This is an optimization exercise on Yosys and OpenROAD, whose aim is small area and a short achievable clock period, not a production implementation.
Where RTL was checked, it was by simulation tests only, not by an equivalence proof against the original.
Some runs may be left out. An edit can pass the tests and still lose a function that they never use.
No functional check of the RTL was part of runs 6 to 9 and 13.

==> run_1/final_congestion.png <==
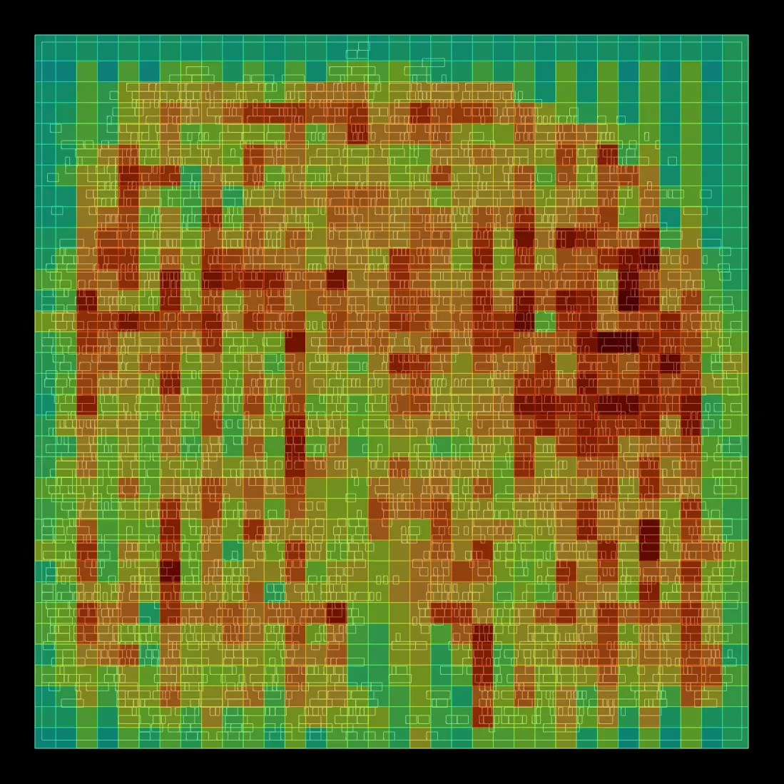
==> run_1/clock_map.png <==
Scale: 3 px per um.
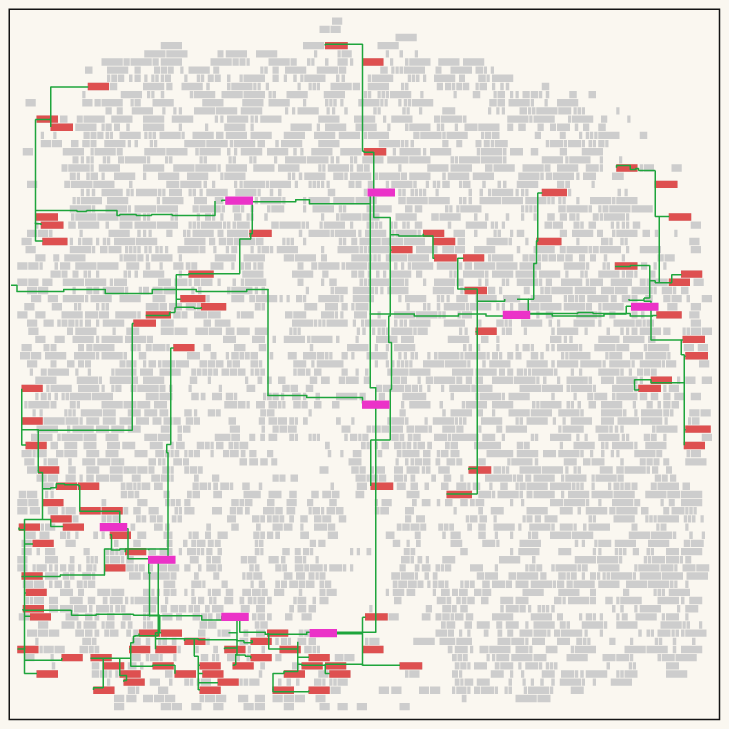
==> run_1/port_nets.png <==
Scale: 2 px per um.
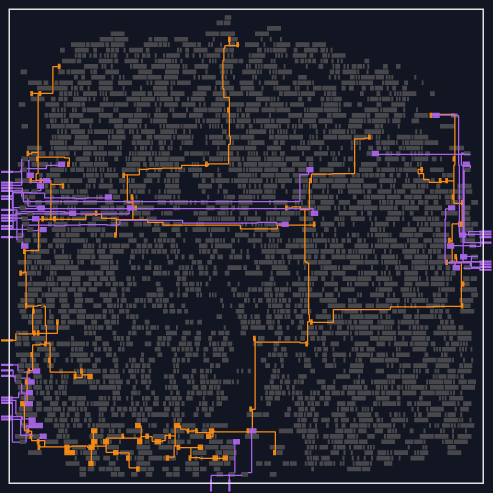
File: flow/config.mk
export PLATFORM = sky130hd
export DESIGN_NAME = FloatingPointMultiplierSingle
export DESIGN_NICKNAME = FloatingPointMultiplierSingle
export VERILOG_FILES = /design/flow/design.v
export SDC_FILE = /design/flow/constraint.sdc
export NUM_CORES = 4
export LEC_CHECK = 0
export CAP_MARGIN = 20
export CORE_MARGIN = 2
export CORE_UTILIZATION = 45
export SLEW_MARGIN = 20
File: flow/constraint.sdc
create_clock -name core_clock -period 11.0 [get_ports {clk}]
set_input_delay 2.2000 -clock core_clock [delete_from_list [all_inputs] [get_ports {clk}]]
set_output_delay 2.2000 -clock core_clock [all_outputs]
set_load 0.01 [all_outputs]
File: flow/design.v
module registerNbits #(parameter N = 32) (clk,reset,en, inp, out);
	input clk,reset,en;
	output reg [N-1:0] out;
	input [N-1:0] inp;
	always @(posedge clk)
		begin
			if (reset) 
				out <= 'b0;
			else if(en)
				out <= inp;
		end
endmodule
module FloatingPointMultiplierSingle (clk,reset,en,inputA,inputB,result, OF);
input clk,reset,en;
input [32-1:0] inputA, inputB;
output [32-1:0] result;
output OF;
wire [32-1:0] A_reg;
wire [32-1:0] B_reg;
wire [32-1:0] out;
registerNbits #(32) regA (clk,reset,en,inputA, A_reg);
registerNbits #(32) regB (clk,reset,en,inputB, B_reg);
FloatingPointMultiplier 
FloatingPointMultiplier_dut (
  .A (A_reg),
  . B (B_reg),
  .O (out),
  .OF  ( OF)
);
registerNbits #(32) outReg (clk,reset,en,out,result);
endmodule
module FloatingPointMultiplier (A, B, O, OF);
  input [31:0] A, B;
  output [31:0] O;
  output OF;
  wire [7:0] a_exponent;
  wire [23:0] a_mantissa;
  wire [7:0] b_exponent;
  wire [23:0] b_mantissa;
  wire isNormalised;
  wire [47:0] o_mantissa_normalised;
  wire [23:0] O_final_mantessa;
  wire o_sign;
  wire [7:0]  o_exponent; 
  wire o_carry_exponent;
  wire [47:0] o_mantissa;
  wire zf;
  wire inf;
  wire nan;
  wire a_sign;
  wire b_sign;
  assign a_sign = A[31];
  assign a_exponent = A[30:23]; 
  assign a_mantissa = {1'b1,A[22:0]};
  assign b_sign = B[31];
  assign b_exponent = B[30:23];
  assign b_mantissa = {1'b1,B[22:0]};
  assign round = |o_mantissa[22:0];
  assign o_mantissa = a_mantissa * b_mantissa;
  assign {o_carry_exponent,o_exponent} = a_exponent + b_exponent - 8'd127 + isNormalised;
  assign o_sign = A[31] ^ B[31];
  assign isNormalised = o_mantissa[47] ? 1'b1 : 1'b0;
  assign o_mantissa_normalised = isNormalised ? o_mantissa : o_mantissa << 1;
  assign O_final_mantessa = o_mantissa_normalised[46:24] + (o_mantissa_normalised[23] & round); 					 
  assign zf = ((a_mantissa[22:0] == 23'b0 && a_exponent==8'b0) || (b_mantissa[22:0] == 23'b0 && b_exponent==8'b0)) ? 1'b1 :  1'b0;
  assign inf = ((a_mantissa[22:0] == 23'b0 && a_exponent==8'hff) || (b_mantissa[22:0] == 23'b0 && b_exponent==8'hff)) ? 1'b1 :  1'b0;
  assign nan = (zf & inf)||((a_mantissa[22:0] != 23'b0 && a_exponent==8'hff) || (b_mantissa[22:0] != 23'b0 && b_exponent==8'hff)) ;
  assign O[31] = o_sign;
  assign O[30:23] = nan?8'hff:
         zf ? 0 :
         inf ? 8'hff:
         o_exponent;
  assign O[22:0] = nan ? 23'b1111_1111_1111_1111_1111_111:
         zf ? 0 :
         inf ? 23'b0:
         O_final_mantessa[22:0];
  assign OF = (inf|zf|nan)?0: o_carry_exponent;
endmodule
File: flow/run.sh
#!/bin/bash
# synth_recipe.tcl (not shown) runs the flow's synth.tcl, then flattens the netlist and writes it again
# the make line also repeats each setting of config.mk as NAME=value (left out here)
make -C /OpenROAD-flow-scripts/flow DESIGN_CONFIG=/design/flow/config.mk WORK_HOME=/design/flow/orfs CLKGATE_MAP_FILE= SYNTH_SCRIPT=/design/flow/synth_recipe.tcl finish
==> impl_metrics.py, run 1 <==
metrics = {
    "status": {
        "outcome": "finished clean",
    },
    "timing": {
        "clock_skew_ns": 0.0217,
        "layout_min_cycle_time_ns": 10.57,
        "period_share_pct": 96.1,
    },
    "logic_synthesis": {
        "synth_xor_xnor_area_share_pct": 1.87,
        "synthAdderAreaFrac_pct": 49.6,
        "synthSimpleGateAreaFrac_pct": 18.1,
        "synth_top_family_by_area": "adder cells",
    },
    "grt": {
        "grt_max_degree": 73,
        "grt_pass1_wl_um": 116000,
        "grt_pass1_vias": 21300,
        "grt-ovfl-total": 0,
    },
    "floorplanning": {
        "dieArea_um2": 55800,
    },
    "setup_path": {
        "slowest_stage": "fa_1",
        "cpLargestDelayFamily": "adder cells",
        "path_class": "flop to output pin",
        "rr_worst_depth": 31,
        "cp-startpoint": "regA.out[10]$_SDFFE_PP0P_",
        "worstSetupEndpointType": "output pin",
        "reg2reg_to": "outReg.out[22]$_SDFFE_PP0P_",
    },
    "route": {
        "dr_total_vias": 19700,
    },
    "cells_and_area": {
        "nFillCells": 5153,
        "diodes": 0,
        "drive_above_1_share_pct": 10.3,
        "flow.area_growth_from_synthesis_pct": 13.7,
        "multi_input_area_um2": 19700,
    },
    "min_path": {
        "min-delay-start": "outReg.out[7]$_SDFFE_PP0P_",
    },
    "clocking": {
        "clk_pin_slew_ns": 0.09,
        "ctsHoldBuffers": 0,
        "numCtsBuffers": 9,
        "clock_path_buffers": 2,
    },
    "placed_design": {
        "dp_hpwl_um": 61500,
    },
}
-- final_congestion.png (at the start) --
GRT Total Usage: 27.0%
Global Route met1 Usage: 34.6%
met3 Usage GRT: 5.15%
met2 Use GR: 45.3%

-- clock_map.png (at the start) --
[green] clock wires | length: 2210 um
[magenta] cells driving clock nets | count: 9
[red] flip-flops | count: 96
routed clock nets: 10
flops lie: spread over the die

-- port_nets.png (at the start) --
| colour | port | bits | direction | edge | end cells | buffers | wire |
|---|---|---|---|---|---|---|---|
| orange | reset | 1 | input | left | 94 | 2 | 1450 um |
| purple | inputA | 32 | input | 22 left, 8 right, 2 bottom | 32 | 32 | 1350 um |
Top Ports: 100
Port-buffer cells: 99

run 1: logic make-up after synthesis:
logic type               count (synthesis)
flip-flops                              96
AO/OA/AOI/OAI                          271
adder cells (fa/ha/maj)                673
multiplexers                            77
XOR/XNOR                                51
AND/OR/NAND/NOR                        910
buffers and inverters                  744
run 1: worst min-delay path by stage:
stage / endpoint / slack (ns) / cells past startpoint
floorplan: regA.out[31]$_SDFFE_PP0P_ / 0.48 / 2
global placement: outReg.out[11]$_SDFFE_PP0P_ / 0.47 / 2
detailed placement: outReg.out[7]$_SDFFE_PP0P_ / 0.47 / 2
CTS: outReg.out[7]$_SDFFE_PP0P_ / 0.48 / 2
global route: outReg.out[7]$_SDFFE_PP0P_ / 0.51 / 2
finish: outReg.out[7]$_SDFFE_PP0P_ / 0.48 / 2
run 1: layout make-up:
| class | instances | area share (%) |
|---|---|---|
| timing repair buffer | 295 | 9.35 |
| clock inverter | 7 | 0.272 |
| clock buffer | 9 | 0.816 |
| sequential | 96 | 7.19 |
| tap | 696 | 3.15 |
| multi-input combinational | 1982 | 71.2 |
| inverter | 588 | 8.03 |
run 1: worst reg2reg max path, delay by kind of cell (launching register included):
kind / cells / cell delay, ns
XOR/XNOR: 1 / 0.54
buffers and inverters: 6 / 0.80
flip-flops: 1 / 0.39
adder cells (fa/ha/maj): 10 / 4.05
AO/OA/AOI/OAI: 4 / 0.81
AND/OR/NAND/NOR: 10 / 2.50
run 1: repair_timing:
action	in CTS	in global routing
setup endpoints to repair	1	1
gates resized for setup	25	67
pin swaps	5	35
buffers inserted	0	9
run 1: metrics by stage:
| step | util [%] | setup TNS (ns) | hold slack [ns] | cells |
|---|---|---|---|---|
| after global routing | 51.5 | 0 | 0.511 | 3673 |
| after floorplan | - | 0 | 0.482 | 2822 |
| final | 51.5 | 0 | 0.476 | 3673 |
| after CTS | 51.0 | 0 | 0.478 | 3664 |
| after global placement | 50.3 | -0.129 | 0.466 | 3648 |
| after detailed placement | 50.3 | -0.223 | 0.466 | 3648 |
run 1: sequential cells by signal (all words and copies together), names as in the netlist:
| signal | cells |
|---|---|
| outReg.out | 32 |
| regA.out | 32 |
| regB.out | 32 |
run 1: cells in the final DEF (no fill, tap or decap), drive strengths merged, types with 8 or more instances in the layout:
master and instances:
and2 231, nor3 30, o21bai 10, buf 198, a21oi 72, a21o 14
dfxtp 96, nand2 355, xor2 18, clkdlybuf4s50 96, inv 586, a211oi 22
nor2 165, o21ai 61, mux2i 76, clkbuf 10, nor4 27, nand4 20
ha 190, nand3 26, and3 13, fa 483, xnor2 33, o211ai 8
a31oi 11
run 1: metal layers:
layer / up-vias / routed length, um / GRT usage (%)
met1: 9980 / 30400 / 34.6
met2: 560 / 35100 / 45.3
li1: 8969 / - / -
met4: 0 / 3080 / 10.6
met3: 145 / 4050 / 5.15
met5: - / 0 / 0
## Run 2: large edit since run 1, in outline
flow/design.v: 78 -> 1601 lines; modules unchanged: 0
  FloatingPointMultiplierSingle: edited, 19 -> 1601 lines
  removed: registerNbits, FloatingPointMultiplier
--- a/flow/config.mk
+++ b/flow/config.mk
@@ -6,4 +6,5 @@
 export NUM_CORES = 4
 export LEC_CHECK = 0
+export ABC_CLOCK_PERIOD_IN_PS = 4000
 export CAP_MARGIN = 20
 export CORE_MARGIN = 2
==> run_2/port_nets.png <==
Scale: 2 px per um.
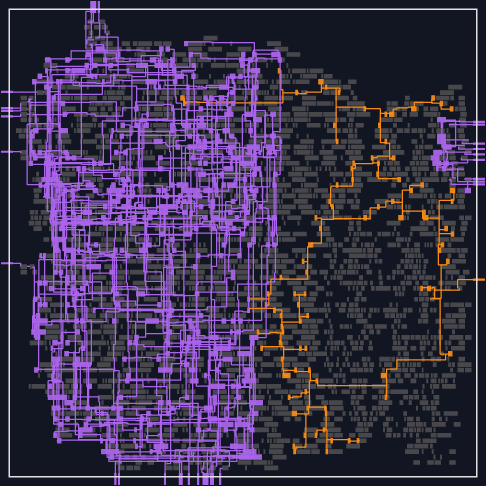
| colour | port | bits | direction | edge | end cells | buffers | wire |
|---|---|---|---|---|---|---|---|
| purple | inputA | 32 | input | 13 bottom, 9 right, 6 left, 4 top | 537 | 52 | 14100 um |
| orange | reset | 1 | input | right | 95 | 2 | 1030 um |

==> run 2 against run 1 <==
Global-route usage increased by 0.65 points. Still clean on timing, DRC and antenna. Cell area shrank 7.4%. Highest routed layer unchanged. Synthesized cell count decreased by 5.0%. Critical path type is now input port to flop. Clock skew shrank 0.0040 ns. Area after synthesis is 2.8% lower. Fmax is 39% higher.
==> impl_metrics.py, run 2 <==
metrics = {
    "status": {
        "outcome": "finished clean",
    },
    "floorplanning": {
        "dieArea_um2": 54300,
        "start_util_pct": 45.7,
        "io_pins": 100,
        "fp.dieH_um": 233,
    },
    "grt": {
        "grt-ovfl-total": 0,
        "grt_use_total_pct": 27.7,
        "grt_pass1_wl_um": 114000,
        "grt_pass1_vias": 20000,
        "grt_max_degree": 75,
        "antenna_found_initial": 1,
    },
    "cells_and_area": {
        "reg_top3": "result (32), q_row0 (31), q_row1 (31)",
        "largest_register_ff_count": 32,
        "nFillCells": 4959,
        "final_common_cell": "inv_1",
        "multi_input_area_um2": 18900,
        "mostFrequentLayoutCells": "inv_1 (534), fa_1 (485), and2_1 (329)",
        "diodes": 0,
        "top_register": "result",
        "drive_above_1_share_pct": 3.44,
        "nets": 3368,
    },
    "timing": {
        "clock_skew_ns": 0.0178,
        "finalHoldViolations": 0,
        "rsz0062_at_grt": "false",
        "finalSetupTns_ns": 0,
        "period_share_pct": 68.9,
        "layout_min_cycle_time_ns": 7.58,
    },
    "logic_synthesis": {
        "synth_edf_count": 0,
        "synth_nets": 3349,
        "yosys.area.top_type_share_pct": 41.1,
        "avgSynthCellArea_um2": 8.81,
        "synth_top_area_cell": "fa_1",
    },
    "setup_path": {
        "cp_common_cell": "fa_1",
        "crit_required_ns": 11.24,
        "slowest_stage": "clkdlybuf4s50_1",
        "worstSetupEndpointType": "flop",
        "path_class": "input port to flop",
    },
    "placed_design": {
        "dp_hpwl_um": 52600,
        "port_buffers": 99,
        "place_congestion": 0.917,
    },
    "clocking": {
        "clk_pin_slew_ns": 0.08,
        "clock_path_buffers": 2,
        "ctsHoldBuffers": 0,
        "cts-resized-gates": 0,
        "cts_setup_buffers": 0,
        "numCtsBuffers": 9,
    },
    "route": {
        "wire_per_inst_um": 21.5,
        "dr_total_vias": 18800,
        "drc": 0,
    },
}
==> run_2/drive_strength.png <==
Scale: 2 px per um.
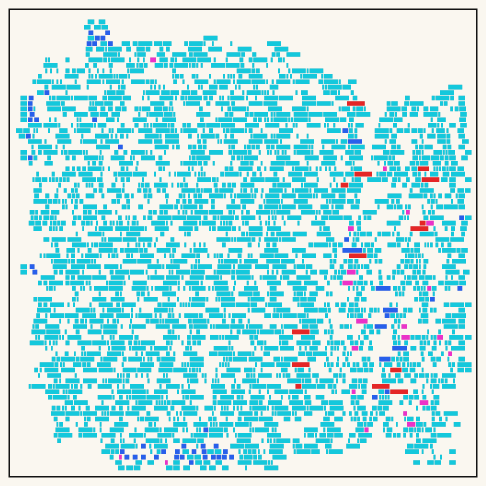
| colour | size | cells | most used |
|---|---|---|---|
| red | drive 6 and up | 14 | clkbuf_16 |
| cyan | drive 1 or less | 2612 | inv_1 |
| magenta | drive 2 | 21 | or2_2 |
| blue | drive 3 to 4 | 58 | buf_4 |
final instance area: 25600 um^2
Plain + repair buffers: 146
Syn-to-layout area delta: 8.27%
setup ws final: 3.42 ns

==> run 2: per-stage QoR <==
step | cell area, um^2 | instances | utilization (%) | hold WS (ns)
after floorplan | 23600 | 2681 | - | 0.441
after global placement | 25300 | 3369 | 48.9 | 0.437
after detailed placement | 25300 | 3369 | 48.9 | 0.436
after CTS | 25600 | 3385 | 49.5 | 0.448
after global routing | 25600 | 3385 | 49.5 | 0.468
final | 25600 | 3385 | 49.5 | 0.444
==> run 2: final cells by class <==
type / instances / area share [%]
Timing Repair Buffer: 146 / 5.20
Clock inverter: 7 / 0.308
Inverter: 543 / 7.97
Tap cell: 680 / 3.33
Multi-Input combinational cell: 1891 / 73.8
Sequential cell: 109 / 8.54
Clock buffer: 9 / 0.881
==> run 2: worst paths after layout <==
check             cells after the start  slack [ns]                 endpoint               startpoint
hold reg to reg                       2        0.44   result[5]$_SDFFE_PP0P_   result[5]$_SDFFE_PP0P_
setup / recovery                     15        3.42   q_row1[9]$_SDFFE_PP0P_                inputA[0]
hold / removal                        2        0.44   result[5]$_SDFFE_PP0P_   result[5]$_SDFFE_PP0P_
setup reg to reg                     15        6.52  result[30]$_SDFFE_PP0P_  q_row0[12]$_SDFFE_PP0P_
==> run 2: worst max-delay path: cells and delay by family <==
kind,cells,cell delay (ns)
buffers and inverters,4,1.96
AND/OR/NAND/NOR,2,0.39
multiplexers,1,0.14
adder cells (fa/ha/maj),8,3.11
==> run 2: logic make-up after synthesis <==
kind of cell / count (synthesis) / share of synthesized area, %
and+or+nand+nor: 896 / 20.0
AOI/OAI and AO/OA: 273 / 7.71
buffers and inverters: 681 / 10.9
muxes: 74 / 3.14
adders and majority gates: 601 / 47.3
xor gates and xnor gates: 47 / 1.78
DFF: 109 / 9.24
==> run 2: metal layers <==
layer	GRT usage, %	part of all wire (%)	up-vias
li1	-	-	8250
met1	36.6	41	9554
met2	46.1	47	799
met3	4.48	8.2	170
met4	9.61	3.6	0
met5	0	0	-
==> inputs of run 3 (changes only) <==
--- a/flow/config.mk
+++ b/flow/config.mk
@@ -5,7 +5,6 @@
 export SDC_FILE = /design/flow/constraint.sdc
 export NUM_CORES = 4
 export LEC_CHECK = 0
-export ABC_CLOCK_PERIOD_IN_PS = 4000
 export CAP_MARGIN = 20
 export CORE_MARGIN = 2
 export CORE_UTILIZATION = 45
==> run_3/registers.png <==
Scale: 2 px per um.
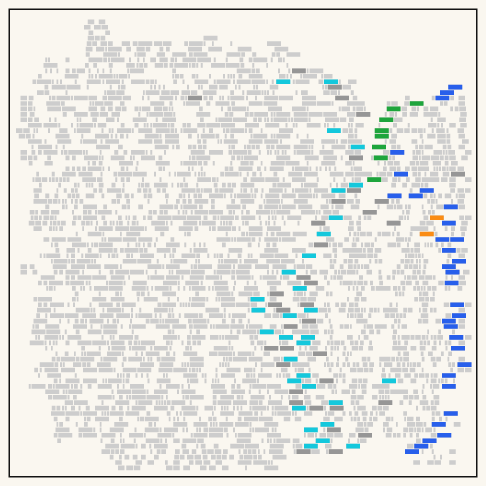
| colour | name in the netlist | sequential cells |
|---|---|---|
| green | q_e0 | 8 |
| blue | result | 32 |
| orange | q_cls | 2 |
| cyan | q_row1 | 31 |
not coloured: 36
Register Area: 2180 um^2
sequential cell area share: 8.54%
fin util: 49.5%

==> run 3 against run 2 <==
Critical path type unchanged. Cell area is the same. Still clean on timing, DRC and antenna. Clock skew is the same. Critical path depth is the same. Fmax is the same.
==> impl_metrics.py, run 3 <==
metrics = {
    "logic_synthesis": {
        "synth_top_area_cell": "fa_1",
        "synth.area.mux_share_pct": 3.14,
        "synth_top_family_by_area": "adder cells",
        "avgSynthCellArea_um2": 8.81,
        "synthSimpleGateAreaFrac_pct": 20.0,
        "synthAdderAreaFrac_pct": 47.3,
        "synth_nets": 3349,
    },
    "floorplanning": {
        "start_util_pct": 45.7,
    },
    "grt": {
        "grt_pass1_wl_um": 114000,
        "antenna_found_initial": 1,
        "grt-ovfl-total": 0,
    },
    "timing": {
        "rsz0062_at_grt": "false",
        "finalHoldViolations": 0,
    },
    "placed_design": {
        "dp_hpwl_um": 52600,
        "place_congestion": 0.917,
        "port_buffers": 99,
    },
    "setup_path": {
        "worstSetupEndpointType": "flop",
        "path_buf_inv": 4,
        "slowest_stage": "clkdlybuf4s50_1",
        "cp-startpoint": "inputA[0]",
    },
    "cells_and_area": {
        "largest_register_ff_count": 32,
        "mostFrequentLayoutCells": "inv_1 (534), fa_1 (485), and2_1 (329)",
        "final_common_cell": "inv_1",
        "drive_above_1_share_pct": 3.44,
    },
    "route": {
        "routed.top_layer": "met4",
    },
    "status": {
        "outcome": "finished clean",
    },
    "clocking": {
        "clk_pin_slew_ns": 0.08,
        "ctsHoldBuffers": 0,
    },
}
==> run_3/wire_density.png <==
Scale: 1.5 px per um. The die is cut into 23 by 23 equal tiles; white is low, dark blue is high, scaled to the fullest tile. Values are wire area over tile area, all layers added.
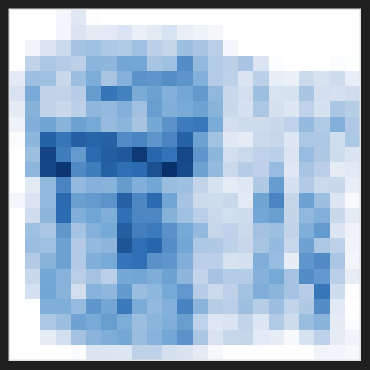
mean over tiles: 0.22
tiles over half the peak: 23%
emptiest ninth of the die: top right
Total Wirelength: 72600 um
vias: 18.8k

run 3: cell counts after synthesis:
Identical to the previous run, type by type.
run 3: worst min-delay path, stage by stage (launching register included):
cell and delay (ns):
dfxtp_1 0.31, nand2_1 0.05, nand2_1 0.04
run 3: through the flow:
step                util [%]  instance area, um^2  std cells  hold slack, ns
floorplan                  -                23600       2681           0.441
CTS                     49.5                25600       3385           0.448
global route            49.5                25600       3385           0.468
finish                  49.5                25600       3385           0.444
global placement        48.9                25300       3369           0.437
detailed placement      48.9                25300       3369           0.436
run 3: final cells by class:
| class | count | share of cell area [%] |
|---|---|---|
| clock buffers | 9 | 0.881 |
| clock inverters | 7 | 0.308 |
| inverters | 543 | 7.97 |
| multi-input cells | 1891 | 73.8 |
| flip-flops and latches | 109 | 8.54 |
| well taps | 680 | 3.33 |
| repair buffers | 146 | 5.20 |
run 3: worst min path at each step:
| stage | startpoint | end |
|---|---|---|
| finish | result[5]$_SDFFE_PP0P_ | result[5]$_SDFFE_PP0P_ |
| CTS | result[5]$_SDFFE_PP0P_ | result[5]$_SDFFE_PP0P_ |
| detailed placement | result[5]$_SDFFE_PP0P_ | result[5]$_SDFFE_PP0P_ |
| floorplan | q_row0[30]$_SDFFE_PP0P_ | q_row0[30]$_SDFFE_PP0P_ |
| global route | result[5]$_SDFFE_PP0P_ | result[5]$_SDFFE_PP0P_ |
| global placement | result[5]$_SDFFE_PP0P_ | result[5]$_SDFFE_PP0P_ |
run 3: kinds of logic (layout without fill, tap and decap cells):
logic type | Yosys count | after routing
xor gates and xnor gates | 47 | 47
AOI/OAI and AO/OA | 273 | 273
and+or+nand+nor | 896 | 896
buffers and inverters | 681 | 705
DFF | 109 | 109
adders and majority gates | 601 | 601
muxes | 74 | 74
run 3: routing by layer:
| metal | global-route usage (%) | vias up |
|---|---|---|
| met5 | 0 | - |
| met4 | 9.61 | 0 |
| met3 | 4.48 | 170 |
| met2 | 46.1 | 799 |
| met1 | 36.6 | 9554 |
| li1 | - | 8250 |
==> inputs of run 4 (changes only) <==
--- a/flow/config.mk
+++ b/flow/config.mk
@@ -8,4 +8,6 @@
 export CAP_MARGIN = 20
 export CORE_MARGIN = 2
 export CORE_UTILIZATION = 45
+export SETUP_SLACK_MARGIN = 4
 export SLEW_MARGIN = 20
+export TNS_END_PERCENT = 100
==> run_4/wire_density.png <==
Scale: 1.5 px per um. The die is cut into 23 by 23 equal tiles; white is low, dark blue is high, scaled to the fullest tile. Values are wire area over tile area, all layers added.
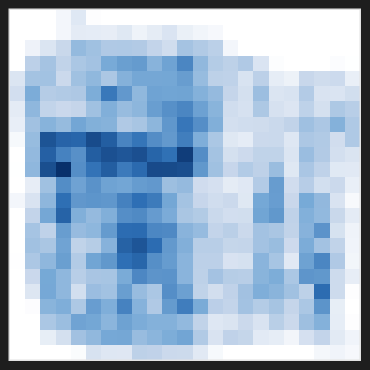
tiles over half the peak: 23%
fullest tile: 0.68
nearly empty tiles: 15%
mean over tiles: 0.22
emptiest ninth of the die: top right
GRT Total Usage: 27.7%
drt wl/cell: 21.5 um

==> run 4 against run 3 <==
Still clean. Sequential cell count is the same. Non-clock buffer count up 23. Synthesized cell count stayed put. Cell area up 1.1%. Clock skew up 0.00064 ns.
==> impl_metrics.py, run 4 <==
metrics = {
    "timing": {
        "rsz0062_at_grt": "false",
        "finalSetupTns_ns": 0,
        "finalHoldViolations": 0,
        "period_share_pct": 62.9,
    },
    "floorplanning": {
        "dieArea_um2": 54300,
        "start_util_pct": 45.7,
        "fp.dieH_um": 233,
        "io_pins": 100,
    },
    "logic_synthesis": {
        "synth_top_area_cell": "fa_1",
        "synth_edf_count": 0,
        "avgSynthCellArea_um2": 8.81,
        "synth_nets": 3349,
    },
    "clocking": {
        "ctsHoldBuffers": 0,
        "numCtsBuffers": 9,
        "clock_path_buffers": 2,
        "clk_pin_slew_ns": 0.08,
    },
    "route": {
        "drc": 0,
        "wl_um": 73200,
    },
    "cells_and_area": {
        "final_common_cell": "inv_1",
        "diodes": 0,
        "mostFrequentLayoutCells": "inv_1 (528), fa_1 (485), and2_1 (329)",
        "top_register": "result",
        "reg_top3": "result (32), q_row0 (31), q_row1 (31)",
    },
    "grt": {
        "grt-ovfl-total": 0,
    },
    "status": {
        "outcome": "finished clean",
    },
    "placed_design": {
        "dp_hpwl_um": 52600,
        "port_buffers": 99,
        "place_congestion": 0.917,
    },
    "setup_path": {
        "path_class": "input port to flop",
    },
}
==> run_4/drive_strength.png <==
Scale: 2 px per um.
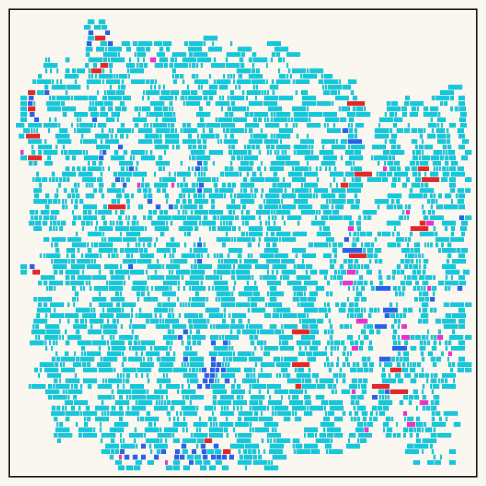
| colour | size | cells | most used |
|---|---|---|---|
| cyan | drive 1 or less | 2597 | inv_1 |
| blue | drive 3 to 4 | 82 | buf_4 |
| red | drive 6 and up | 25 | clkbuf_16 |
| magenta | drive 2 | 24 | or2_2 |
setup ws final: 4.08 ns
Plain + repair buffers: 169

[run 4: worst paths after layout]
kind	startpoint	endpoint	slack, ns	cells after the start
max	inputB[14]	q_row1[9]$_SDFFE_PP0P_	4.08	16
min	result[5]$_SDFFE_PP0P_	result[5]$_SDFFE_PP0P_	0.44	2
max reg2reg	q_row0[12]$_SDFFE_PP0P_	result[30]$_SDFFE_PP0P_	6.58	15
min reg2reg	result[5]$_SDFFE_PP0P_	result[5]$_SDFFE_PP0P_	0.44	2
[run 4: metrics by stage]
| stage | utilization [%] | worst slack, ns | hold slack [ns] | cells | area [um^2] |
|---|---|---|---|---|---|
| 6_report | 50.1 | 4.08 | 0.443 | 3408 | 25900 |
| 4_1_cts | 49.5 | 3.97 | 0.448 | 3385 | 25600 |
| 5_1_grt | 50.1 | 3.97 | 0.468 | 3408 | 25900 |
| 3_3_place_gp | 48.9 | 3.25 | 0.437 | 3369 | 25300 |
| 2_1_floorplan | - | 4.26 | 0.441 | 2681 | 23600 |
| 3_5_place_dp | 48.9 | 3.10 | 0.436 | 3369 | 25300 |
[run 4: logic make-up after synthesis]
kind of cell / Yosys count / share of synthesized area, %
AOI/OAI and AO/OA: 273 / 7.71
xor gates and xnor gates: 47 / 1.78
adders and majority gates: 601 / 47.3
buffers and inverters: 681 / 10.9
DFF: 109 / 9.24
muxes: 74 / 3.14
and+or+nand+nor: 896 / 20.0
[run 4: final cells by class]
type                    instances  area, um^2  share of cell area [%]
multi-input cells            1891       18900                    72.9
flip-flops and latches        109        2180                    8.44
inverters                     543        2080                    8.05
repair buffers                169        1580                    6.09
well taps                     680         851                    3.29
clock buffers                   9         225                   0.871
clock inverters                 7        78.8                   0.305
[run 4: critical path, cell delays in order]
cell,delay (ns)
clkdlybuf4s50_1,0.46
buf_4,0.36
clkinvlp_4,0.31
nor2_1,0.22
fa_1,0.20
inv_1,0.07
fa_1,0.52
fa_1,0.50
fa_1,0.47
fa_1,0.40
fa_1,0.40
fa_1,0.39
inv_1,0.07
fa_1,0.40
mux2i_1,0.14
nor2_1,0.05
[run 4: metal layers]
metal | GRT usage [%] | up-vias | routed length (um) | share of wire [%]
met5 | 0 | - | 0 | 0
met4 | 9.57 | 0 | 2420 | 3.3
met3 | 4.38 | 155 | 6180 | 8.4
met2 | 46.1 | 856 | 34300 | 47
met1 | 36.7 | 9602 | 30200 | 41
li1 | - | 8308 | - | -
[run 4: timing repair]
| item | 4_1_cts | 5_1_grt |
|---|---|---|
| setup buffers | 0 | 22 |
| resized for setup | 9 | 32 |
| endpoints found under the setup margin | 25 | 20 |
| gates cloned | 0 | 1 |
## Run 5: large edit since run 4, in outline
flow/design.v: 1601 -> 995 lines; modules unchanged: 0
  FloatingPointMultiplierSingle: edited, 1601 -> 995 lines
==> run_5/drive_strength.png <==
Scale: 2 px per um.
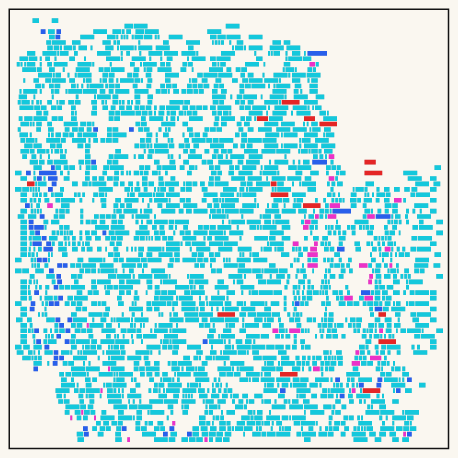
| colour | size | cells | most used |
|---|---|---|---|
| cyan | drive 1 or less | 2253 | xnor2_1 |
| blue | drive 3 to 4 | 76 | buf_4 |
| red | drive 6 and up | 15 | clkbuf_16 |
| magenta | drive 2 | 41 | inv_2 |
Plain + repair buffers: 158
Syn-to-layout area delta: 8.33%
final instance area: 22500 um^2
setup ws final: 4.26 ns

==> run 5 against run 4 <==
Setup slack improved by 0.18 ns. Global-route usage shrank 0.58 points. Register-to-register slack gained 0.05 ns. Clock-buffer cell count unchanged. Sequential share of layout area up 1.4 points. Cell area down 13%. Die area is 12% lower. Sequential cell count is 2 higher. Via count shrank 6.3%. Largest cell class unchanged.
==> impl_metrics.py, run 5 <==
metrics = {
    "grt": {
        "grt_pass1_vias": 18200,
        "grt_use_total_pct": 27.1,
        "grt_pass1_wl_um": 102000,
        "antenna_found_initial": 1,
        "grt-ovfl-total": 0,
        "grt_max_degree": 66,
    },
    "logic_synthesis": {
        "avgSynthCellArea_um2": 8.61,
        "synth_seq_cells": 111,
        "ys_async_sr_fraction_pct": 0,
        "ys.flop_type": "dfxtp_1",
        "synth_top_area_cell": "fa_1",
        "synth_edf_count": 0,
        "synth_nets": 2864,
    },
    "route": {
        "dr_total_vias": 17700,
        "wl_um": 64000,
        "drc": 0,
        "drtAntennaViolNets": 0,
        "wire_per_inst_um": 21.5,
    },
    "timing": {
        "rsz0062_at_grt": "false",
        "clock_skew_ns": 0.0147,
        "layout_min_cycle_time_ns": 6.74,
        "finalHoldViolations": 0,
        "fmax_mhz": 148,
        "period_share_pct": 61.2,
        "slew_violations": 0,
    },
    "cells_and_area": {
        "nets": 2830,
        "mostFrequentLayoutCells": "xnor2_1 (280), inv_1 (262), fa_1 (253)",
        "final_common_cell": "xnor2_1",
        "reg_top3": "q_row0 (32), q_row1 (32), result (32)",
        "diodes": 0,
    },
    "clocking": {
        "numCtsBuffers": 9,
        "clk_pin_slew_ns": 0.09,
        "clock_path_buffers": 2,
    },
    "floorplanning": {
        "fp.dieH_um": 219,
        "start_util_pct": 45.7,
        "io_pins": 100,
    },
    "placed_design": {
        "port_buffers": 99,
        "dp_hpwl_um": 45500,
        "post_dp_cell_area_um2": 22100,
        "place_congestion": 0.903,
    },
    "setup_path": {
        "crit_arrival_ns": 7.00,
        "crit_required_ns": 11.26,
        "worstSetupEndpointType": "flop",
        "path_class": "input port to flop",
    },
    "status": {
        "outcome": "finished clean",
    },
}
==> run_5/registers.png <==
Scale: 2 px per um.
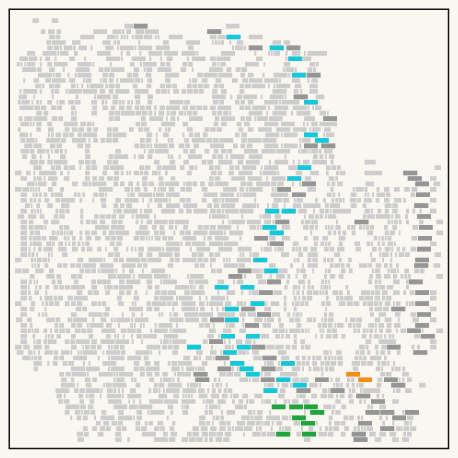
| colour | name in the netlist | sequential cells |
|---|---|---|
| cyan | q_row1 | 32 |
| green | q_e0 | 8 |
| orange | q_cls | 2 |
not coloured: 69
fin util: 49.5%
sequential cell area share: 9.87%

## run 5: changes by cell type after synthesis, moves of 19 or more
cell      delta
fa_1       -232
and2_1     -315
nor2_1      -48
a22oi_1    +241
nand2_1     -68
xnor2_1    +251
clkbuf_1    +34
o21ai_1     +19
buf_1       +27
inv_1      -271
xor2_1      +56
## run 5: cell families after synthesis
| kind of cell | after synthesis | synth area share, % |
|---|---|---|
| DFF | 111 | 10.7 |
| muxes | 78 | 3.77 |
| buffers and inverters | 475 | 8.79 |
| AOI/OAI and AO/OA | 569 | 19.3 |
| adders and majority gates | 383 | 32.2 |
| xor gates and xnor gates | 353 | 14.9 |
| and+or+nand+nor | 445 | 10.3 |
## run 5: cell type report
class	count	area, um^2
Fill cell	4423	23000
Multi-Input combinational cell	1828	16800
Sequential cell	111	2220
Timing Repair Buffer	158	1420
Inverter	271	1030
Tap cell	600	751
Clock buffer	9	225
Clock inverter	7	85.1
Timing Repair inverter	1	5.00
## run 5: what timing repair did
action	in CTS	in global routing
gates resized for setup	7	7
buffers inserted	0	2
hold buffers	0	0
setup endpoints to repair	30	17
cloned	1	0
## run 5: path summary, 6_finish.rpt
| path | slack (ns) | start | endpoint | cells after the start |
|---|---|---|---|---|
| worst min-delay path | 0.46 | result[5]$_SDFFE_PP0P_ | result[5]$_SDFFE_PP0P_ | 1 |
| worst min register to register | 0.46 | result[5]$_SDFFE_PP0P_ | result[5]$_SDFFE_PP0P_ | 1 |
| worst max-delay path | 4.26 | inputB[1] | q_row1[8]$_SDFFE_PP0P_ | 15 |
| worst max register to register | 6.63 | q_row0[0]$_SDFFE_PP0P_ | result[6]$_SDFFE_PP0P_ | 13 |
## run 5: routing by layer
metal / GRT usage, % / up-vias / part of all wire (%)
met3: 5.61 / 156 / 9.5
met1: 36.6 / 8564 / 43
met4: 9.23 / 0 / 2.9
met5: 0 / - / 0
li1: - / 8098 / -
met2: 43.2 / 905 / 45
## run 5: through the flow
step	hold WS [ns]	setup slack, ns	instances	util [%]
2_1_floorplan	0.436	4.39	2414	-
3_3_place_gp	0.437	3.28	2966	48.6
3_5_place_dp	0.445	3.17	2966	48.6
4_1_cts	0.463	4.06	2983	49.4
5_1_grt	0.476	4.04	2985	49.5
6_report	0.460	4.26	2985	49.5
## run 5: critical path, cell delays in order
cell and delay [ns]:
clkdlybuf4s50_1 0.41, buf_6 0.22, ha_4 0.21, nor2b_4 0.38
buf_4 0.37, xor2_1 0.30, fa_1 0.51, fa_1 0.46
fa_1 0.39, fa_1 0.46, fa_1 0.37, inv_1 0.08
fa_1 0.42, mux2i_1 0.15, nor2_1 0.05
==> inputs of run 6 (changes only) <==
--- a/flow/design.v
+++ b/flow/design.v
@@ -978,9 +978,9 @@
 end
 wire [31:0] P = q_row0 + q_row1 + q_cK;   
 wire n = P[31];
-wire [22:0] m_hi = P[30:8] + (P[7] & q_sticky);
-wire [22:0] m_lo = P[29:7] + P[6];
-wire [22:0] mant = n ? m_hi : m_lo;
+wire [22:0] m_sel = n ? P[30:8] : P[29:7];
+wire m_inc = n ? (P[7] & q_sticky) : P[6];
+wire [22:0] mant = m_sel + m_inc;
 wire [7:0] expo = q_e0 + n;
 wire normal = q_cls == 2'b11;
 assign OF = normal & (n ? q_of1 : q_of0);
==> flow/flow/run.sh (new file) <==
#!/bin/bash
# Standard ORFS layout, except that Yosys's generic ABC pass before full-adder
# extraction is skipped (SYNTH_ARGS=-noabc), so the hand-written adder tree is
# mapped to full-adder cells without extra inverters. Registers are unchanged.
set -euo pipefail
bash standard.sh SYNTH_ARGS=-noabc finish > standard.log 2>&1
==> flow/standard.sh (new file) <==
#!/bin/bash
# synth_recipe.tcl (not shown) runs the flow's synth.tcl, then flattens the netlist and writes it again
# the make line also repeats each setting of config.mk as NAME=value (left out here)
make -C /OpenROAD-flow-scripts/flow DESIGN_CONFIG=/design/flow/config.mk WORK_HOME=/design/flow/orfs CLKGATE_MAP_FILE= SYNTH_SCRIPT=/design/flow/synth_recipe.tcl "${@:-finish}"
--- a/flow/config.mk
+++ b/flow/config.mk
@@ -8,6 +8,6 @@
 export CAP_MARGIN = 20
 export CORE_MARGIN = 2
 export CORE_UTILIZATION = 45
-export SETUP_SLACK_MARGIN = 4
+export SETUP_SLACK_MARGIN = 5
 export SLEW_MARGIN = 20
 export TNS_END_PERCENT = 100
removed: flow/run.sh
==> run_6/drive_strength.png <==
Scale: 3 px per um.
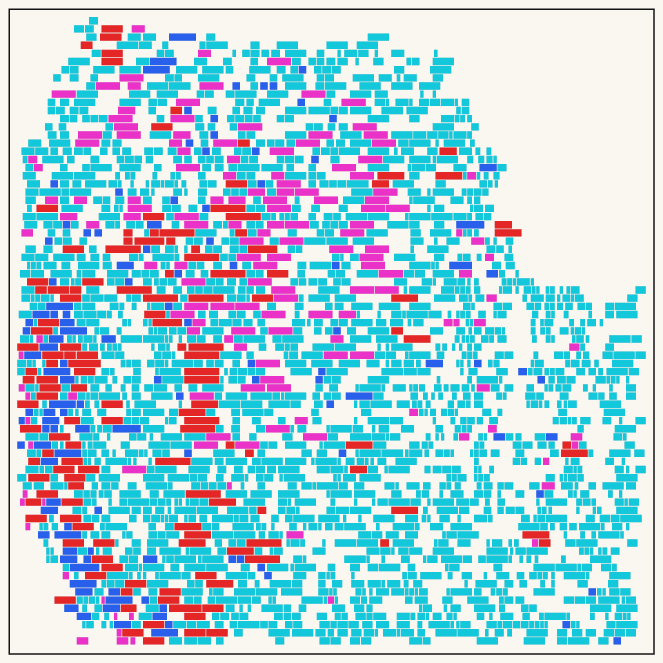
| colour | size | cells | most used |
|---|---|---|---|
| blue | drive 3 to 4 | 120 | buf_4 |
| cyan | drive 1 or less | 1891 | xnor2_1 |
| red | drive 6 and up | 136 | buf_12 |
| magenta | drive 2 | 154 | fa_2 |
setup ws final: 4.98 ns
Plain + repair buffers: 255
Syn-to-layout area delta: 24.6%

==> run 6 against run 5 <==
Final cell count decreased by 3.1%. Cell area increased by 10%. Register-to-register slack got worse by 0.84 ns. Global-route usage increased by 5.6 points. Setup slack improved by 0.71 ns. Sequential share of layout area decreased by 0.92 points. Utilization increased by 7.0 points. Non-clock buffer count increased by 97. Highest routed layer unchanged.
==> impl_metrics.py, run 6 <==
metrics = {
    "floorplanning": {
        "dieArea_um2": 46000,
        "fp.dieH_um": 214,
        "io_pins": 100,
    },
    "cells_and_area": {
        "diodes": 0,
        "mostFrequentLayoutCells": "xnor2_1 (291), a22oi_1 (223), fa_1 (175)",
        "drive_above_1_share_pct": 17.8,
        "nets": 2744,
        "final_common_cell": "xnor2_1",
    },
    "route": {
        "dr_total_vias": 18700,
        "wl_met3_um": 9340,
        "drc": 0,
        "drtAntennaViolNets": 0,
        "wl_um": 80100,
        "routed.top_layer": "met4",
    },
    "grt": {
        "grt_max_degree": 73,
        "grt_pass1_wl_um": 115000,
    },
    "setup_path": {
        "cp_common_cell": "fa_2",
        "rr_worst_depth": 17,
        "worstPathCellList": "buf_12, inv_4, or3_4, o21ai_4, buf_12, buf_4, buf_8, a22oi_1, xnor2_1, fa_2, fa_1, fa_2, fa_1, fa_2, ha_4, mux2i_1, nor2_1",
        "crit_arrival_ns": 6.26,
        "cpLargestDelayFamily": "adder cells",
        "rrSetupSlack_ns": 5.79,
    },
    "placed_design": {
        "place_congestion": 0.913,
        "port_buffers": 99,
    },
    "clocking": {
        "clock_path_buffers": 2,
        "ctsHoldBuffers": 0,
        "clk_pin_slew_ns": 0.09,
    },
    "logic_synthesis": {
        "synth_seq_cells": 111,
        "ys_async_sr_fraction_pct": 0,
        "synth_edf_count": 0,
        "ys.flop_type": "dfxtp_1",
        "yosys.area.top_type_share_pct": 25.4,
        "synth_top_area_cell": "fa_1",
    },
    "timing": {
        "layout_min_cycle_time_ns": 6.02,
        "finalHoldViolations": 0,
        "rsz0062_at_grt": "true",
        "period_share_pct": 54.8,
        "hold_ws_ns": 0.471,
        "finalSetupTns_ns": 0,
    },
    "status": {
        "outcome": "finished clean",
    },
    "min_path": {
        "hold_depth": 2,
        "min_to": "result[4]$_SDFFE_PP0P_",
    },
}
==> run_6/registers.png <==
Scale: 3 px per um.
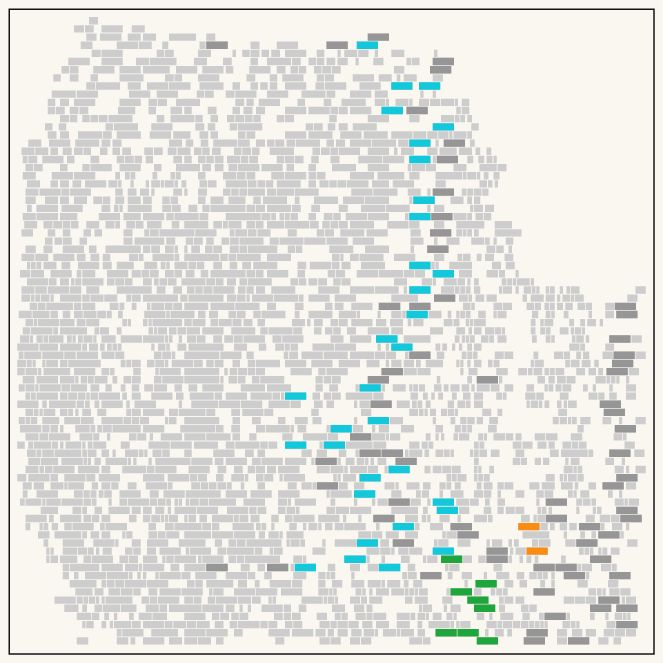
| colour | name in the netlist | sequential cells |
|---|---|---|
| orange | q_cls | 2 |
| green | q_e0 | 8 |
| cyan | q_row1 | 32 |
fin util: 56.5%
sequential cell area share: 8.95%

[run 6: final cells by class]
cell class,count,area (um^2)
repair inverters,10,87.6
flip-flops and latches,111,2220
inverters,110,599
clock buffers,9,225
fillers,3788,19100
repair buffers,255,3500
multi-input cells,1799,17400
well taps,592,741
clock inverters,7,93.8
[run 6: cells by family (layout without fill, tap and decap cells)]
logic type / after synthesis / in the layout / share of synthesized area (%)
multiplexers: 77 / 77 / 3.88
AND/OR/NAND/NOR: 405 / 405 / 9.66
buffers and inverters: 309 / 391 / 6.08
flip-flops: 111 / 111 / 11.2
XOR/XNOR: 358 / 358 / 15.7
adder cells (fa/ha/maj): 381 / 381 / 33.5
AO/OA/AOI/OAI: 577 / 578 / 20.0
[run 6: what timing repair did]
action	CTS	global route
cloned	35	10
buffers inserted	57	18
pin swaps	32	93
resized for setup	327	152
setup endpoints to repair	52	38
[run 6: layer usage]
layer  track usage (%)  vias to the layer above
li1                  -                     7930
met1              40.6                     9057
met2              51.0                     1336
met3              8.43                      414
met4              20.6                        0
met5                 0                        -
[run 6: worst max path at each step]
stage,startpoint,cells past startpoint,slack (ns),to
CTS,inputB[21],15,4.96,q_row1[11]$_SDFFE_PP0P_
global placement,inputB[9],12,3.56,q_row1[11]$_SDFFE_PP0P_
detailed placement,inputB[9],12,3.49,q_row1[11]$_SDFFE_PP0P_
finish,inputB[9],17,4.98,q_row1[16]$_SDFFE_PP0P_
global route,inputB[9],17,4.90,q_row1[16]$_SDFFE_PP0P_
floorplan,inputB[8],15,4.89,q_cK$_SDFFE_PP0P_
[run 6: worst register-to-register path: cells and delay by family, from the launching register on]
kind | cells | cell delay (ns)
AOI/OAI and AO/OA | 9 | 2.51
and+or+nand+nor | 4 | 1.26
adders and majority gates | 3 | 0.75
DFF | 1 | 0.45
buffers and inverters | 1 | 0.14
[run 6: stage by stage]
step                instance area, um^2  worst slack, ns  instances
CTS                               23900             4.96       2865
global placement                  21300             3.56       2757
floorplan                         20200             4.89       2218
detailed placement                21300             3.49       2757
finish                            24800             4.98       2893
global route                      24800             4.90       2893
==> inputs of run 7 (changes only) <==
--- a/flow/design.v
+++ b/flow/design.v
@@ -968,12 +968,15 @@
 reg [1:0] q_cls;
 always @(posedge clk) begin
   if (reset) begin
-    q_row0 <= 0; q_row1 <= 0; q_cK <= 1'b0; q_sticky <= 1'b0; q_sign <= 1'b0;
-    q_of0 <= 1'b0; q_of1 <= 1'b0; q_e0 <= 8'd0; q_cls <= 2'b00;
+    q_sign <= 1'b0; q_cls <= 2'b00;
   end else if (en) begin
+    q_sign <= A[31] ^ B[31]; q_cls <= cls;
+  end
+end
+always @(posedge clk) begin
+  if (en) begin
     q_row0 <= row0; q_row1 <= row1; q_cK <= cK; q_sticky <= sticky;
-    q_sign <= A[31] ^ B[31];
-    q_of0 <= e0[8]; q_of1 <= e1[8]; q_e0 <= e0[7:0]; q_cls <= cls;
+    q_of0 <= e0[8]; q_of1 <= e1[8]; q_e0 <= e0[7:0];
   end
 end
 wire [31:0] P = q_row0 + q_row1 + q_cK;   
--- a/flow/config.mk
+++ b/flow/config.mk
@@ -8,6 +8,6 @@
 export CAP_MARGIN = 20
 export CORE_MARGIN = 2
 export CORE_UTILIZATION = 45
-export SETUP_SLACK_MARGIN = 5
+export SETUP_SLACK_MARGIN = 4
 export SLEW_MARGIN = 20
 export TNS_END_PERCENT = 100
==> run_7/port_nets.png <==
Scale: 3 px per um.
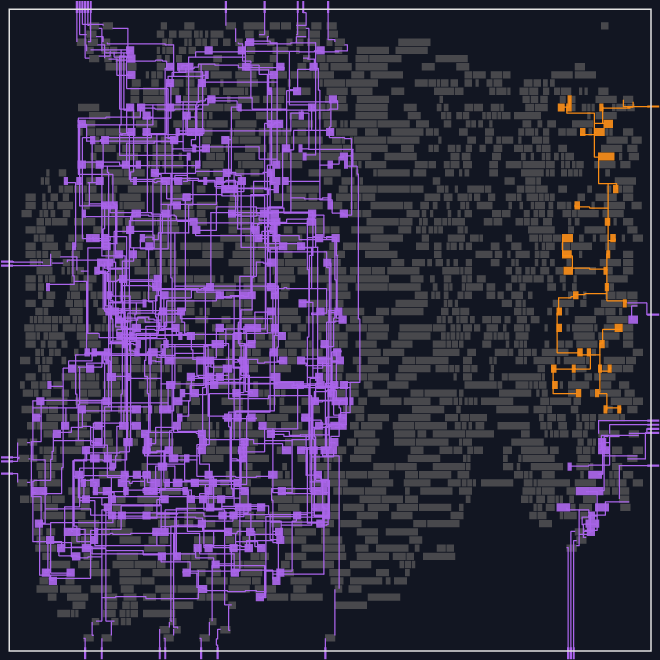
| colour | port | bits | direction | edge | end cells | buffers | wire |
|---|---|---|---|---|---|---|---|
| purple | inputA | 32 | input | 11 top, 10 bottom, 6 right, 5 left | 359 | 55 | 11300 um |
| orange | reset | 1 | input | right | 35 | 2 | 311 um |

==> run 7 against run 6 <==
Still clean on timing, DRC and antenna. Clock-buffer cell count unchanged. Setup slack got worse by 0.92 ns. Synthesized cell count fell by 7.1%. Utilization fell by 7.0 points. Global-route usage shrank 5.6 points. Non-clock buffer count decreased by 115. Die area is 0.92% lower. Largest cell class unchanged.
==> impl_metrics.py, run 7 <==
metrics = {
    "timing": {
        "finalSetupTns_ns": 0,
        "layout_min_cycle_time_ns": 6.94,
        "slew_violations": 0,
        "clock_skew_ns": 0.0138,
        "period_share_pct": 63.1,
        "rsz0062_at_grt": "true",
        "fmax_mhz": 144,
        "finalHoldViolations": 0,
    },
    "grt": {
        "grtUsageMet3_pct": 3.53,
        "use_met1_pct": 35.6,
        "grt_use_total_pct": 27.1,
        "grt_pass1_wl_um": 95100,
    },
    "cells_and_area": {
        "final_common_cell": "xnor2_1",
        "final_area_um2": 21400,
        "drive_above_1_share_pct": 5.85,
        "reg_top3": "q_row0 (32), q_row1 (32), result (32)",
        "nets": 2477,
        "flow.area_growth_from_synthesis_pct": 8.23,
    },
    "logic_synthesis": {
        "yosys.area.top_type_share_pct": 25.7,
        "ys.flop_type": "edfxtp_1",
        "ys_async_sr_fraction_pct": 0,
        "synth_seq_cells": 111,
        "avgSynthCellArea_um2": 9.58,
        "synth_nets": 2508,
    },
    "floorplanning": {
        "dieArea_um2": 45500,
    },
    "clocking": {
        "numCtsBuffers": 9,
        "clock_path_buffers": 2,
    },
    "route": {
        "dr_total_vias": 15900,
        "drtAntennaViolNets": 0,
        "wire_per_inst_um": 23.2,
    },
    "setup_path": {
        "path_class": "input port to flop",
        "rrSetupSlack_ns": 5.42,
        "reg2reg_to": "result[16]$_SDFFE_PP0P_",
        "cp-startpoint": "inputB[17]",
        "crit_required_ns": 11.10,
        "rr_worst_depth": 19,
    },
    "placed_design": {
        "post_dp_cell_area_um2": 21000,
    },
    "status": {
        "outcome": "finished clean",
    },
}
==> run_7/registers.png <==
Scale: 3 px per um.
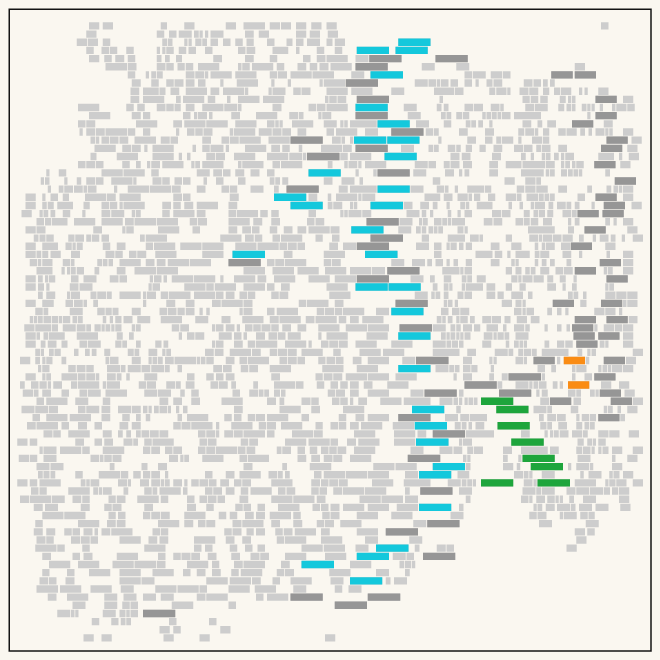
| colour | name in the netlist | sequential cells |
|---|---|---|
| cyan | q_row1 | 32 |
| orange | q_cls | 2 |
| green | q_e0 | 8 |
not coloured: 69
Register Area: 2980 um^2
fin util: 49.5%
sequential cell area share: 14.0%

[run 7: changes by cell type in the layout (fill, tap and decap cells not counted), sizes merged, moves of 19 or more]
cell and delta:
clkdlybuf4s50 +41, edfxtp +76, buf -103, mux2i -58, nor2 -51, bufbuf -19
dfxtp -76
[run 7: cell type report]
cell class | count | area, um^2
fill | 4159 | 21800
multi-input combinational | 1657 | 15600
sequential | 111 | 2980
timing repair buffer | 140 | 1290
tap | 585 | 732
inverter | 110 | 430
clock buffer | 9 | 225
clock inverter | 7 | 46.3
antenna | 1 | 2.50
[run 7: per-layer routing]
layer  up-vias  routed length [um]
li1       7189                   -
met3       128                4380
met5         -                  12
met4         2                2340
met2       734               28400
met1      7891               25700
[run 7: how the worst min path moves through the flow]
| stage | from | to | slack, ns | depth (start not counted) |
|---|---|---|---|---|
| 2_1_floorplan | q_sign$_SDFFE_PP0P_ | q_sign$_SDFFE_PP0P_ | 0.46 | 2 |
| 3_3_place_gp | result[4]$_SDFFE_PP0P_ | result[4]$_SDFFE_PP0P_ | 0.45 | 2 |
| 3_5_place_dp | result[0]$_SDFFE_PP0P_ | result[0]$_SDFFE_PP0P_ | 0.46 | 2 |
| 4_1_cts | result[0]$_SDFFE_PP0P_ | result[0]$_SDFFE_PP0P_ | 0.47 | 2 |
| 5_1_grt | result[4]$_SDFFE_PP0P_ | result[4]$_SDFFE_PP0P_ | 0.49 | 2 |
| 6_report | result[0]$_SDFFE_PP0P_ | result[0]$_SDFFE_PP0P_ | 0.46 | 2 |
[run 7: metrics by stage]
| stage | hold slack, ns | utilization [%] | std cells |
|---|---|---|---|
| 2_1_floorplan | 0.463 | - | 2060 |
| 3_3_place_gp | 0.453 | 48.7 | 2603 |
| 3_5_place_dp | 0.455 | 48.7 | 2603 |
| 4_1_cts | 0.467 | 49.4 | 2619 |
| 5_1_grt | 0.492 | 49.5 | 2619 |
| 6_report | 0.463 | 49.5 | 2620 |
[run 7: critical path, stage by stage]
cell and delay [ns]:
clkdlybuf4s50_1 0.57, ha_2 0.26, nand2b_1 0.21, inv_2 0.70, xnor2_1 0.23, fa_1 0.47
fa_1 0.46, fa_1 0.49, fa_1 0.48, fa_1 0.46, fa_1 0.48
[run 7: kinds of logic (layout without fill, tap and decap cells)]
family / count (synthesis) / in the layout / synth area share (%)
and+or+nand+nor: 342 / 342 / 8.75
AOI/OAI and AO/OA: 555 / 555 / 19.5
DFF: 111 / 111 / 15.1
muxes: 21 / 21 / 1.10
other: 0 / 1 / 0
xor gates and xnor gates: 358 / 358 / 16.0
adders and majority gates: 381 / 381 / 33.8
buffers and inverters: 292 / 266 / 5.75
[run 7: repair_timing]
action,CTS,global route
gates resized for setup,6,15
setup buffers,0,0
gates cloned,0,0
pin swaps,0,0
endpoints found under the setup margin,4,14
==> inputs of run 8 (changes only) <==
==> flow/flow/run.sh (replaced) <==
#!/bin/bash
# Standard ORFS layout with two changes: Yosys's generic ABC pass before
# full-adder extraction is skipped (SYNTH_ARGS=-noabc), so the hand-written
# adder tree maps to full-adder cells without extra inverters; and the port
# buffers are buf_4 cells instead of the default delay-buffer choice.
# Registers are unchanged. ORFS writes each tool's log under orfs/logs.
set -euo pipefail
bash standard.sh SYNTH_ARGS=-noabc "BUFFER_PORTS_ARGS=-buffer_cell sky130_fd_sc_hd__buf_4" finish > standard.log 2>&1
==> run_8/wire_density.png <==
Scale: 2 px per um. The die is cut into 21 by 21 equal tiles; white is low, dark blue is high, scaled to the fullest tile. Values are wire area over tile area, all layers added.
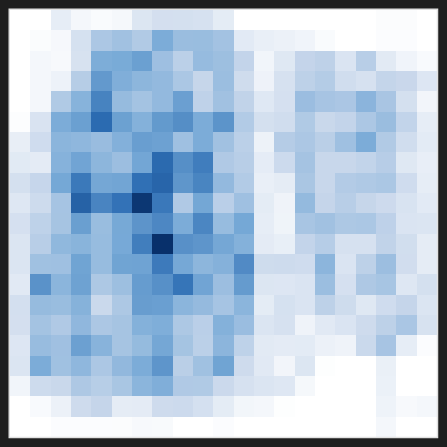
fullest tile: 0.80
nearly empty tiles: 13%
mean over tiles: 0.22
emptiest ninth of the die: bottom right
drt wl/cell: 23.4 um
Total Wirelength: 60900 um
GRT Total Usage: 27.0%
vias: 16.0k

==> run 8 against run 7 <==
Critical endpoint is now q_cK$_DFFE_PP_. Highest routed layer is now met4. Die area unchanged. Cell area down 1.8%. Hold slack better by 0.0051 ns. Non-clock buffer count down 23. Setup slack better by 0.24 ns. Critical path depth up 4. Register-to-register slack about the same. Largest cell class unchanged. Sequential share of layout area up 0.25 points.
==> impl_metrics.py, run 8 <==
metrics = {
    "status": {
        "outcome": "finished clean",
    },
    "cells_and_area": {
        "register_area_um2": 2980,
        "final_util_pct": 48.6,
        "mostFrequentLayoutCells": "xnor2_1 (288), fa_1 (253), a22oi_1 (244)",
        "final_common_cell": "xnor2_1",
        "multi_input_area_um2": 15600,
        "nets": 2454,
        "nFillCells": 4109,
        "drive_above_1_share_pct": 9.40,
        "reg_top3": "q_row0 (32), q_row1 (32), result (32)",
    },
    "logic_synthesis": {
        "synth_seq_cells": 111,
        "ys_async_sr_fraction_pct": 0,
        "yosys.area.top_type_share_pct": 25.7,
        "synth_edf_count": 76,
        "ys.flop_type": "edfxtp_1",
        "synth_nets": 2508,
    },
    "placed_design": {
        "dp_hpwl_um": 42700,
        "place_congestion": 0.890,
        "port_buffers": 99,
    },
    "timing": {
        "fmax_mhz": 149,
        "clock_skew_ns": 0.0128,
        "rsz0062_at_grt": "false",
        "period_share_pct": 60.9,
        "layout_min_cycle_time_ns": 6.70,
        "finalSetupTns_ns": 0,
    },
    "grt": {
        "grt_pass1_vias": 16300,
        "antenna_found_initial": 1,
        "grt_pass1_wl_um": 94400,
    },
    "clocking": {
        "clock_path_buffers": 2,
        "numCtsBuffers": 9,
        "clk_pin_slew_ns": 0.08,
    },
    "setup_path": {
        "path_buf_inv": 1,
        "crit_required_ns": 11.13,
        "path_class": "input port to flop",
        "worstSetupEndpointType": "flop",
        "worstPathCellList": "buf_4, ha_1, a22oi_1, xnor2_1, fa_1, fa_1, fa_1, ha_1, ha_1, ha_1, a21o_1, a21o_1, a21oi_1, nand2_1, o21a_1",
        "critPathMaxStageDelay_ns": 1.00,
        "cp_common_cell": "ha_1",
        "crit_arrival_ns": 6.83,
    },
    "floorplanning": {
        "dieArea_um2": 45500,
        "io_pins": 100,
        "fp.dieH_um": 213,
    },
}
==> run_8/drive_strength.png <==
Scale: 3 px per um.
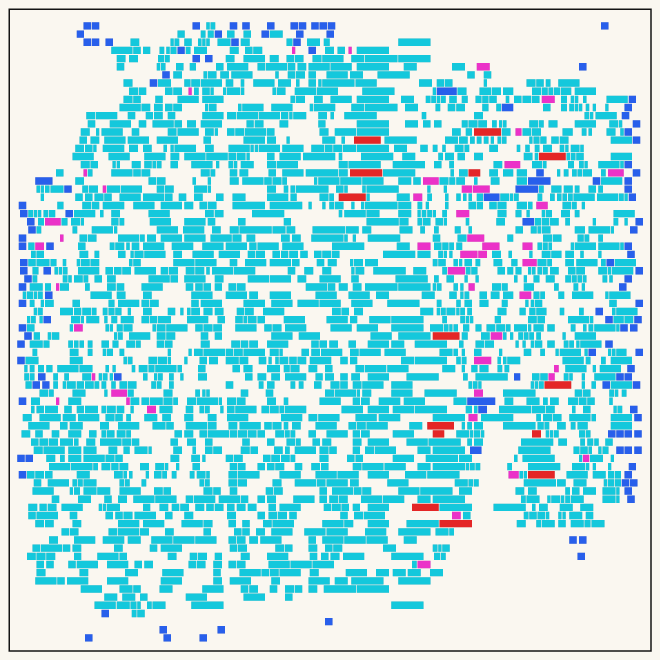
| colour | size | cells | most used |
|---|---|---|---|
| blue | drive 3 to 4 | 129 | buf_4 |
| cyan | drive 1 or less | 1822 | xnor2_1 |
| red | drive 6 and up | 14 | clkbuf_16 |
| magenta | drive 2 | 46 | inv_2 |
final instance area: 21000 um^2
Plain + repair buffers: 117
setup ws final: 4.30 ns
Syn-to-layout area delta: 6.30%

-- run 8: cell counts after synthesis --
No cell type changed its count.
-- run 8: what timing repair did --
action / in CTS / in global routing
buffers inserted: 0 / 0
endpoints found under the setup margin: 0 / 1
endpoints found under the hold margin: 0 / 0
resized for setup: 0 / 1
hold buffers: 0 / 0
-- run 8: logic make-up after synthesis --
logic type      share of synthesized area, %
compound gates                          19.5
xor+xnor                                16.0
fa+ha+maj                               33.8
buf+inv                                 5.75
flops                                   15.1
mux                                     1.10
simple gates                            8.75
-- run 8: worst paths after layout --
path | end | start | slack (ns) | depth (start not counted)
hold reg to reg | result[0]$_SDFFE_PP0P_ | result[0]$_SDFFE_PP0P_ | 0.47 | 2
setup reg to reg | result[16]$_SDFFE_PP0P_ | q_row1[10]$_DFFE_PP_ | 5.42 | 19
setup / recovery | q_cK$_DFFE_PP_ | inputB[7] | 4.30 | 15
hold / removal | result[0]$_SDFFE_PP0P_ | result[0]$_SDFFE_PP0P_ | 0.47 | 2
-- run 8: worst register-to-register path, stage by stage (launching register included) --
cell      delay [ns]
edfxtp_1        0.37
ha_1            0.50
nand4_1         0.27
nor3_1          0.29
a32oi_2         0.12
a211oi_1        0.33
or2_1           0.19
o21a_4          0.34
inv_4           0.24
o21ai_0         0.23
ha_1            0.23
ha_1            0.26
nand2b_1        0.07
mux2_2          0.30
or3_1           0.42
nor4_1          0.41
nand3_1         0.29
or3_1           0.38
a21oi_1         0.15
o31ai_1         0.08
-- run 8: final cells by class --
cell class / instances / area share (%)
antenna: 1 / 0.0119
clock buffer: 9 / 1.07
clock inverter: 7 / 0.495
inverter: 110 / 1.98
multi-input combinational: 1657 / 74.5
sequential: 111 / 14.2
tap: 585 / 3.49
timing repair buffer: 117 / 4.19
-- run 8: layer usage --
layer	vias up	global-route usage, %	part of all wire, %
met5	-	0	0
met4	0	10.5	3.3
met3	134	3.91	8.1
met2	768	44.4	47
met1	7967	36.1	42
li1	7129	-	-
-- run 8: metrics by stage --
stage	instances	hold slack [ns]	cell area, um^2	setup WS [ns]
6_report	2597	0.468	21000	4.30
5_1_grt	2596	0.488	21000	4.14
4_1_cts	2596	0.468	21000	4.22
3_5_place_dp	2580	0.458	20600	3.82
3_3_place_gp	2580	0.455	20600	3.87
2_1_floorplan	2060	0.463	19700	4.50
==> inputs of run 9 (changes only) <==
--- a/flow/config.mk
+++ b/flow/config.mk
@@ -8,6 +8,6 @@
 export CAP_MARGIN = 20
 export CORE_MARGIN = 2
 export CORE_UTILIZATION = 45
-export SETUP_SLACK_MARGIN = 4
+export SETUP_SLACK_MARGIN = 4.5
 export SLEW_MARGIN = 20
 export TNS_END_PERCENT = 100
==> run_9/final_congestion.png <==
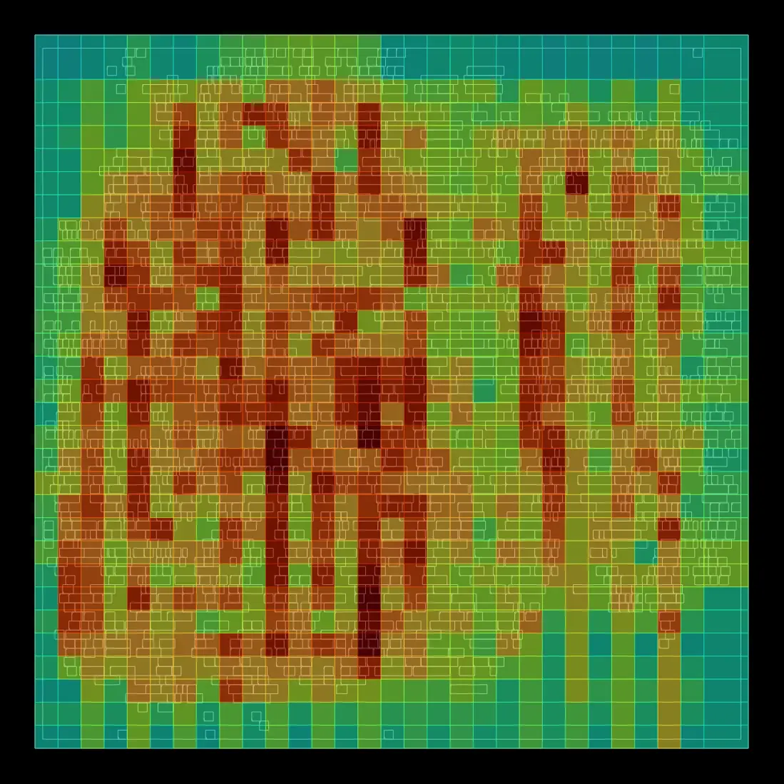
drt wl/cell: 23.7 um
GRT Total Usage: 27.5%
met3 Usage GRT: 4.29%
Global Route met1 Usage: 36.3%

==> run 9 against run 8 <==
Setup slack gained 0.36 ns. Cell area is essentially flat. Utilization is essentially flat. Still clean. Sequential cell count is the same. Clock-buffer cell count is the same. Critical path type unchanged. Fmax grew 5.7%. Die area is the same. Global-route usage grew 0.52 points. Non-clock buffer count grew 1.
==> impl_metrics.py, run 9 <==
metrics = {
    "setup_path": {
        "cpLargestDelayFamily": "adder cells",
        "critPathMaxStageDelay_ns": 0.72,
        "rr_startpoint": "q_row0[16]$_DFFE_PP_",
        "cp-startpoint": "inputB[5]",
        "reg2reg_to": "result[12]$_SDFFE_PP0P_",
        "slowest_stage": "ha_2",
    },
    "route": {
        "drtAntennaViolNets": 0,
        "wl_um": 61600,
    },
    "timing": {
        "worst_slack_ns": 4.66,
        "clock_skew_ns": 0.0139,
        "slew_violations": 0,
    },
    "grt": {
        "grt_max_degree": 53,
        "grt_pass1_vias": 16700,
    },
    "status": {
        "outcome": "finished clean",
    },
    "placed_design": {
        "preCtsSetupSlack_ns": 3.83,
        "dp_hpwl_um": 43100,
        "post_dp_cell_area_um2": 20600,
    },
    "floorplanning": {
        "dieArea_um2": 45500,
        "fp.dieH_um": 213,
    },
    "logic_synthesis": {
        "synth_top_area_cell": "fa_1",
        "avgSynthCellArea_um2": 9.58,
        "yosys.area.top_type_share_pct": 25.7,
    },
    "cells_and_area": {
        "multi_input_area_um2": 15600,
    },
}
==> run_9/registers.png <==
Scale: 3 px per um.
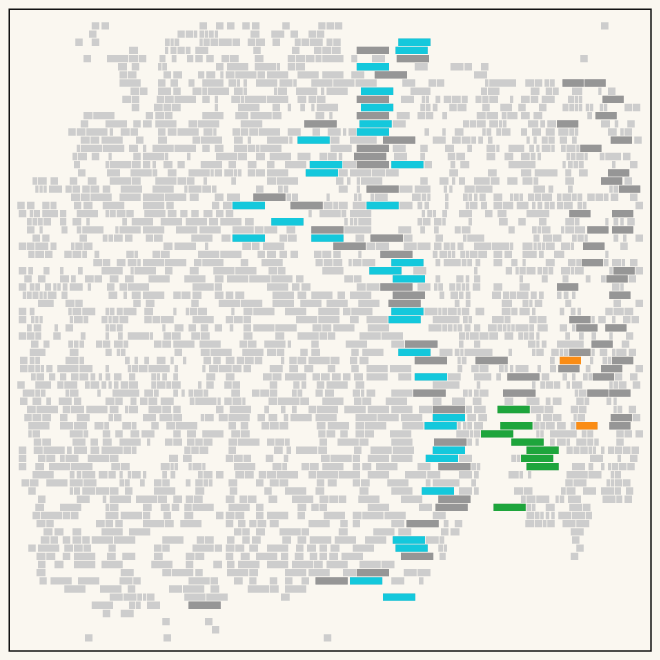
| colour | name in the netlist | sequential cells |
|---|---|---|
| green | q_e0 | 8 |
| cyan | q_row1 | 32 |
| orange | q_cls | 2 |
not coloured: 69
fin util: 48.6%
sequential cell area share: 14.2%

==> run 9: cell counts after synthesis <==
Identical to the previous run, type by type.
==> run 9: tightest hold or removal path, cell delays in order (launching register included) <==
cell	delay [ns]
dfxtp_1	0.32
nand2_1	0.06
a21oi_1	0.05
==> run 9: repair_timing <==
action                                  CTS  global route
buffers inserted                          0             0
resized for setup                         7            18
endpoints found under the setup margin    9            10
==> run 9: layout make-up <==
| type | count | share of cell area, % |
|---|---|---|
| Clock buffer | 9 | 1.07 |
| Clock inverter | 7 | 0.263 |
| Sequential cell | 111 | 14.2 |
| Inverter | 110 | 2.10 |
| Tap cell | 585 | 3.49 |
| Timing Repair Buffer | 118 | 4.24 |
| Multi-Input combinational cell | 1657 | 74.6 |
==> run 9: how the worst min path moves through the flow <==
| stage | startpoint | end | slack (ns) | cells after the start |
|---|---|---|---|---|
| finish | result[24]$_SDFFE_PP0P_ | result[24]$_SDFFE_PP0P_ | 0.47 | 2 |
| global route | result[3]$_SDFFE_PP0P_ | result[3]$_SDFFE_PP0P_ | 0.50 | 2 |
| CTS | result[4]$_SDFFE_PP0P_ | result[4]$_SDFFE_PP0P_ | 0.47 | 2 |
| detailed placement | result[4]$_SDFFE_PP0P_ | result[4]$_SDFFE_PP0P_ | 0.46 | 2 |
| global placement | result[24]$_SDFFE_PP0P_ | result[24]$_SDFFE_PP0P_ | 0.45 | 2 |
| floorplan | q_sign$_SDFFE_PP0P_ | q_sign$_SDFFE_PP0P_ | 0.46 | 2 |
==> run 9: kinds of logic after synthesis <==
family / synth area share, %
xor gates and xnor gates: 16.0
buffers and inverters: 5.75
and+or+nand+nor: 8.75
AOI/OAI and AO/OA: 19.5
DFF: 15.1
muxes: 1.10
adders and majority gates: 33.8
==> run 9: routing by layer <==
metal,share of wire [%],up-vias,wire length [um],track usage [%]
li1,-,7154,-,-
met1,42,7987,25600,36.3
met2,47,782,29000,45.5
met3,8.3,135,5100,4.29
met4,3.2,0,1960,10.8
met5,0,-,0,0
==> run 9: stage by stage <==
step                std cells  hold slack [ns]  utilization, %
floorplan                2060            0.463               -
global placement         2581            0.454            47.8
detailed placement       2581            0.457            47.8
CTS                      2597            0.468            48.5
global route             2597            0.495            48.6
finish                   2597            0.469            48.6
==> inputs of run 10 (changes only) <==
--- a/flow/design.v
+++ b/flow/design.v
@@ -968,22 +968,19 @@
 reg [1:0] q_cls;
 always @(posedge clk) begin
   if (reset) begin
-    q_sign <= 1'b0; q_cls <= 2'b00;
+    q_row0 <= 0; q_row1 <= 0; q_cK <= 1'b0; q_sticky <= 1'b0; q_sign <= 1'b0;
+    q_of0 <= 1'b0; q_of1 <= 1'b0; q_e0 <= 8'd0; q_cls <= 2'b00;
   end else if (en) begin
-    q_sign <= A[31] ^ B[31]; q_cls <= cls;
-  end
-end
-always @(posedge clk) begin
-  if (en) begin
     q_row0 <= row0; q_row1 <= row1; q_cK <= cK; q_sticky <= sticky;
-    q_of0 <= e0[8]; q_of1 <= e1[8]; q_e0 <= e0[7:0];
+    q_sign <= A[31] ^ B[31];
+    q_of0 <= e0[8]; q_of1 <= e1[8]; q_e0 <= e0[7:0]; q_cls <= cls;
   end
 end
 wire [31:0] P = q_row0 + q_row1 + q_cK;   
 wire n = P[31];
-wire [22:0] m_sel = n ? P[30:8] : P[29:7];
-wire m_inc = n ? (P[7] & q_sticky) : P[6];
-wire [22:0] mant = m_sel + m_inc;
+wire [22:0] m_hi = P[30:8] + (P[7] & q_sticky);
+wire [22:0] m_lo = P[29:7] + P[6];
+wire [22:0] mant = n ? m_hi : m_lo;
 wire [7:0] expo = q_e0 + n;
 wire normal = q_cls == 2'b11;
 assign OF = normal & (n ? q_of1 : q_of0);
==> flow/flow/run.sh (replaced) <==
#!/bin/bash
# Standard ORFS layout, except that Yosys's generic ABC pass before full-adder
# extraction is skipped (SYNTH_ARGS=-noabc), so the hand-written adder tree is
# mapped to full-adder cells without extra inverters. Registers are unchanged.
set -euo pipefail
bash standard.sh SYNTH_ARGS=-noabc finish > standard.log 2>&1
--- a/flow/config.mk
+++ b/flow/config.mk
@@ -8,6 +8,6 @@
 export CAP_MARGIN = 20
 export CORE_MARGIN = 2
 export CORE_UTILIZATION = 45
-export SETUP_SLACK_MARGIN = 4.5
+export SETUP_SLACK_MARGIN = 4
 export SLEW_MARGIN = 20
 export TNS_END_PERCENT = 100
==> run_10/port_nets.png <==
Scale: 3 px per um.
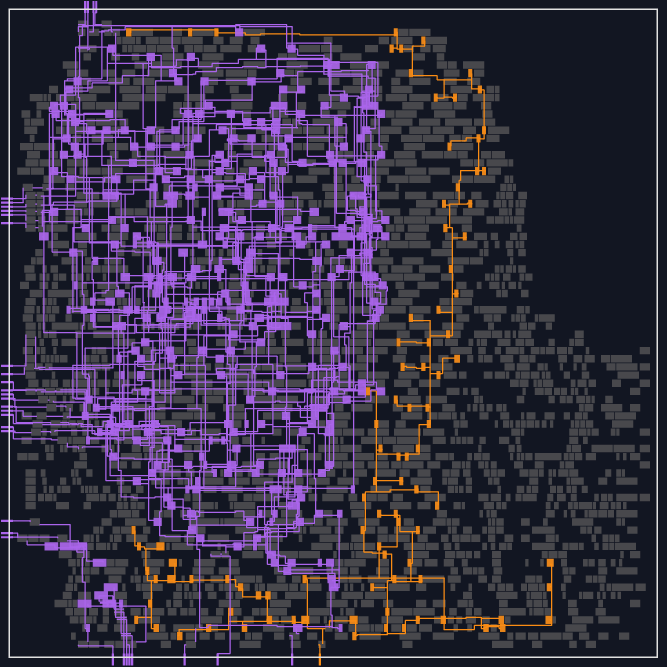
| colour | port | bits | direction | edge | end cells | buffers | wire |
|---|---|---|---|---|---|---|---|
| orange | reset | 1 | input | bottom | 95 | 2 | 1040 um |
| purple | inputA | 32 | input | 20 left, 8 bottom, 4 top | 355 | 55 | 11600 um |

==> run 10 against run 9 <==
Still clean. Register-to-register slack improved by 0.95 ns. Wire length increased by 2.9%. Critical path depth increased by 1. Global-route usage decreased by 0.37 points. Die area increased by 2.0%. Non-clock buffer count increased by 29. Sequential share of layout area decreased by 4.0 points. Critical endpoint is now q_cK$_SDFFE_PP0P_. Highest routed layer unchanged.
==> impl_metrics.py, run 10 <==
metrics = {
    "clocking": {
        "clock_path_buffers": 2,
        "clk_pin_slew_ns": 0.09,
        "ctsHoldBuffers": 0,
        "numCtsBuffers": 9,
    },
    "grt": {
        "grt_pass1_vias": 17400,
        "antenna_found_initial": 0,
        "grt-ovfl-total": 0,
        "grt_pass1_wl_um": 98800,
    },
    "timing": {
        "layout_min_cycle_time_ns": 6.84,
        "rsz0062_at_grt": "true",
        "clock_skew_ns": 0.0217,
        "finalHoldViolations": 0,
        "finalSetupTns_ns": 0,
        "slew_violations": 0,
        "fmax_mhz": 146,
    },
    "placed_design": {
        "post_dp_cell_area_um2": 21400,
        "place_congestion": 0.908,
        "dp.cells": 2774,
        "dp_hpwl_um": 45600,
        "port_buffers": 99,
    },
    "logic_synthesis": {
        "synth_top_family_by_area": "adder cells",
        "synth_seq_cells": 111,
        "yosys.area.top_type_share_pct": 25.2,
        "synth_nets": 2685,
        "synth_xor_xnor_area_share_pct": 15.6,
        "synth.area.mux_share_pct": 4.18,
        "ys.flop_type": "dfxtp_1",
        "yosys-top-cells-count": "xnor2_1 (301), fa_1 (253), a22oi_1 (244), clkbuf_1 (138), ha_1 (130)",
        "avgSynthCellArea_um2": 9.01,
        "synth_compound_area_share_pct": 19.3,
        "synthAdderAreaFrac_pct": 33.2,
        "synth_top_area_cell": "fa_1",
        "synth_edf_count": 0,
    },
    "setup_path": {
        "crit_arrival_ns": 7.10,
        "crit_required_ns": 11.26,
        "cp-startpoint": "inputB[5]",
        "critPathMaxStageDelay_ns": 0.58,
        "slowest_stage": "clkdlybuf4s50_1",
        "worstPathCellList": "clkdlybuf4s50_1, ha_4, nand2b_1, inv_4, xnor2_1, fa_1, fa_1, fa_1, fa_1, ha_1, ha_1, a21o_1, a21oi_1, nand3b_1, a311oi_2, nor3_1",
        "cp_common_cell": "fa_1",
        "worstSetupEndpointType": "flop",
    },
    "cells_and_area": {
        "layoutNonFillerInstCount": 2790,
        "final_area_um2": 21800,
        "mostFrequentLayoutCells": "xnor2_1 (301), fa_1 (253), a22oi_1 (244)",
        "final_util_pct": 49.3,
        "reg_top3": "q_row0 (32), q_row1 (32), result (32)",
        "drive_above_1_share_pct": 5.05,
        "diodes": 0,
        "nets": 2643,
        "final_common_cell": "xnor2_1",
    },
    "floorplanning": {
        "dieArea_um2": 46500,
        "fp.dieH_um": 216,
        "start_util_pct": 45.5,
        "io_pins": 100,
    },
    "route": {
        "viasPerCell": 6.10,
        "drtAntennaViolNets": 0,
        "drc": 0,
    },
    "min_path": {
        "min-delay-start": "result[10]$_SDFFE_PP0P_",
    },
    "status": {
        "outcome": "finished clean",
    },
}
==> run_10/wire_density.png <==
Scale: 1.5 px per um. The die is cut into 22 by 22 equal tiles; white is low, dark blue is high, scaled to the fullest tile. Values are wire area over tile area, all layers added.
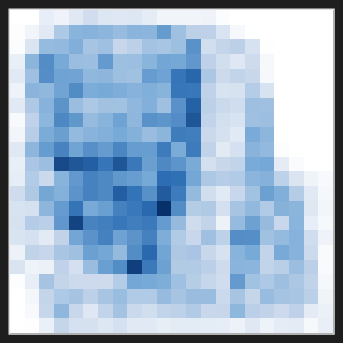
densest ninth of the die: middle
emptiest ninth of the die: top right
fullest tile: 0.68
nearly empty tiles: 12%
tiles over half the peak: 23%
mean over tiles: 0.22
vias: 17.0k
Total Wirelength: 63400 um
GRT Total Usage: 27.1%

## run 10: final timing paths
check | slack [ns] | endpoint | cells past startpoint
setup / recovery | 4.16 | q_cK$_SDFFE_PP0P_ | 16
hold / removal | 0.45 | result[10]$_SDFFE_PP0P_ | 2
setup reg to reg | 6.37 | result[20]$_SDFFE_PP0P_ | 16
hold reg to reg | 0.45 | result[10]$_SDFFE_PP0P_ | 2
## run 10: cell families after synthesis
family | after synthesis
AO/OA/AOI/OAI | 571
AND/OR/NAND/NOR | 424
adder cells (fa/ha/maj) | 383
XOR/XNOR | 358
buffers and inverters | 304
flip-flops | 111
multiplexers | 84
## run 10: per-stage QoR
stage / setup WS, ns / hold WS [ns]
2_1_floorplan: 4.37 / 0.442
3_3_place_gp: 3.53 / 0.433
3_5_place_dp: 3.37 / 0.434
4_1_cts: 4.02 / 0.448
5_1_grt: 3.94 / 0.465
6_report: 4.16 / 0.446
## run 10: repair_timing
item | CTS | global route
setup buffers | 0 | 0
pin swaps | 0 | 0
gates resized for setup | 11 | 15
setup endpoints to repair | 3 | 13
## run 10: final cells by class
cell class,count,area [um^2]
fill,4177,22400
multi-input combinational,1820,16800
sequential,111,2220
timing repair buffer,147,1350
tap,592,741
inverter,104,413
clock buffer,9,225
clock inverter,7,88.8
## run 10: per-layer routing
layer	part of all wire, %	global-route usage, %	vias up
met5	0	0	-
met3	7.3	4.27	133
li1	-	-	7753
met1	43	36.8	8400
met4	3.9	12.0	0
met2	45	42.9	746
## run 10: worst max-delay path, delay by kind of cell
kind	cells	cell delay [ns]
compound gates	3	0.65
xor+xnor	1	0.18
fa+ha+maj	7	2.63
buf+inv	2	1.00
simple gates	3	0.42
==> inputs of run 11 (changes only) <==
--- a/flow/design.v
+++ b/flow/design.v
@@ -942,12 +942,11 @@
 wire c894 = c888 & s891;
 wire s895 = ma[23] ^ ~neg11 ^ c892;
 wire c896 = (ma[23] & ~neg11) | (ma[23] & c892) | (~neg11 & c892);
-wire [31:0] row0 = {c894, c890, c886, c880, c874, c866, c858, c848, c838, c826, c814, c800, c786, c770, c754, c736, c718, c698, c678, c656, c634, c610, c586, c564, c542, c520, c500, c480, s477, c444, c428, c412};
-wire [31:0] row1 = {s895, s893, s889, s885, s879, s873, s865, s857, s847, s837, s825, s813, s799, s785, s769, s753, s735, s717, s697, s677, s655, s633, s609, s585, s563, s541, s519, s499, s479, s461, s443, s427};
+wire [63:0] pp_bits = {s895, c894, s893, c890, s889, c886, s885, c880, s879, c874, s873, c866, s865, c858, s857, c848, s847, c838, s837, c826, s825, c814, s813, c800, s799, c786, s785, c770, s769, c754, s753, c736, s735, c718, s717, c698, s697, c678, s677, c656, s655, c634, s633, c610, s609, c586, s585, c564, s563, c542, s541, c520, s519, c500, s499, c480, s479, s477, s461, c444, s443, c428, s427, c412};
 wire [15:0] low0 = {c398, c384, s381, c360, c350, s347, s337, c324, s321, s315, s309, s305, c302, pp26, pp2, pp1};
 wire [15:0] low1 = {s411, s397, s383, s371, s359, s349, s339, s331, s323, s317, s311, s307, s303, s301, 1'b0, neg0};
 wire [16:0] lowsum = low0 + low1;
-wire cK = lowsum[16];
+wire cK = lowsum[16];    
 function [4:0] tz23; input [22:0] m; integer i; begin
   tz23 = 5'd23;
   for (i = 22; i >= 0; i = i - 1) if (m[i]) tz23 = i;
@@ -962,25 +961,184 @@
 wire inf = (a_mz & a_ef) | (b_mz & b_ef);
 wire nan = (zf & inf) | (~a_mz & a_ef) | (~b_mz & b_ef);
 wire [1:0] cls = nan ? 2'b10 : zf ? 2'b00 : inf ? 2'b01 : 2'b11;
-reg [31:0] q_row0, q_row1;
+reg [63:0] q_pp;
 reg q_cK, q_sticky, q_sign, q_of0, q_of1;
 reg [7:0] q_e0;
 reg [1:0] q_cls;
 always @(posedge clk) begin
   if (reset) begin
-    q_row0 <= 0; q_row1 <= 0; q_cK <= 1'b0; q_sticky <= 1'b0; q_sign <= 1'b0;
-    q_of0 <= 1'b0; q_of1 <= 1'b0; q_e0 <= 8'd0; q_cls <= 2'b00;
+    q_sign <= 1'b0; q_cls <= 2'b00;
   end else if (en) begin
-    q_row0 <= row0; q_row1 <= row1; q_cK <= cK; q_sticky <= sticky;
-    q_sign <= A[31] ^ B[31];
-    q_of0 <= e0[8]; q_of1 <= e1[8]; q_e0 <= e0[7:0]; q_cls <= cls;
+    q_sign <= A[31] ^ B[31]; q_cls <= cls;
   end
 end
-wire [31:0] P = q_row0 + q_row1 + q_cK;   
+always @(posedge clk) begin
+  if (en) begin
+    q_pp <= pp_bits; q_cK <= cK; q_sticky <= sticky;
+    q_of0 <= e0[8]; q_of1 <= e1[8]; q_e0 <= e0[7:0];
+  end
+end
+wire [31:0] row0 = {q_pp[62], q_pp[60], q_pp[58], q_pp[56], q_pp[54], q_pp[52], q_pp[50], q_pp[48], q_pp[46], q_pp[44], q_pp[42], q_pp[40], q_pp[38], q_pp[36], q_pp[34], q_pp[32], q_pp[30], q_pp[28], q_pp[26], q_pp[24], q_pp[22], q_pp[20], q_pp[18], q_pp[16], q_pp[14], q_pp[12], q_pp[10], q_pp[8], q_pp[6], q_pp[4], q_pp[2], q_pp[0]};
+wire [31:0] row1 = {q_pp[63], q_pp[61], q_pp[59], q_pp[57], q_pp[55], q_pp[53], q_pp[51], q_pp[49], q_pp[47], q_pp[45], q_pp[43], q_pp[41], q_pp[39], q_pp[37], q_pp[35], q_pp[33], q_pp[31], q_pp[29], q_pp[27], q_pp[25], q_pp[23], q_pp[21], q_pp[19], q_pp[17], q_pp[15], q_pp[13], q_pp[11], q_pp[9], q_pp[7], q_pp[5], q_pp[3], q_pp[1]};
+wire [31:0] ag = row0 & row1;
+wire [31:0] ap = row0 ^ row1;
+wire G897 = ag[0] | (ap[0] & q_cK);
+wire Pg898 = ap[0] & 1'b0;
+wire G899 = ag[2] | (ap[2] & ag[1]);
+wire Pg900 = ap[2] & ap[1];
+wire G901 = ag[4] | (ap[4] & ag[3]);
+wire Pg902 = ap[4] & ap[3];
+wire G903 = ag[6] | (ap[6] & ag[5]);
+wire Pg904 = ap[6] & ap[5];
+wire G905 = ag[8] | (ap[8] & ag[7]);
+wire Pg906 = ap[8] & ap[7];
+wire G907 = ag[10] | (ap[10] & ag[9]);
+wire Pg908 = ap[10] & ap[9];
+wire G909 = ag[12] | (ap[12] & ag[11]);
+wire Pg910 = ap[12] & ap[11];
+wire G911 = ag[14] | (ap[14] & ag[13]);
+wire Pg912 = ap[14] & ap[13];
+wire G913 = ag[16] | (ap[16] & ag[15]);
+wire Pg914 = ap[16] & ap[15];
+wire G915 = ag[18] | (ap[18] & ag[17]);
+wire Pg916 = ap[18] & ap[17];
+wire G917 = ag[20] | (ap[20] & ag[19]);
+wire Pg918 = ap[20] & ap[19];
+wire G919 = ag[22] | (ap[22] & ag[21]);
+wire Pg920 = ap[22] & ap[21];
+wire G921 = ag[24] | (ap[24] & ag[23]);
+wire Pg922 = ap[24] & ap[23];
+wire G923 = ag[26] | (ap[26] & ag[25]);
+wire Pg924 = ap[26] & ap[25];
+wire G925 = ag[28] | (ap[28] & ag[27]);
+wire Pg926 = ap[28] & ap[27];
+wire G927 = ag[30] | (ap[30] & ag[29]);
+wire Pg928 = ap[30] & ap[29];
+wire G929 = G899 | (Pg900 & G897);
+wire Pg930 = Pg900 & Pg898;
+wire G931 = G903 | (Pg904 & G901);
+wire Pg932 = Pg904 & Pg902;
+wire G933 = G907 | (Pg908 & G905);
+wire Pg934 = Pg908 & Pg906;
+wire G935 = G911 | (Pg912 & G909);
+wire Pg936 = Pg912 & Pg910;
+wire G937 = G915 | (Pg916 & G913);
+wire Pg938 = Pg916 & Pg914;
+wire G939 = G919 | (Pg920 & G917);
+wire Pg940 = Pg920 & Pg918;
+wire G941 = G923 | (Pg924 & G921);
+wire Pg942 = Pg924 & Pg922;
+wire G943 = G927 | (Pg928 & G925);
+wire Pg944 = Pg928 & Pg926;
+wire G945 = G931 | (Pg932 & G929);
+wire Pg946 = Pg932 & Pg930;
+wire G947 = G935 | (Pg936 & G933);
+wire Pg948 = Pg936 & Pg934;
+wire G949 = G939 | (Pg940 & G937);
+wire Pg950 = Pg940 & Pg938;
+wire G951 = G943 | (Pg944 & G941);
+wire Pg952 = Pg944 & Pg942;
+wire G953 = G947 | (Pg948 & G945);
+wire Pg954 = Pg948 & Pg946;
+wire G955 = G951 | (Pg952 & G949);
+wire Pg956 = Pg952 & Pg950;
+wire G957 = G955 | (Pg956 & G953);
+wire Pg958 = Pg956 & Pg954;
+wire G959 = G949 | (Pg950 & G953);
+wire Pg960 = Pg950 & Pg954;
+wire G961 = G933 | (Pg934 & G945);
+wire Pg962 = Pg934 & Pg946;
+wire G963 = G937 | (Pg938 & G953);
+wire Pg964 = Pg938 & Pg954;
+wire G965 = G941 | (Pg942 & G959);
+wire Pg966 = Pg942 & Pg960;
+wire G967 = G901 | (Pg902 & G929);
+wire Pg968 = Pg902 & Pg930;
+wire G969 = G905 | (Pg906 & G945);
+wire Pg970 = Pg906 & Pg946;
+wire G971 = G909 | (Pg910 & G961);
+wire Pg972 = Pg910 & Pg962;
+wire G973 = G913 | (Pg914 & G953);
+wire Pg974 = Pg914 & Pg954;
+wire G975 = G917 | (Pg918 & G963);
+wire Pg976 = Pg918 & Pg964;
+wire G977 = G921 | (Pg922 & G959);
+wire Pg978 = Pg922 & Pg960;
+wire G979 = G925 | (Pg926 & G965);
+wire Pg980 = Pg926 & Pg966;
+wire G981 = ag[1] | (ap[1] & G897);
+wire Pg982 = ap[1] & Pg898;
+wire G983 = ag[3] | (ap[3] & G929);
+wire Pg984 = ap[3] & Pg930;
+wire G985 = ag[5] | (ap[5] & G967);
+wire Pg986 = ap[5] & Pg968;
+wire G987 = ag[7] | (ap[7] & G945);
+wire Pg988 = ap[7] & Pg946;
+wire G989 = ag[9] | (ap[9] & G969);
+wire Pg990 = ap[9] & Pg970;
+wire G991 = ag[11] | (ap[11] & G961);
+wire Pg992 = ap[11] & Pg962;
+wire G993 = ag[13] | (ap[13] & G971);
+wire Pg994 = ap[13] & Pg972;
+wire G995 = ag[15] | (ap[15] & G953);
+wire Pg996 = ap[15] & Pg954;
+wire G997 = ag[17] | (ap[17] & G973);
+wire Pg998 = ap[17] & Pg974;
+wire G999 = ag[19] | (ap[19] & G963);
+wire Pg1000 = ap[19] & Pg964;
+wire G1001 = ag[21] | (ap[21] & G975);
+wire Pg1002 = ap[21] & Pg976;
+wire G1003 = ag[23] | (ap[23] & G959);
+wire Pg1004 = ap[23] & Pg960;
+wire G1005 = ag[25] | (ap[25] & G977);
+wire Pg1006 = ap[25] & Pg978;
+wire G1007 = ag[27] | (ap[27] & G965);
+wire Pg1008 = ap[27] & Pg966;
+wire G1009 = ag[29] | (ap[29] & G979);
+wire Pg1010 = ap[29] & Pg980;
+wire [31:0] carry = {G957, G1009, G979, G1007, G965, G1005, G977, G1003, G959, G1001, G975, G999, G963, G997, G973, G995, G953, G993, G971, G991, G961, G989, G969, G987, G945, G985, G967, G983, G929, G981, G897, q_cK};
+wire [31:0] P = ap ^ carry;   
 wire n = P[31];
-wire [22:0] m_hi = P[30:8] + (P[7] & q_sticky);
-wire [22:0] m_lo = P[29:7] + P[6];
-wire [22:0] mant = n ? m_hi : m_lo;
+wire [22:0] m_sel = n ? P[30:8] : P[29:7];
+wire m_inc = n ? (P[7] & q_sticky) : P[6];
+wire Ap1011 = m_sel[1] & m_sel[0];
+wire Ap1012 = m_sel[3] & m_sel[2];
+wire Ap1013 = m_sel[5] & m_sel[4];
+wire Ap1014 = m_sel[7] & m_sel[6];
+wire Ap1015 = m_sel[9] & m_sel[8];
+wire Ap1016 = m_sel[11] & m_sel[10];
+wire Ap1017 = m_sel[13] & m_sel[12];
+wire Ap1018 = m_sel[15] & m_sel[14];
+wire Ap1019 = m_sel[17] & m_sel[16];
+wire Ap1020 = m_sel[19] & m_sel[18];
+wire Ap1021 = m_sel[21] & m_sel[20];
+wire Ap1022 = Ap1012 & Ap1011;
+wire Ap1023 = Ap1014 & Ap1013;
+wire Ap1024 = Ap1016 & Ap1015;
+wire Ap1025 = Ap1018 & Ap1017;
+wire Ap1026 = Ap1020 & Ap1019;
+wire Ap1027 = Ap1023 & Ap1022;
+wire Ap1028 = Ap1025 & Ap1024;
+wire Ap1029 = Ap1028 & Ap1027;
+wire Ap1030 = Ap1024 & Ap1027;
+wire Ap1031 = Ap1026 & Ap1029;
+wire Ap1032 = Ap1013 & Ap1022;
+wire Ap1033 = Ap1015 & Ap1027;
+wire Ap1034 = Ap1017 & Ap1030;
+wire Ap1035 = Ap1019 & Ap1029;
+wire Ap1036 = Ap1021 & Ap1031;
+wire Ap1037 = m_sel[2] & Ap1011;
+wire Ap1038 = m_sel[4] & Ap1022;
+wire Ap1039 = m_sel[6] & Ap1032;
+wire Ap1040 = m_sel[8] & Ap1027;
+wire Ap1041 = m_sel[10] & Ap1033;
+wire Ap1042 = m_sel[12] & Ap1030;
+wire Ap1043 = m_sel[14] & Ap1034;
+wire Ap1044 = m_sel[16] & Ap1029;
+wire Ap1045 = m_sel[18] & Ap1035;
+wire Ap1046 = m_sel[20] & Ap1031;
+wire [22:0] ones = {Ap1036, Ap1046, Ap1031, Ap1045, Ap1035, Ap1044, Ap1029, Ap1043, Ap1034, Ap1042, Ap1030, Ap1041, Ap1033, Ap1040, Ap1027, Ap1039, Ap1032, Ap1038, Ap1022, Ap1037, Ap1011, m_sel[0], 1'b1};
+wire [22:0] mant = m_sel ^ ({23{m_inc}} & ones);
 wire [7:0] expo = q_e0 + n;
 wire normal = q_cls == 2'b11;
 assign OF = normal & (n ? q_of1 : q_of0);
==> flow/flow/run.sh (replaced) <==
#!/bin/bash
# Standard ORFS layout with two changes: Yosys's generic ABC pass before
# full-adder extraction is skipped (SYNTH_ARGS=-noabc), so the hand-written
# adder tree maps to full-adder cells without extra inverters; and the port
# buffers are buf_4 cells instead of the default delay-buffer choice.
# Registers are unchanged. ORFS writes each tool's log under orfs/logs.
set -euo pipefail
bash standard.sh SYNTH_ARGS=-noabc "BUFFER_PORTS_ARGS=-buffer_cell sky130_fd_sc_hd__buf_4" finish > standard.log 2>&1
--- a/flow/config.mk
+++ b/flow/config.mk
@@ -8,6 +8,6 @@
 export CAP_MARGIN = 20
 export CORE_MARGIN = 2
 export CORE_UTILIZATION = 45
-export SETUP_SLACK_MARGIN = 4
+export SETUP_SLACK_MARGIN = 5
 export SLEW_MARGIN = 20
 export TNS_END_PERCENT = 100
==> run_11/final_congestion.png <==
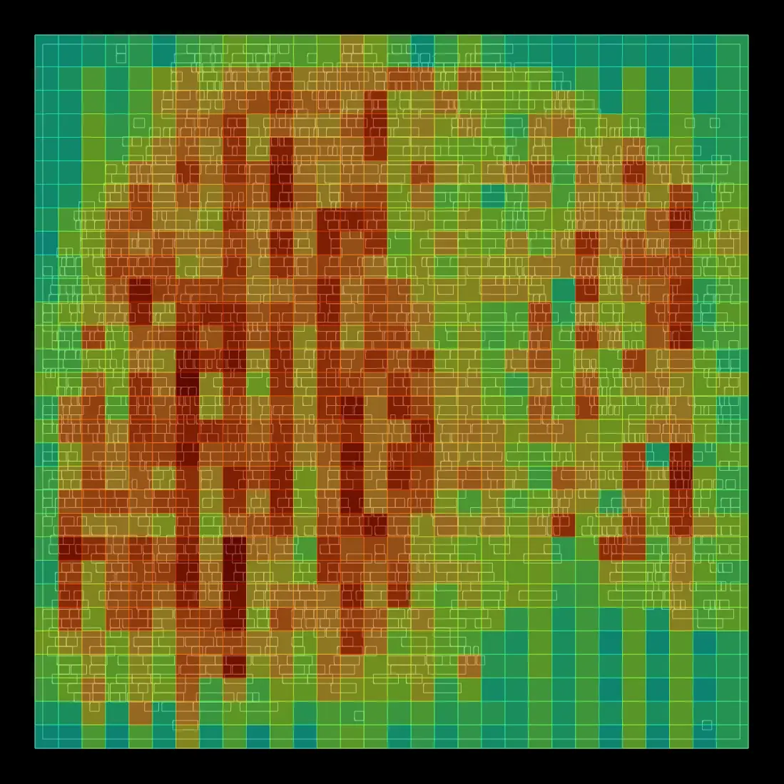
met3 Usage GRT: 4.01%
GR peak layer: met2
Global Route met1 Usage: 36.9%
met2 Use GR: 43.8%
GRT Total Usage: 26.9%

==> run 11 against run 10 <==
Via count fell by 9.7%. Area after synthesis is 5.7% lower. Wire length fell by 5.3%. Cell area fell by 2.4%. Utilization rose by 1.7 points. Fmax up 14%. Synthesized cell count is 15% lower. Sequential share of layout area is 3.8 points higher. Clock skew down 0.0080 ns. Non-clock buffer count shrank 1.
==> impl_metrics.py, run 11 <==
metrics = {
    "grt": {
        "antenna_found_initial": 0,
        "grt_pass1_vias": 15900,
        "grt_pass1_wl_um": 91700,
        "grt_max_degree": 58,
    },
    "timing": {
        "fmax_mhz": 166,
        "finalSetupTns_ns": 0,
        "clock_skew_ns": 0.0137,
        "period_share_pct": 54.8,
        "layout_min_cycle_time_ns": 6.03,
    },
    "route": {
        "drtAntennaViolNets": 0,
        "wl_um": 60000,
        "viasPerCell": 6.30,
        "dr_total_vias": 15400,
    },
    "placed_design": {
        "dp_hpwl_um": 40200,
        "post_dp_cell_area_um2": 20000,
        "port_buffers": 99,
    },
    "status": {
        "outcome": "finished clean",
    },
    "cells_and_area": {
        "top_register": "q_pp",
        "diodes": 0,
        "mostFrequentLayoutCells": "xnor2_1 (257), a22oi_1 (238), fa_1 (223)",
        "largest_register_ff_count": 64,
        "final_area_um2": 21300,
        "flow.area_growth_from_synthesis_pct": 12.0,
        "final_common_cell": "xnor2_1",
        "reg_top3": "q_pp (64), result (32), q_e0 (8)",
        "drive_above_1_share_pct": 15.3,
        "nets": 2359,
    },
    "clocking": {
        "numCtsBuffers": 9,
        "clock_path_buffers": 2,
        "clk_pin_slew_ns": 0.07,
        "ctsHoldBuffers": 0,
    },
    "setup_path": {
        "path_class": "input port to flop",
        "crit_arrival_ns": 6.12,
        "worstSetupEndpointType": "flop",
        "path_buf_inv": 4,
        "cp_common_cell": "fa_2",
        "critPathMaxStageDelay_ns": 0.54,
        "worstPathCellList": "buf_12, inv_1, or3_4, o21ai_4, buf_12, buf_6, a22oi_1, xnor2_1, fa_2, fa_2, fa_2, fa_2, fa_1, fa_2",
        "cpLargestDelayFamily": "adder cells",
    },
    "logic_synthesis": {
        "ys.flop_type": "edfxtp_1",
        "synth_seq_cells": 111,
        "avgSynthCellArea_um2": 9.95,
        "synth_nets": 2368,
        "ys_async_sr_fraction_pct": 0,
    },
    "floorplanning": {
        "dieArea_um2": 43900,
        "start_util_pct": 45.5,
        "io_pins": 100,
    },
}
==> run_11/port_nets.png <==
Scale: 3 px per um.
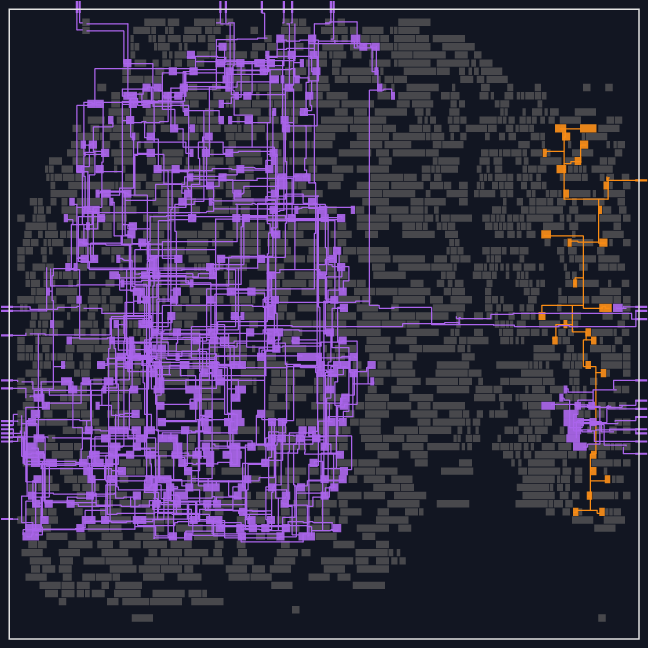
| colour | port | bits | direction | edge | end cells | buffers | wire |
|---|---|---|---|---|---|---|---|
| purple | inputA | 32 | input | 12 left, 11 right, 9 top | 371 | 32 | 11400 um |
| orange | reset | 1 | input | right | 30 | 1 | 296 um |

[run 11: cell types whose count changed after synthesis, moves of 12 or more]
cell / change
dfxtp_1: -76
edfxtp_1: +76
nor2_1: -75
mux2i_1: -56
a21oi_1: -55
xnor2_1: -37
nor3_1: -20
a22o_1: +18
nand2b_1: -16
buf_1: -13
fa_1: +12
o21ai_0: -12
[run 11: path summary, 6_finish.rpt]
path                            from                      end  slack, ns  cells past startpoint
max                        inputB[3]       q_pp[17]$_DFFE_PP_       4.97                     14
min          result[24]$_SDFFE_PP0P_  result[24]$_SDFFE_PP0P_       0.46                      2
max reg2reg        q_pp[0]$_DFFE_PP_  result[20]$_SDFFE_PP0P_       5.55                     21
min reg2reg  result[24]$_SDFFE_PP0P_  result[24]$_SDFFE_PP0P_       0.46                      2
[run 11: area by class of cell]
class / instances / area [um^2] / area share [%]
well taps: 539 / 674 / 3.17
repair inverters: 2 / 17.5 / 0.0823
repair buffers: 146 / 1310 / 6.16
clock buffers: 9 / 225 / 1.06
clock inverters: 7 / 100 / 0.470
flip-flops and latches: 111 / 2980 / 14.0
multi-input cells: 1525 / 15400 / 72.5
inverters: 105 / 541 / 2.54
[run 11: cells by family (layout without fill, tap and decap cells)]
| group | count (synthesis) | in the layout | synth area share [%] |
|---|---|---|---|
| compound gates | 506 | 507 | 19.0 |
| xor+xnor | 318 | 318 | 14.7 |
| fa+ha+maj | 392 | 392 | 36.3 |
| buf+inv | 275 | 269 | 5.48 |
| flops | 111 | 111 | 15.7 |
| mux | 29 | 29 | 1.54 |
| simple gates | 278 | 279 | 7.31 |
[run 11: repair_timing]
action	in CTS	in global routing
gates resized for setup	66	66
setup endpoints to repair	39	26
buffers inserted	4	19
pin swaps	9	50
gates cloned	2	6
hold endpoints to repair	0	0
[run 11: routing by layer]
layer	share of wire, %	vias up	track usage, %
li1	-	6742	-
met1	42	7682	36.9
met2	46	839	43.8
met3	8.8	125	4.01
met4	3.1	0	9.27
met5	0	-	0
[run 11: stage by stage]
stage	cells	setup WS, ns	hold slack [ns]	util (%)
final	2444	4.97	0.464	51.0
after global routing	2444	4.89	0.479	51.0
after CTS	2419	4.95	0.467	49.6
after detailed placement	2397	3.74	0.455	47.9
after global placement	2397	3.87	0.449	47.9
after floorplan	1909	4.67	0.463	-
[run 11: worst reg2reg max path, cell delays in order (launching register included)]
cell and delay, ns:
edfxtp_1 0.38, ha_1 0.30, a21oi_1 0.29, o22ai_1 0.20
a21oi_1 0.38, o21ai_0 0.23, a21o_1 0.21, a21oi_1 0.16
o21ai_0 0.15, a21o_1 0.21, a21o_1 0.18, fa_1 0.40
xor2_2 0.30, nand3_1 0.17, nor4b_2 0.34, and2_4 0.24
nand2_2 0.07, or2_0 0.31, o21ai_0 0.19, a21oi_1 0.08
a311o_1 0.31, a221oi_2 0.26
==> inputs of run 12 (changes only) <==
--- a/flow/config.mk
+++ b/flow/config.mk
@@ -8,6 +8,6 @@
 export CAP_MARGIN = 20
 export CORE_MARGIN = 2
 export CORE_UTILIZATION = 45
-export SETUP_SLACK_MARGIN = 5
+export SETUP_SLACK_MARGIN = 4.5
 export SLEW_MARGIN = 20
 export TNS_END_PERCENT = 100
==> run_12/wire_density.png <==
Scale: 2 px per um. The die is cut into 21 by 21 equal tiles; white is low, dark blue is high, scaled to the fullest tile. Values are wire area over tile area, all layers added.
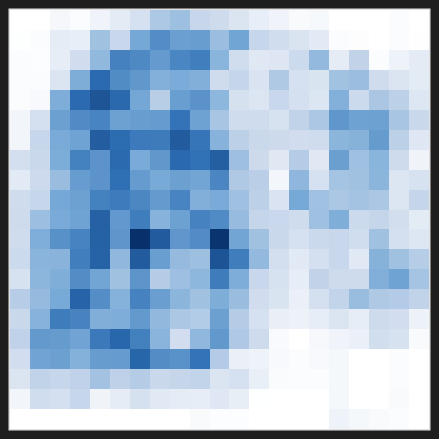
densest ninth of the die: left middle
emptiest ninth of the die: bottom right
fullest tile: 0.67
mean over tiles: 0.22
nearly empty tiles: 9.5%
vias: 15.1k
Total Wirelength: 56700 um
GRT Total Usage: 26.0%
drt wl/cell: 23.5 um

==> run 12 against run 11 <==
Cell area is 4.4% lower. First-iteration DRC count is 8.4% lower. Fmax is 4.8% lower. Still clean on timing, DRC and antenna. Clock skew is 0.0020 ns higher. Non-clock buffer count is 24 lower. Critical path depth is 4 lower. Setup slack worse by 0.30 ns.
==> impl_metrics.py, run 12 <==
metrics = {
    "setup_path": {
        "worstSetupEndpointType": "flop",
        "crit_required_ns": 11.11,
        "cpLargestDelayFamily": "adder cells",
        "crit_arrival_ns": 6.44,
        "path_class": "input port to flop",
        "path_buf_inv": 2,
        "critPathMaxStageDelay_ns": 0.57,
        "worstPathCellList": "buf_4, nor2b_2, buf_4, o21bai_1, fa_1, fa_1, fa_1, fa_1, fa_1, fa_1",
        "slowest_stage": "nor2b_2",
        "cp_common_cell": "fa_1",
    },
    "logic_synthesis": {
        "synth_top_family_by_area": "adder cells",
        "ys.flop_type": "edfxtp_1",
        "synth_xor_xnor_area_share_pct": 14.7,
        "synth_nets": 2368,
        "synth_seq_cells": 111,
        "ys_async_sr_fraction_pct": 0,
        "synth_compound_area_share_pct": 19.0,
        "synth.area.mux_share_pct": 1.54,
        "synthSimpleGateAreaFrac_pct": 7.31,
        "avgSynthCellArea_um2": 9.95,
        "synth_edf_count": 76,
        "yosys-top-cells-count": "fa_1 (265), xnor2_1 (264), a22oi_1 (243), clkbuf_1 (128), ha_1 (127)",
        "yosys.area.top_type_share_pct": 27.9,
    },
    "placed_design": {
        "dp_hpwl_um": 39700,
        "place_congestion": 0.883,
        "port_buffers": 99,
        "preCtsSetupSlack_ns": 3.90,
        "post_dp_cell_area_um2": 19900,
        "dp.cells": 2399,
    },
    "timing": {
        "finalHoldViolations": 0,
        "fmax_mhz": 158,
        "slew_violations": 0,
        "clock_skew_ns": 0.0157,
        "hold_ws_ns": 0.464,
        "worst_slack_ns": 4.67,
        "period_share_pct": 57.5,
        "rsz0062_at_grt": "false",
    },
    "grt": {
        "antenna_found_initial": 1,
        "grt_max_degree": 54,
        "grt-ovfl-total": 0,
        "grt_pass1_vias": 15600,
        "grt_pass1_wl_um": 88900,
    },
    "route": {
        "drtAntennaViolNets": 0,
        "viasPerCell": 6.26,
    },
    "floorplanning": {
        "io_pins": 100,
        "dieArea_um2": 43900,
    },
    "clocking": {
        "numCtsBuffers": 9,
        "clk_pin_slew_ns": 0.08,
        "clock_path_buffers": 2,
    },
    "cells_and_area": {
        "final_area_um2": 20300,
        "top_register": "q_pp",
        "flow.area_growth_from_synthesis_pct": 7.07,
        "diodes": 0,
        "layoutNonFillerInstCount": 2416,
        "reg_top3": "q_pp (64), result (32), q_e0 (8)",
        "mostFrequentLayoutCells": "xnor2_1 (264), fa_1 (264), a22oi_1 (243)",
    },
    "status": {
        "outcome": "finished clean",
    },
}
==> run_12/final_congestion.png <==
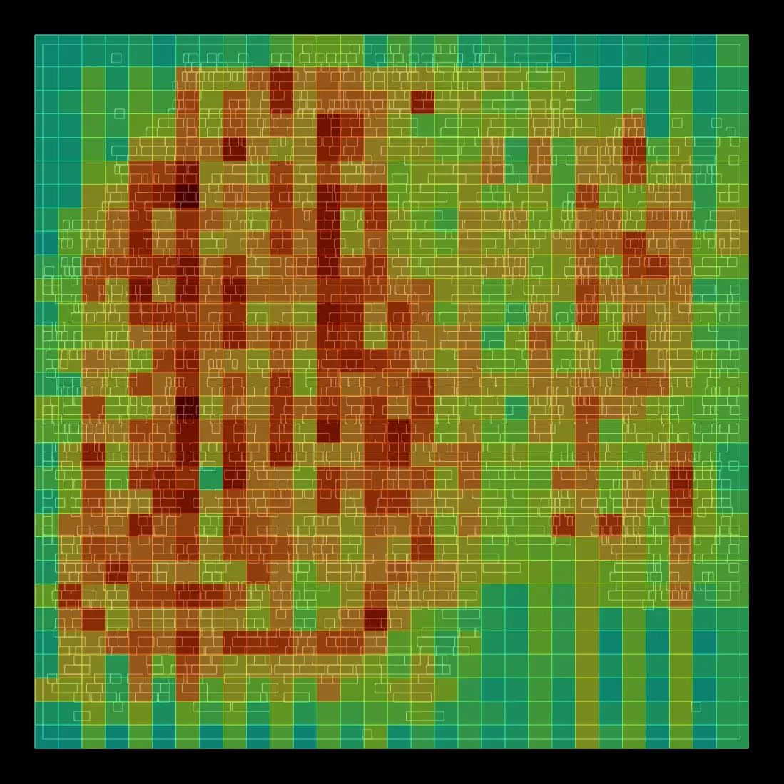
met3 Usage GRT: 5.16%
fin util: 48.7%
Global Route met1 Usage: 35.3%
met2 Use GR: 41.0%

[run 12: cell counts after synthesis]
Identical to the previous run, type by type.
[run 12: worst paths after layout]
kind         cells past startpoint  slack (ns)               startpoint                       to
max reg2reg                     21        5.48        q_pp[0]$_DFFE_PP_  result[20]$_SDFFE_PP0P_
min                              2        0.46  result[23]$_SDFFE_PP0P_  result[23]$_SDFFE_PP0P_
min reg2reg                      2        0.46  result[23]$_SDFFE_PP0P_  result[23]$_SDFFE_PP0P_
max                             10        4.67                inputB[0]       q_pp[23]$_DFFE_PP_
[run 12: cell families after synthesis]
family / Yosys count
adder cells (fa/ha/maj): 392
AO/OA/AOI/OAI: 506
AND/OR/NAND/NOR: 278
XOR/XNOR: 318
buffers and inverters: 275
flip-flops: 111
multiplexers: 29
[run 12: what timing repair did]
action                                  CTS  global route
gates resized for setup                   5            27
setup buffers                             0             0
cloned                                    0             1
pin swaps                                 0             2
hold buffers                              0             0
endpoints found under the setup margin    2             6
[run 12: final cells by class]
type	instances	area (um^2)
repair buffers	122	950
inverters	105	422
well taps	539	674
clock buffers	9	225
fillers	3846	21400
flip-flops and latches	111	2980
clock inverters	7	70.1
multi-input cells	1523	15000
[run 12: per-layer routing]
layer / GRT usage [%] / part of all wire (%) / vias up
met5: 0 / 0.023 / -
met4: 10.4 / 3.4 / 2
met3: 5.16 / 9.1 / 121
met2: 41.0 / 45 / 789
met1: 35.3 / 42 / 7542
li1: - / - / 6674
[run 12: worst min-delay path: cells and delay by family, from the launching register on]
kind / cells / cell delay (ns)
flip-flops: 1 / 0.31
AND/OR/NAND/NOR: 1 / 0.06
AO/OA/AOI/OAI: 1 / 0.05
[run 12: stage by stage]
step           util [%]
3_5_place_dp       47.8
2_1_floorplan         -
5_1_grt            48.7
6_report           48.7
3_3_place_gp       47.8
4_1_cts            48.5
==> inputs of run 13 (changes only) <==
--- a/flow/design.v
+++ b/flow/design.v
@@ -12,7 +12,7 @@
 wire [24:0] max2 = {ma, 1'b0};       
 wire one0 = mb[0] ^ 1'b0;
 wire two0 = (mbx[1] & ~mb[0] & ~1'b0) | (~mbx[1] & mb[0] & 1'b0);
-wire neg0 = mbx[1] & ~(mb[0] & 1'b0);
+wire neg0 = mbx[1] & (one0 | ~mb[0]);
 wire pp1 = ((one0 & max1[0]) | (two0 & max2[0])) ^ neg0;
 wire pp2 = ((one0 & max1[1]) | (two0 & max2[1])) ^ neg0;
 wire pp3 = ((one0 & max1[2]) | (two0 & max2[2])) ^ neg0;
@@ -40,7 +40,7 @@
 wire pp25 = ((one0 & max1[24]) | (two0 & max2[24])) ^ neg0;
 wire one1 = mb[2] ^ mb[1];
 wire two1 = (mbx[3] & ~mb[2] & ~mb[1]) | (~mbx[3] & mb[2] & mb[1]);
-wire neg1 = mbx[3] & ~(mb[2] & mb[1]);
+wire neg1 = mbx[3] & (one1 | ~mb[2]);
 wire pp26 = ((one1 & max1[0]) | (two1 & max2[0])) ^ neg1;
 wire pp27 = ((one1 & max1[1]) | (two1 & max2[1])) ^ neg1;
 wire pp28 = ((one1 & max1[2]) | (two1 & max2[2])) ^ neg1;
@@ -68,7 +68,7 @@
 wire pp50 = ((one1 & max1[24]) | (two1 & max2[24])) ^ neg1;
 wire one2 = mb[4] ^ mb[3];
 wire two2 = (mbx[5] & ~mb[4] & ~mb[3]) | (~mbx[5] & mb[4] & mb[3]);
-wire neg2 = mbx[5] & ~(mb[4] & mb[3]);
+wire neg2 = mbx[5] & (one2 | ~mb[4]);
 wire pp51 = ((one2 & max1[0]) | (two2 & max2[0])) ^ neg2;
 wire pp52 = ((one2 & max1[1]) | (two2 & max2[1])) ^ neg2;
 wire pp53 = ((one2 & max1[2]) | (two2 & max2[2])) ^ neg2;
@@ -96,7 +96,7 @@
 wire pp75 = ((one2 & max1[24]) | (two2 & max2[24])) ^ neg2;
 wire one3 = mb[6] ^ mb[5];
 wire two3 = (mbx[7] & ~mb[6] & ~mb[5]) | (~mbx[7] & mb[6] & mb[5]);
-wire neg3 = mbx[7] & ~(mb[6] & mb[5]);
+wire neg3 = mbx[7] & (one3 | ~mb[6]);
 wire pp76 = ((one3 & max1[0]) | (two3 & max2[0])) ^ neg3;
 wire pp77 = ((one3 & max1[1]) | (two3 & max2[1])) ^ neg3;
 wire pp78 = ((one3 & max1[2]) | (two3 & max2[2])) ^ neg3;
@@ -124,7 +124,7 @@
 wire pp100 = ((one3 & max1[24]) | (two3 & max2[24])) ^ neg3;
 wire one4 = mb[8] ^ mb[7];
 wire two4 = (mbx[9] & ~mb[8] & ~mb[7]) | (~mbx[9] & mb[8] & mb[7]);
-wire neg4 = mbx[9] & ~(mb[8] & mb[7]);
+wire neg4 = mbx[9] & (one4 | ~mb[8]);
 wire pp101 = ((one4 & max1[0]) | (two4 & max2[0])) ^ neg4;
 wire pp102 = ((one4 & max1[1]) | (two4 & max2[1])) ^ neg4;
 wire pp103 = ((one4 & max1[2]) | (two4 & max2[2])) ^ neg4;
@@ -152,7 +152,7 @@
 wire pp125 = ((one4 & max1[24]) | (two4 & max2[24])) ^ neg4;
 wire one5 = mb[10] ^ mb[9];
 wire two5 = (mbx[11] & ~mb[10] & ~mb[9]) | (~mbx[11] & mb[10] & mb[9]);
-wire neg5 = mbx[11] & ~(mb[10] & mb[9]);
+wire neg5 = mbx[11] & (one5 | ~mb[10]);
 wire pp126 = ((one5 & max1[0]) | (two5 & max2[0])) ^ neg5;
 wire pp127 = ((one5 & max1[1]) | (two5 & max2[1])) ^ neg5;
 wire pp128 = ((one5 & max1[2]) | (two5 & max2[2])) ^ neg5;
@@ -180,7 +180,7 @@
 wire pp150 = ((one5 & max1[24]) | (two5 & max2[24])) ^ neg5;
 wire one6 = mb[12] ^ mb[11];
 wire two6 = (mbx[13] & ~mb[12] & ~mb[11]) | (~mbx[13] & mb[12] & mb[11]);
-wire neg6 = mbx[13] & ~(mb[12] & mb[11]);
+wire neg6 = mbx[13] & (one6 | ~mb[12]);
 wire pp151 = ((one6 & max1[0]) | (two6 & max2[0])) ^ neg6;
 wire pp152 = ((one6 & max1[1]) | (two6 & max2[1])) ^ neg6;
 wire pp153 = ((one6 & max1[2]) | (two6 & max2[2])) ^ neg6;
@@ -208,7 +208,7 @@
 wire pp175 = ((one6 & max1[24]) | (two6 & max2[24])) ^ neg6;
 wire one7 = mb[14] ^ mb[13];
 wire two7 = (mbx[15] & ~mb[14] & ~mb[13]) | (~mbx[15] & mb[14] & mb[13]);
-wire neg7 = mbx[15] & ~(mb[14] & mb[13]);
+wire neg7 = mbx[15] & (one7 | ~mb[14]);
 wire pp176 = ((one7 & max1[0]) | (two7 & max2[0])) ^ neg7;
 wire pp177 = ((one7 & max1[1]) | (two7 & max2[1])) ^ neg7;
 wire pp178 = ((one7 & max1[2]) | (two7 & max2[2])) ^ neg7;
@@ -236,7 +236,7 @@
 wire pp200 = ((one7 & max1[24]) | (two7 & max2[24])) ^ neg7;
 wire one8 = mb[16] ^ mb[15];
 wire two8 = (mbx[17] & ~mb[16] & ~mb[15]) | (~mbx[17] & mb[16] & mb[15]);
-wire neg8 = mbx[17] & ~(mb[16] & mb[15]);
+wire neg8 = mbx[17] & (one8 | ~mb[16]);
 wire pp201 = ((one8 & max1[0]) | (two8 & max2[0])) ^ neg8;
 wire pp202 = ((one8 & max1[1]) | (two8 & max2[1])) ^ neg8;
 wire pp203 = ((one8 & max1[2]) | (two8 & max2[2])) ^ neg8;
@@ -264,7 +264,7 @@
 wire pp225 = ((one8 & max1[24]) | (two8 & max2[24])) ^ neg8;
 wire one9 = mb[18] ^ mb[17];
 wire two9 = (mbx[19] & ~mb[18] & ~mb[17]) | (~mbx[19] & mb[18] & mb[17]);
-wire neg9 = mbx[19] & ~(mb[18] & mb[17]);
+wire neg9 = mbx[19] & (one9 | ~mb[18]);
 wire pp226 = ((one9 & max1[0]) | (two9 & max2[0])) ^ neg9;
 wire pp227 = ((one9 & max1[1]) | (two9 & max2[1])) ^ neg9;
 wire pp228 = ((one9 & max1[2]) | (two9 & max2[2])) ^ neg9;
@@ -292,7 +292,7 @@
 wire pp250 = ((one9 & max1[24]) | (two9 & max2[24])) ^ neg9;
 wire one10 = mb[20] ^ mb[19];
 wire two10 = (mbx[21] & ~mb[20] & ~mb[19]) | (~mbx[21] & mb[20] & mb[19]);
-wire neg10 = mbx[21] & ~(mb[20] & mb[19]);
+wire neg10 = mbx[21] & (one10 | ~mb[20]);
 wire pp251 = ((one10 & max1[0]) | (two10 & max2[0])) ^ neg10;
 wire pp252 = ((one10 & max1[1]) | (two10 & max2[1])) ^ neg10;
 wire pp253 = ((one10 & max1[2]) | (two10 & max2[2])) ^ neg10;
@@ -320,7 +320,7 @@
 wire pp275 = ((one10 & max1[24]) | (two10 & max2[24])) ^ neg10;
 wire one11 = mb[22] ^ mb[21];
 wire two11 = (mbx[23] & ~mb[22] & ~mb[21]) | (~mbx[23] & mb[22] & mb[21]);
-wire neg11 = mbx[23] & ~(mb[22] & mb[21]);
+wire neg11 = mbx[23] & (one11 | ~mb[22]);
 wire pp276 = ((one11 & max1[0]) | (two11 & max2[0])) ^ neg11;
 wire pp277 = ((one11 & max1[1]) | (two11 & max2[1])) ^ neg11;
 wire pp278 = ((one11 & max1[2]) | (two11 & max2[2])) ^ neg11;
--- a/flow/config.mk
+++ b/flow/config.mk
@@ -8,6 +8,6 @@
 export CAP_MARGIN = 20
 export CORE_MARGIN = 2
 export CORE_UTILIZATION = 45
-export SETUP_SLACK_MARGIN = 4.5
+export SETUP_SLACK_MARGIN = 5
 export SLEW_MARGIN = 20
 export TNS_END_PERCENT = 100
==> run_13/port_nets.png <==
Scale: 3 px per um.
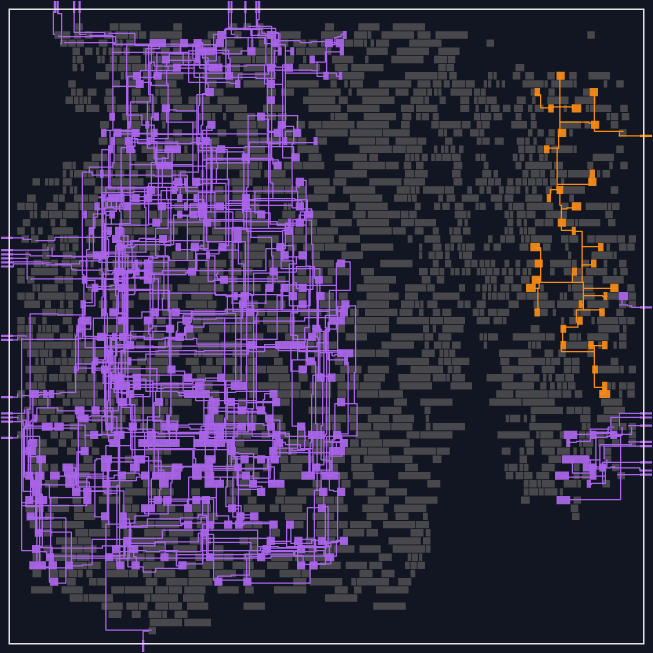
| colour | port | bits | direction | edge | end cells | buffers | wire |
|---|---|---|---|---|---|---|---|
| orange | reset | 1 | input | right | 36 | 1 | 324 um |
| purple | inputA | 32 | input | 13 left, 9 top, 9 right, 1 bottom | 373 | 32 | 11900 um |

==> run 13 against run 12 <==
Utilization increased by 2.0 points. Clock skew decreased by 0.0018 ns. Area after synthesis increased by 1.5%. Wire length increased by 9.7%. Highest routed layer is now met4. Hold slack improved by 0.0039 ns. Critical path depth increased by 3. Final cell count increased by 3.0%. Setup slack improved by 0.28 ns.
==> impl_metrics.py, run 13 <==
metrics = {
    "clocking": {
        "ctsHoldBuffers": 0,
        "clock_path_buffers": 2,
        "clk_pin_slew_ns": 0.09,
    },
    "setup_path": {
        "crit_required_ns": 11.12,
        "worst-path-stages": 13,
        "rr_worst_depth": 18,
        "critPathMaxStageDelay_ns": 0.54,
        "worstSetupEndpointType": "flop",
        "worstPathCellList": "buf_4, ha_1, buf_6, nand2_1, xor2_1, fa_1, fa_1, fa_1, ha_1, ha_1, and4_4, a21oi_2, o311ai_4",
        "crit_arrival_ns": 6.17,
        "path_class": "input port to flop",
    },
    "cells_and_area": {
        "mostFrequentLayoutCells": "xnor2_1 (291), fa_1 (248), a22oi_1 (240)",
        "drive_above_1_share_pct": 12.7,
        "diodes": 0,
        "nets": 2403,
    },
    "logic_synthesis": {
        "synth.area.mux_share_pct": 1.63,
        "synth_xor_xnor_area_share_pct": 14.7,
        "yosys-top-cells-count": "xnor2_1 (292), fa_1 (265), a22oi_1 (243), ha_1 (127), clkbuf_1 (118)",
        "synth_compound_area_share_pct": 19.2,
        "avgSynthCellArea_um2": 9.85,
        "synth_top_family_by_area": "adder cells",
        "ys_async_sr_fraction_pct": 0,
        "yosys.area.top_type_share_pct": 27.5,
        "synth_seq_cells": 111,
    },
    "grt": {
        "grt_max_degree": 67,
        "grt-ovfl-total": 0,
        "antenna_found_initial": 0,
        "grt_pass1_wl_um": 94800,
    },
    "placed_design": {
        "dp_hpwl_um": 40800,
    },
    "floorplanning": {
        "start_util_pct": 45.7,
        "io_pins": 100,
        "dieArea_um2": 44500,
    },
    "min_path": {
        "hold_depth": 2,
    },
    "route": {
        "wl_um": 62200,
        "wire_per_inst_um": 25.0,
        "drtAntennaViolNets": 0,
        "drc": 0,
        "viasPerCell": 6.43,
    },
    "status": {
        "outcome": "finished clean",
    },
    "timing": {
        "clock_skew_ns": 0.0139,
        "finalHoldViolations": 0,
    },
}
==> run_13/drive_strength.png <==
Scale: 3 px per um.
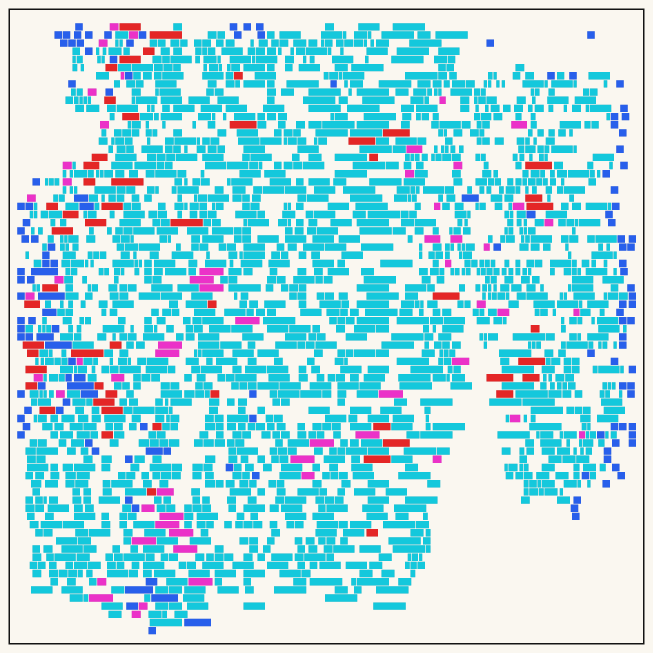
| colour | size | cells |
|---|---|---|
| magenta | drive 2 | 57 |
| red | drive 6 and up | 53 |
| blue | drive 3 to 4 | 138 |
| cyan | drive 1 or less | 1701 |
setup ws final: 4.95 ns
Syn-to-layout area delta: 10.9%
final instance area: 21400 um^2
Plain + repair buffers: 141

==> run 13: stage by stage <==
stage / setup WS, ns / cells / util [%] / cell area (um^2) / hold WS, ns
final: 4.95 / 2488 / 50.7 / 21400 / 0.468
after global routing: 4.88 / 2488 / 50.7 / 21400 / 0.489
after CTS: 4.99 / 2472 / 49.8 / 21000 / 0.472
after detailed placement: 3.93 / 2445 / 48.0 / 20200 / 0.460
after global placement: 3.97 / 2445 / 48.0 / 20200 / 0.453
after floorplan: 4.74 / 1957 / - / 19400 / 0.463
==> run 13: final timing paths <==
check                           from                       to  slack [ns]
min          result[26]$_SDFFE_PP0P_  result[26]$_SDFFE_PP0P_        0.47
min reg2reg  result[26]$_SDFFE_PP0P_  result[26]$_SDFFE_PP0P_        0.47
max                       inputB[13]           q_cK$_DFFE_PP_        4.95
max reg2reg        q_pp[8]$_DFFE_PP_  result[19]$_SDFFE_PP0P_        5.62
==> run 13: area by class of cell <==
cell class / instances / area [um^2]
Inverter: 102 / 564
Timing Repair Buffer: 141 / 1230
Clock inverter: 7 / 93.8
Fill cell: 3866 / 20800
Multi-Input combinational cell: 1574 / 15600
Timing Repair inverter: 5 / 43.8
Clock buffer: 9 / 225
Tap cell: 539 / 674
Sequential cell: 111 / 2980
==> run 13: metal layers <==
metal  track usage [%]  up-vias  share of wire (%)
met5             0.779        -                  0
met4              11.6        0                4.5
met3              5.89      186                 11
met2              44.4      982                 45
met1              36.1     7911                 40
li1                  -     6921                  -
==> run 13: worst register-to-register path: cells and delay by family (launching register included) <==
| family | cells | cell delay (ns) |
|---|---|---|
| xor+xnor | 1 | 0.38 |
| flops | 1 | 0.37 |
| simple gates | 4 | 0.93 |
| compound gates | 11 | 2.79 |
| fa+ha+maj | 2 | 0.76 |
==> run 13: kinds of logic (layout without fill, tap and decap cells) <==
kind of cell / count (synthesis) / count (layout)
AOI/OAI and AO/OA: 520 / 521
xor gates and xnor gates: 323 / 323
DFF: 111 / 111
buffers and inverters: 273 / 264
adders and majority gates: 392 / 392
muxes: 31 / 31
and+or+nand+nor: 307 / 307
==> run 13: what timing repair did <==
item	4_1_cts	5_1_grt
setup buffers	8	11
resized for setup	71	66
cloned	3	5
endpoints found under the setup margin	34	19
pin swaps	12	20

afterwards: timing with drivers on the ports:
In the flow no input, the clock included, has a driving cell. The finished layouts below were timed again as built, in two steps.
Step 1 assumes that a clkbuf_16 drives the clock port and a buf_2 every other input.
Step 2 also shifts input and output timing later by t, the mid clock arrival at the registers, as if the neighbouring blocks saw the same clock.
a / b / c = ideal / step 1 / step 2; a / b = the first two.
run | shift t [ns] | setup slack, ns | worst slew at a driven data input, ns | pins driven straight from the clock port
run 1 | 0.443 | 0.432 / 0.379 / 0.822 | 0.07 | 1
run 2 | 0.414 | 3.419 / 3.445 / 3.031 | 0.04 | 1
run 3 | 0.414 | 3.419 / 3.445 / 3.031 | 0.04 | 1
run 4 | 0.413 | 4.080 / 4.104 / 3.690 | 0.04 | 1
run 5 | 0.430 | 4.264 / 4.296 / 3.865 | 0.06 | 1
run 6 | 0.427 | 4.977 / 4.967 / 4.540 | 0.07 | 1
run 7 | 0.415 | 4.060 / 4.084 / 3.668 | 0.05 | 1
run 8 | 0.417 | 4.302 / 4.331 / 3.914 | 0.05 | 1
run 9 | 0.414 | 4.663 / 4.690 / 4.276 | 0.06 | 1
run 10 | 0.440 | 4.160 / 4.188 / 3.748 | 0.05 | 1
run 11 | 0.408 | 4.974 / 4.959 / 4.551 | 0.09 | 1
run 12 | 0.407 | 4.672 / 4.695 / 4.288 | 0.09 | 1
run 13 | 0.410 | 4.953 / 4.960 / 4.550 | 0.06 | 1
After both steps setup and hold are still met in every run listed. For run 6, which loses most, drivers alone change the setup slack by -0.010 ns; drivers and shift together by -0.437 ns.
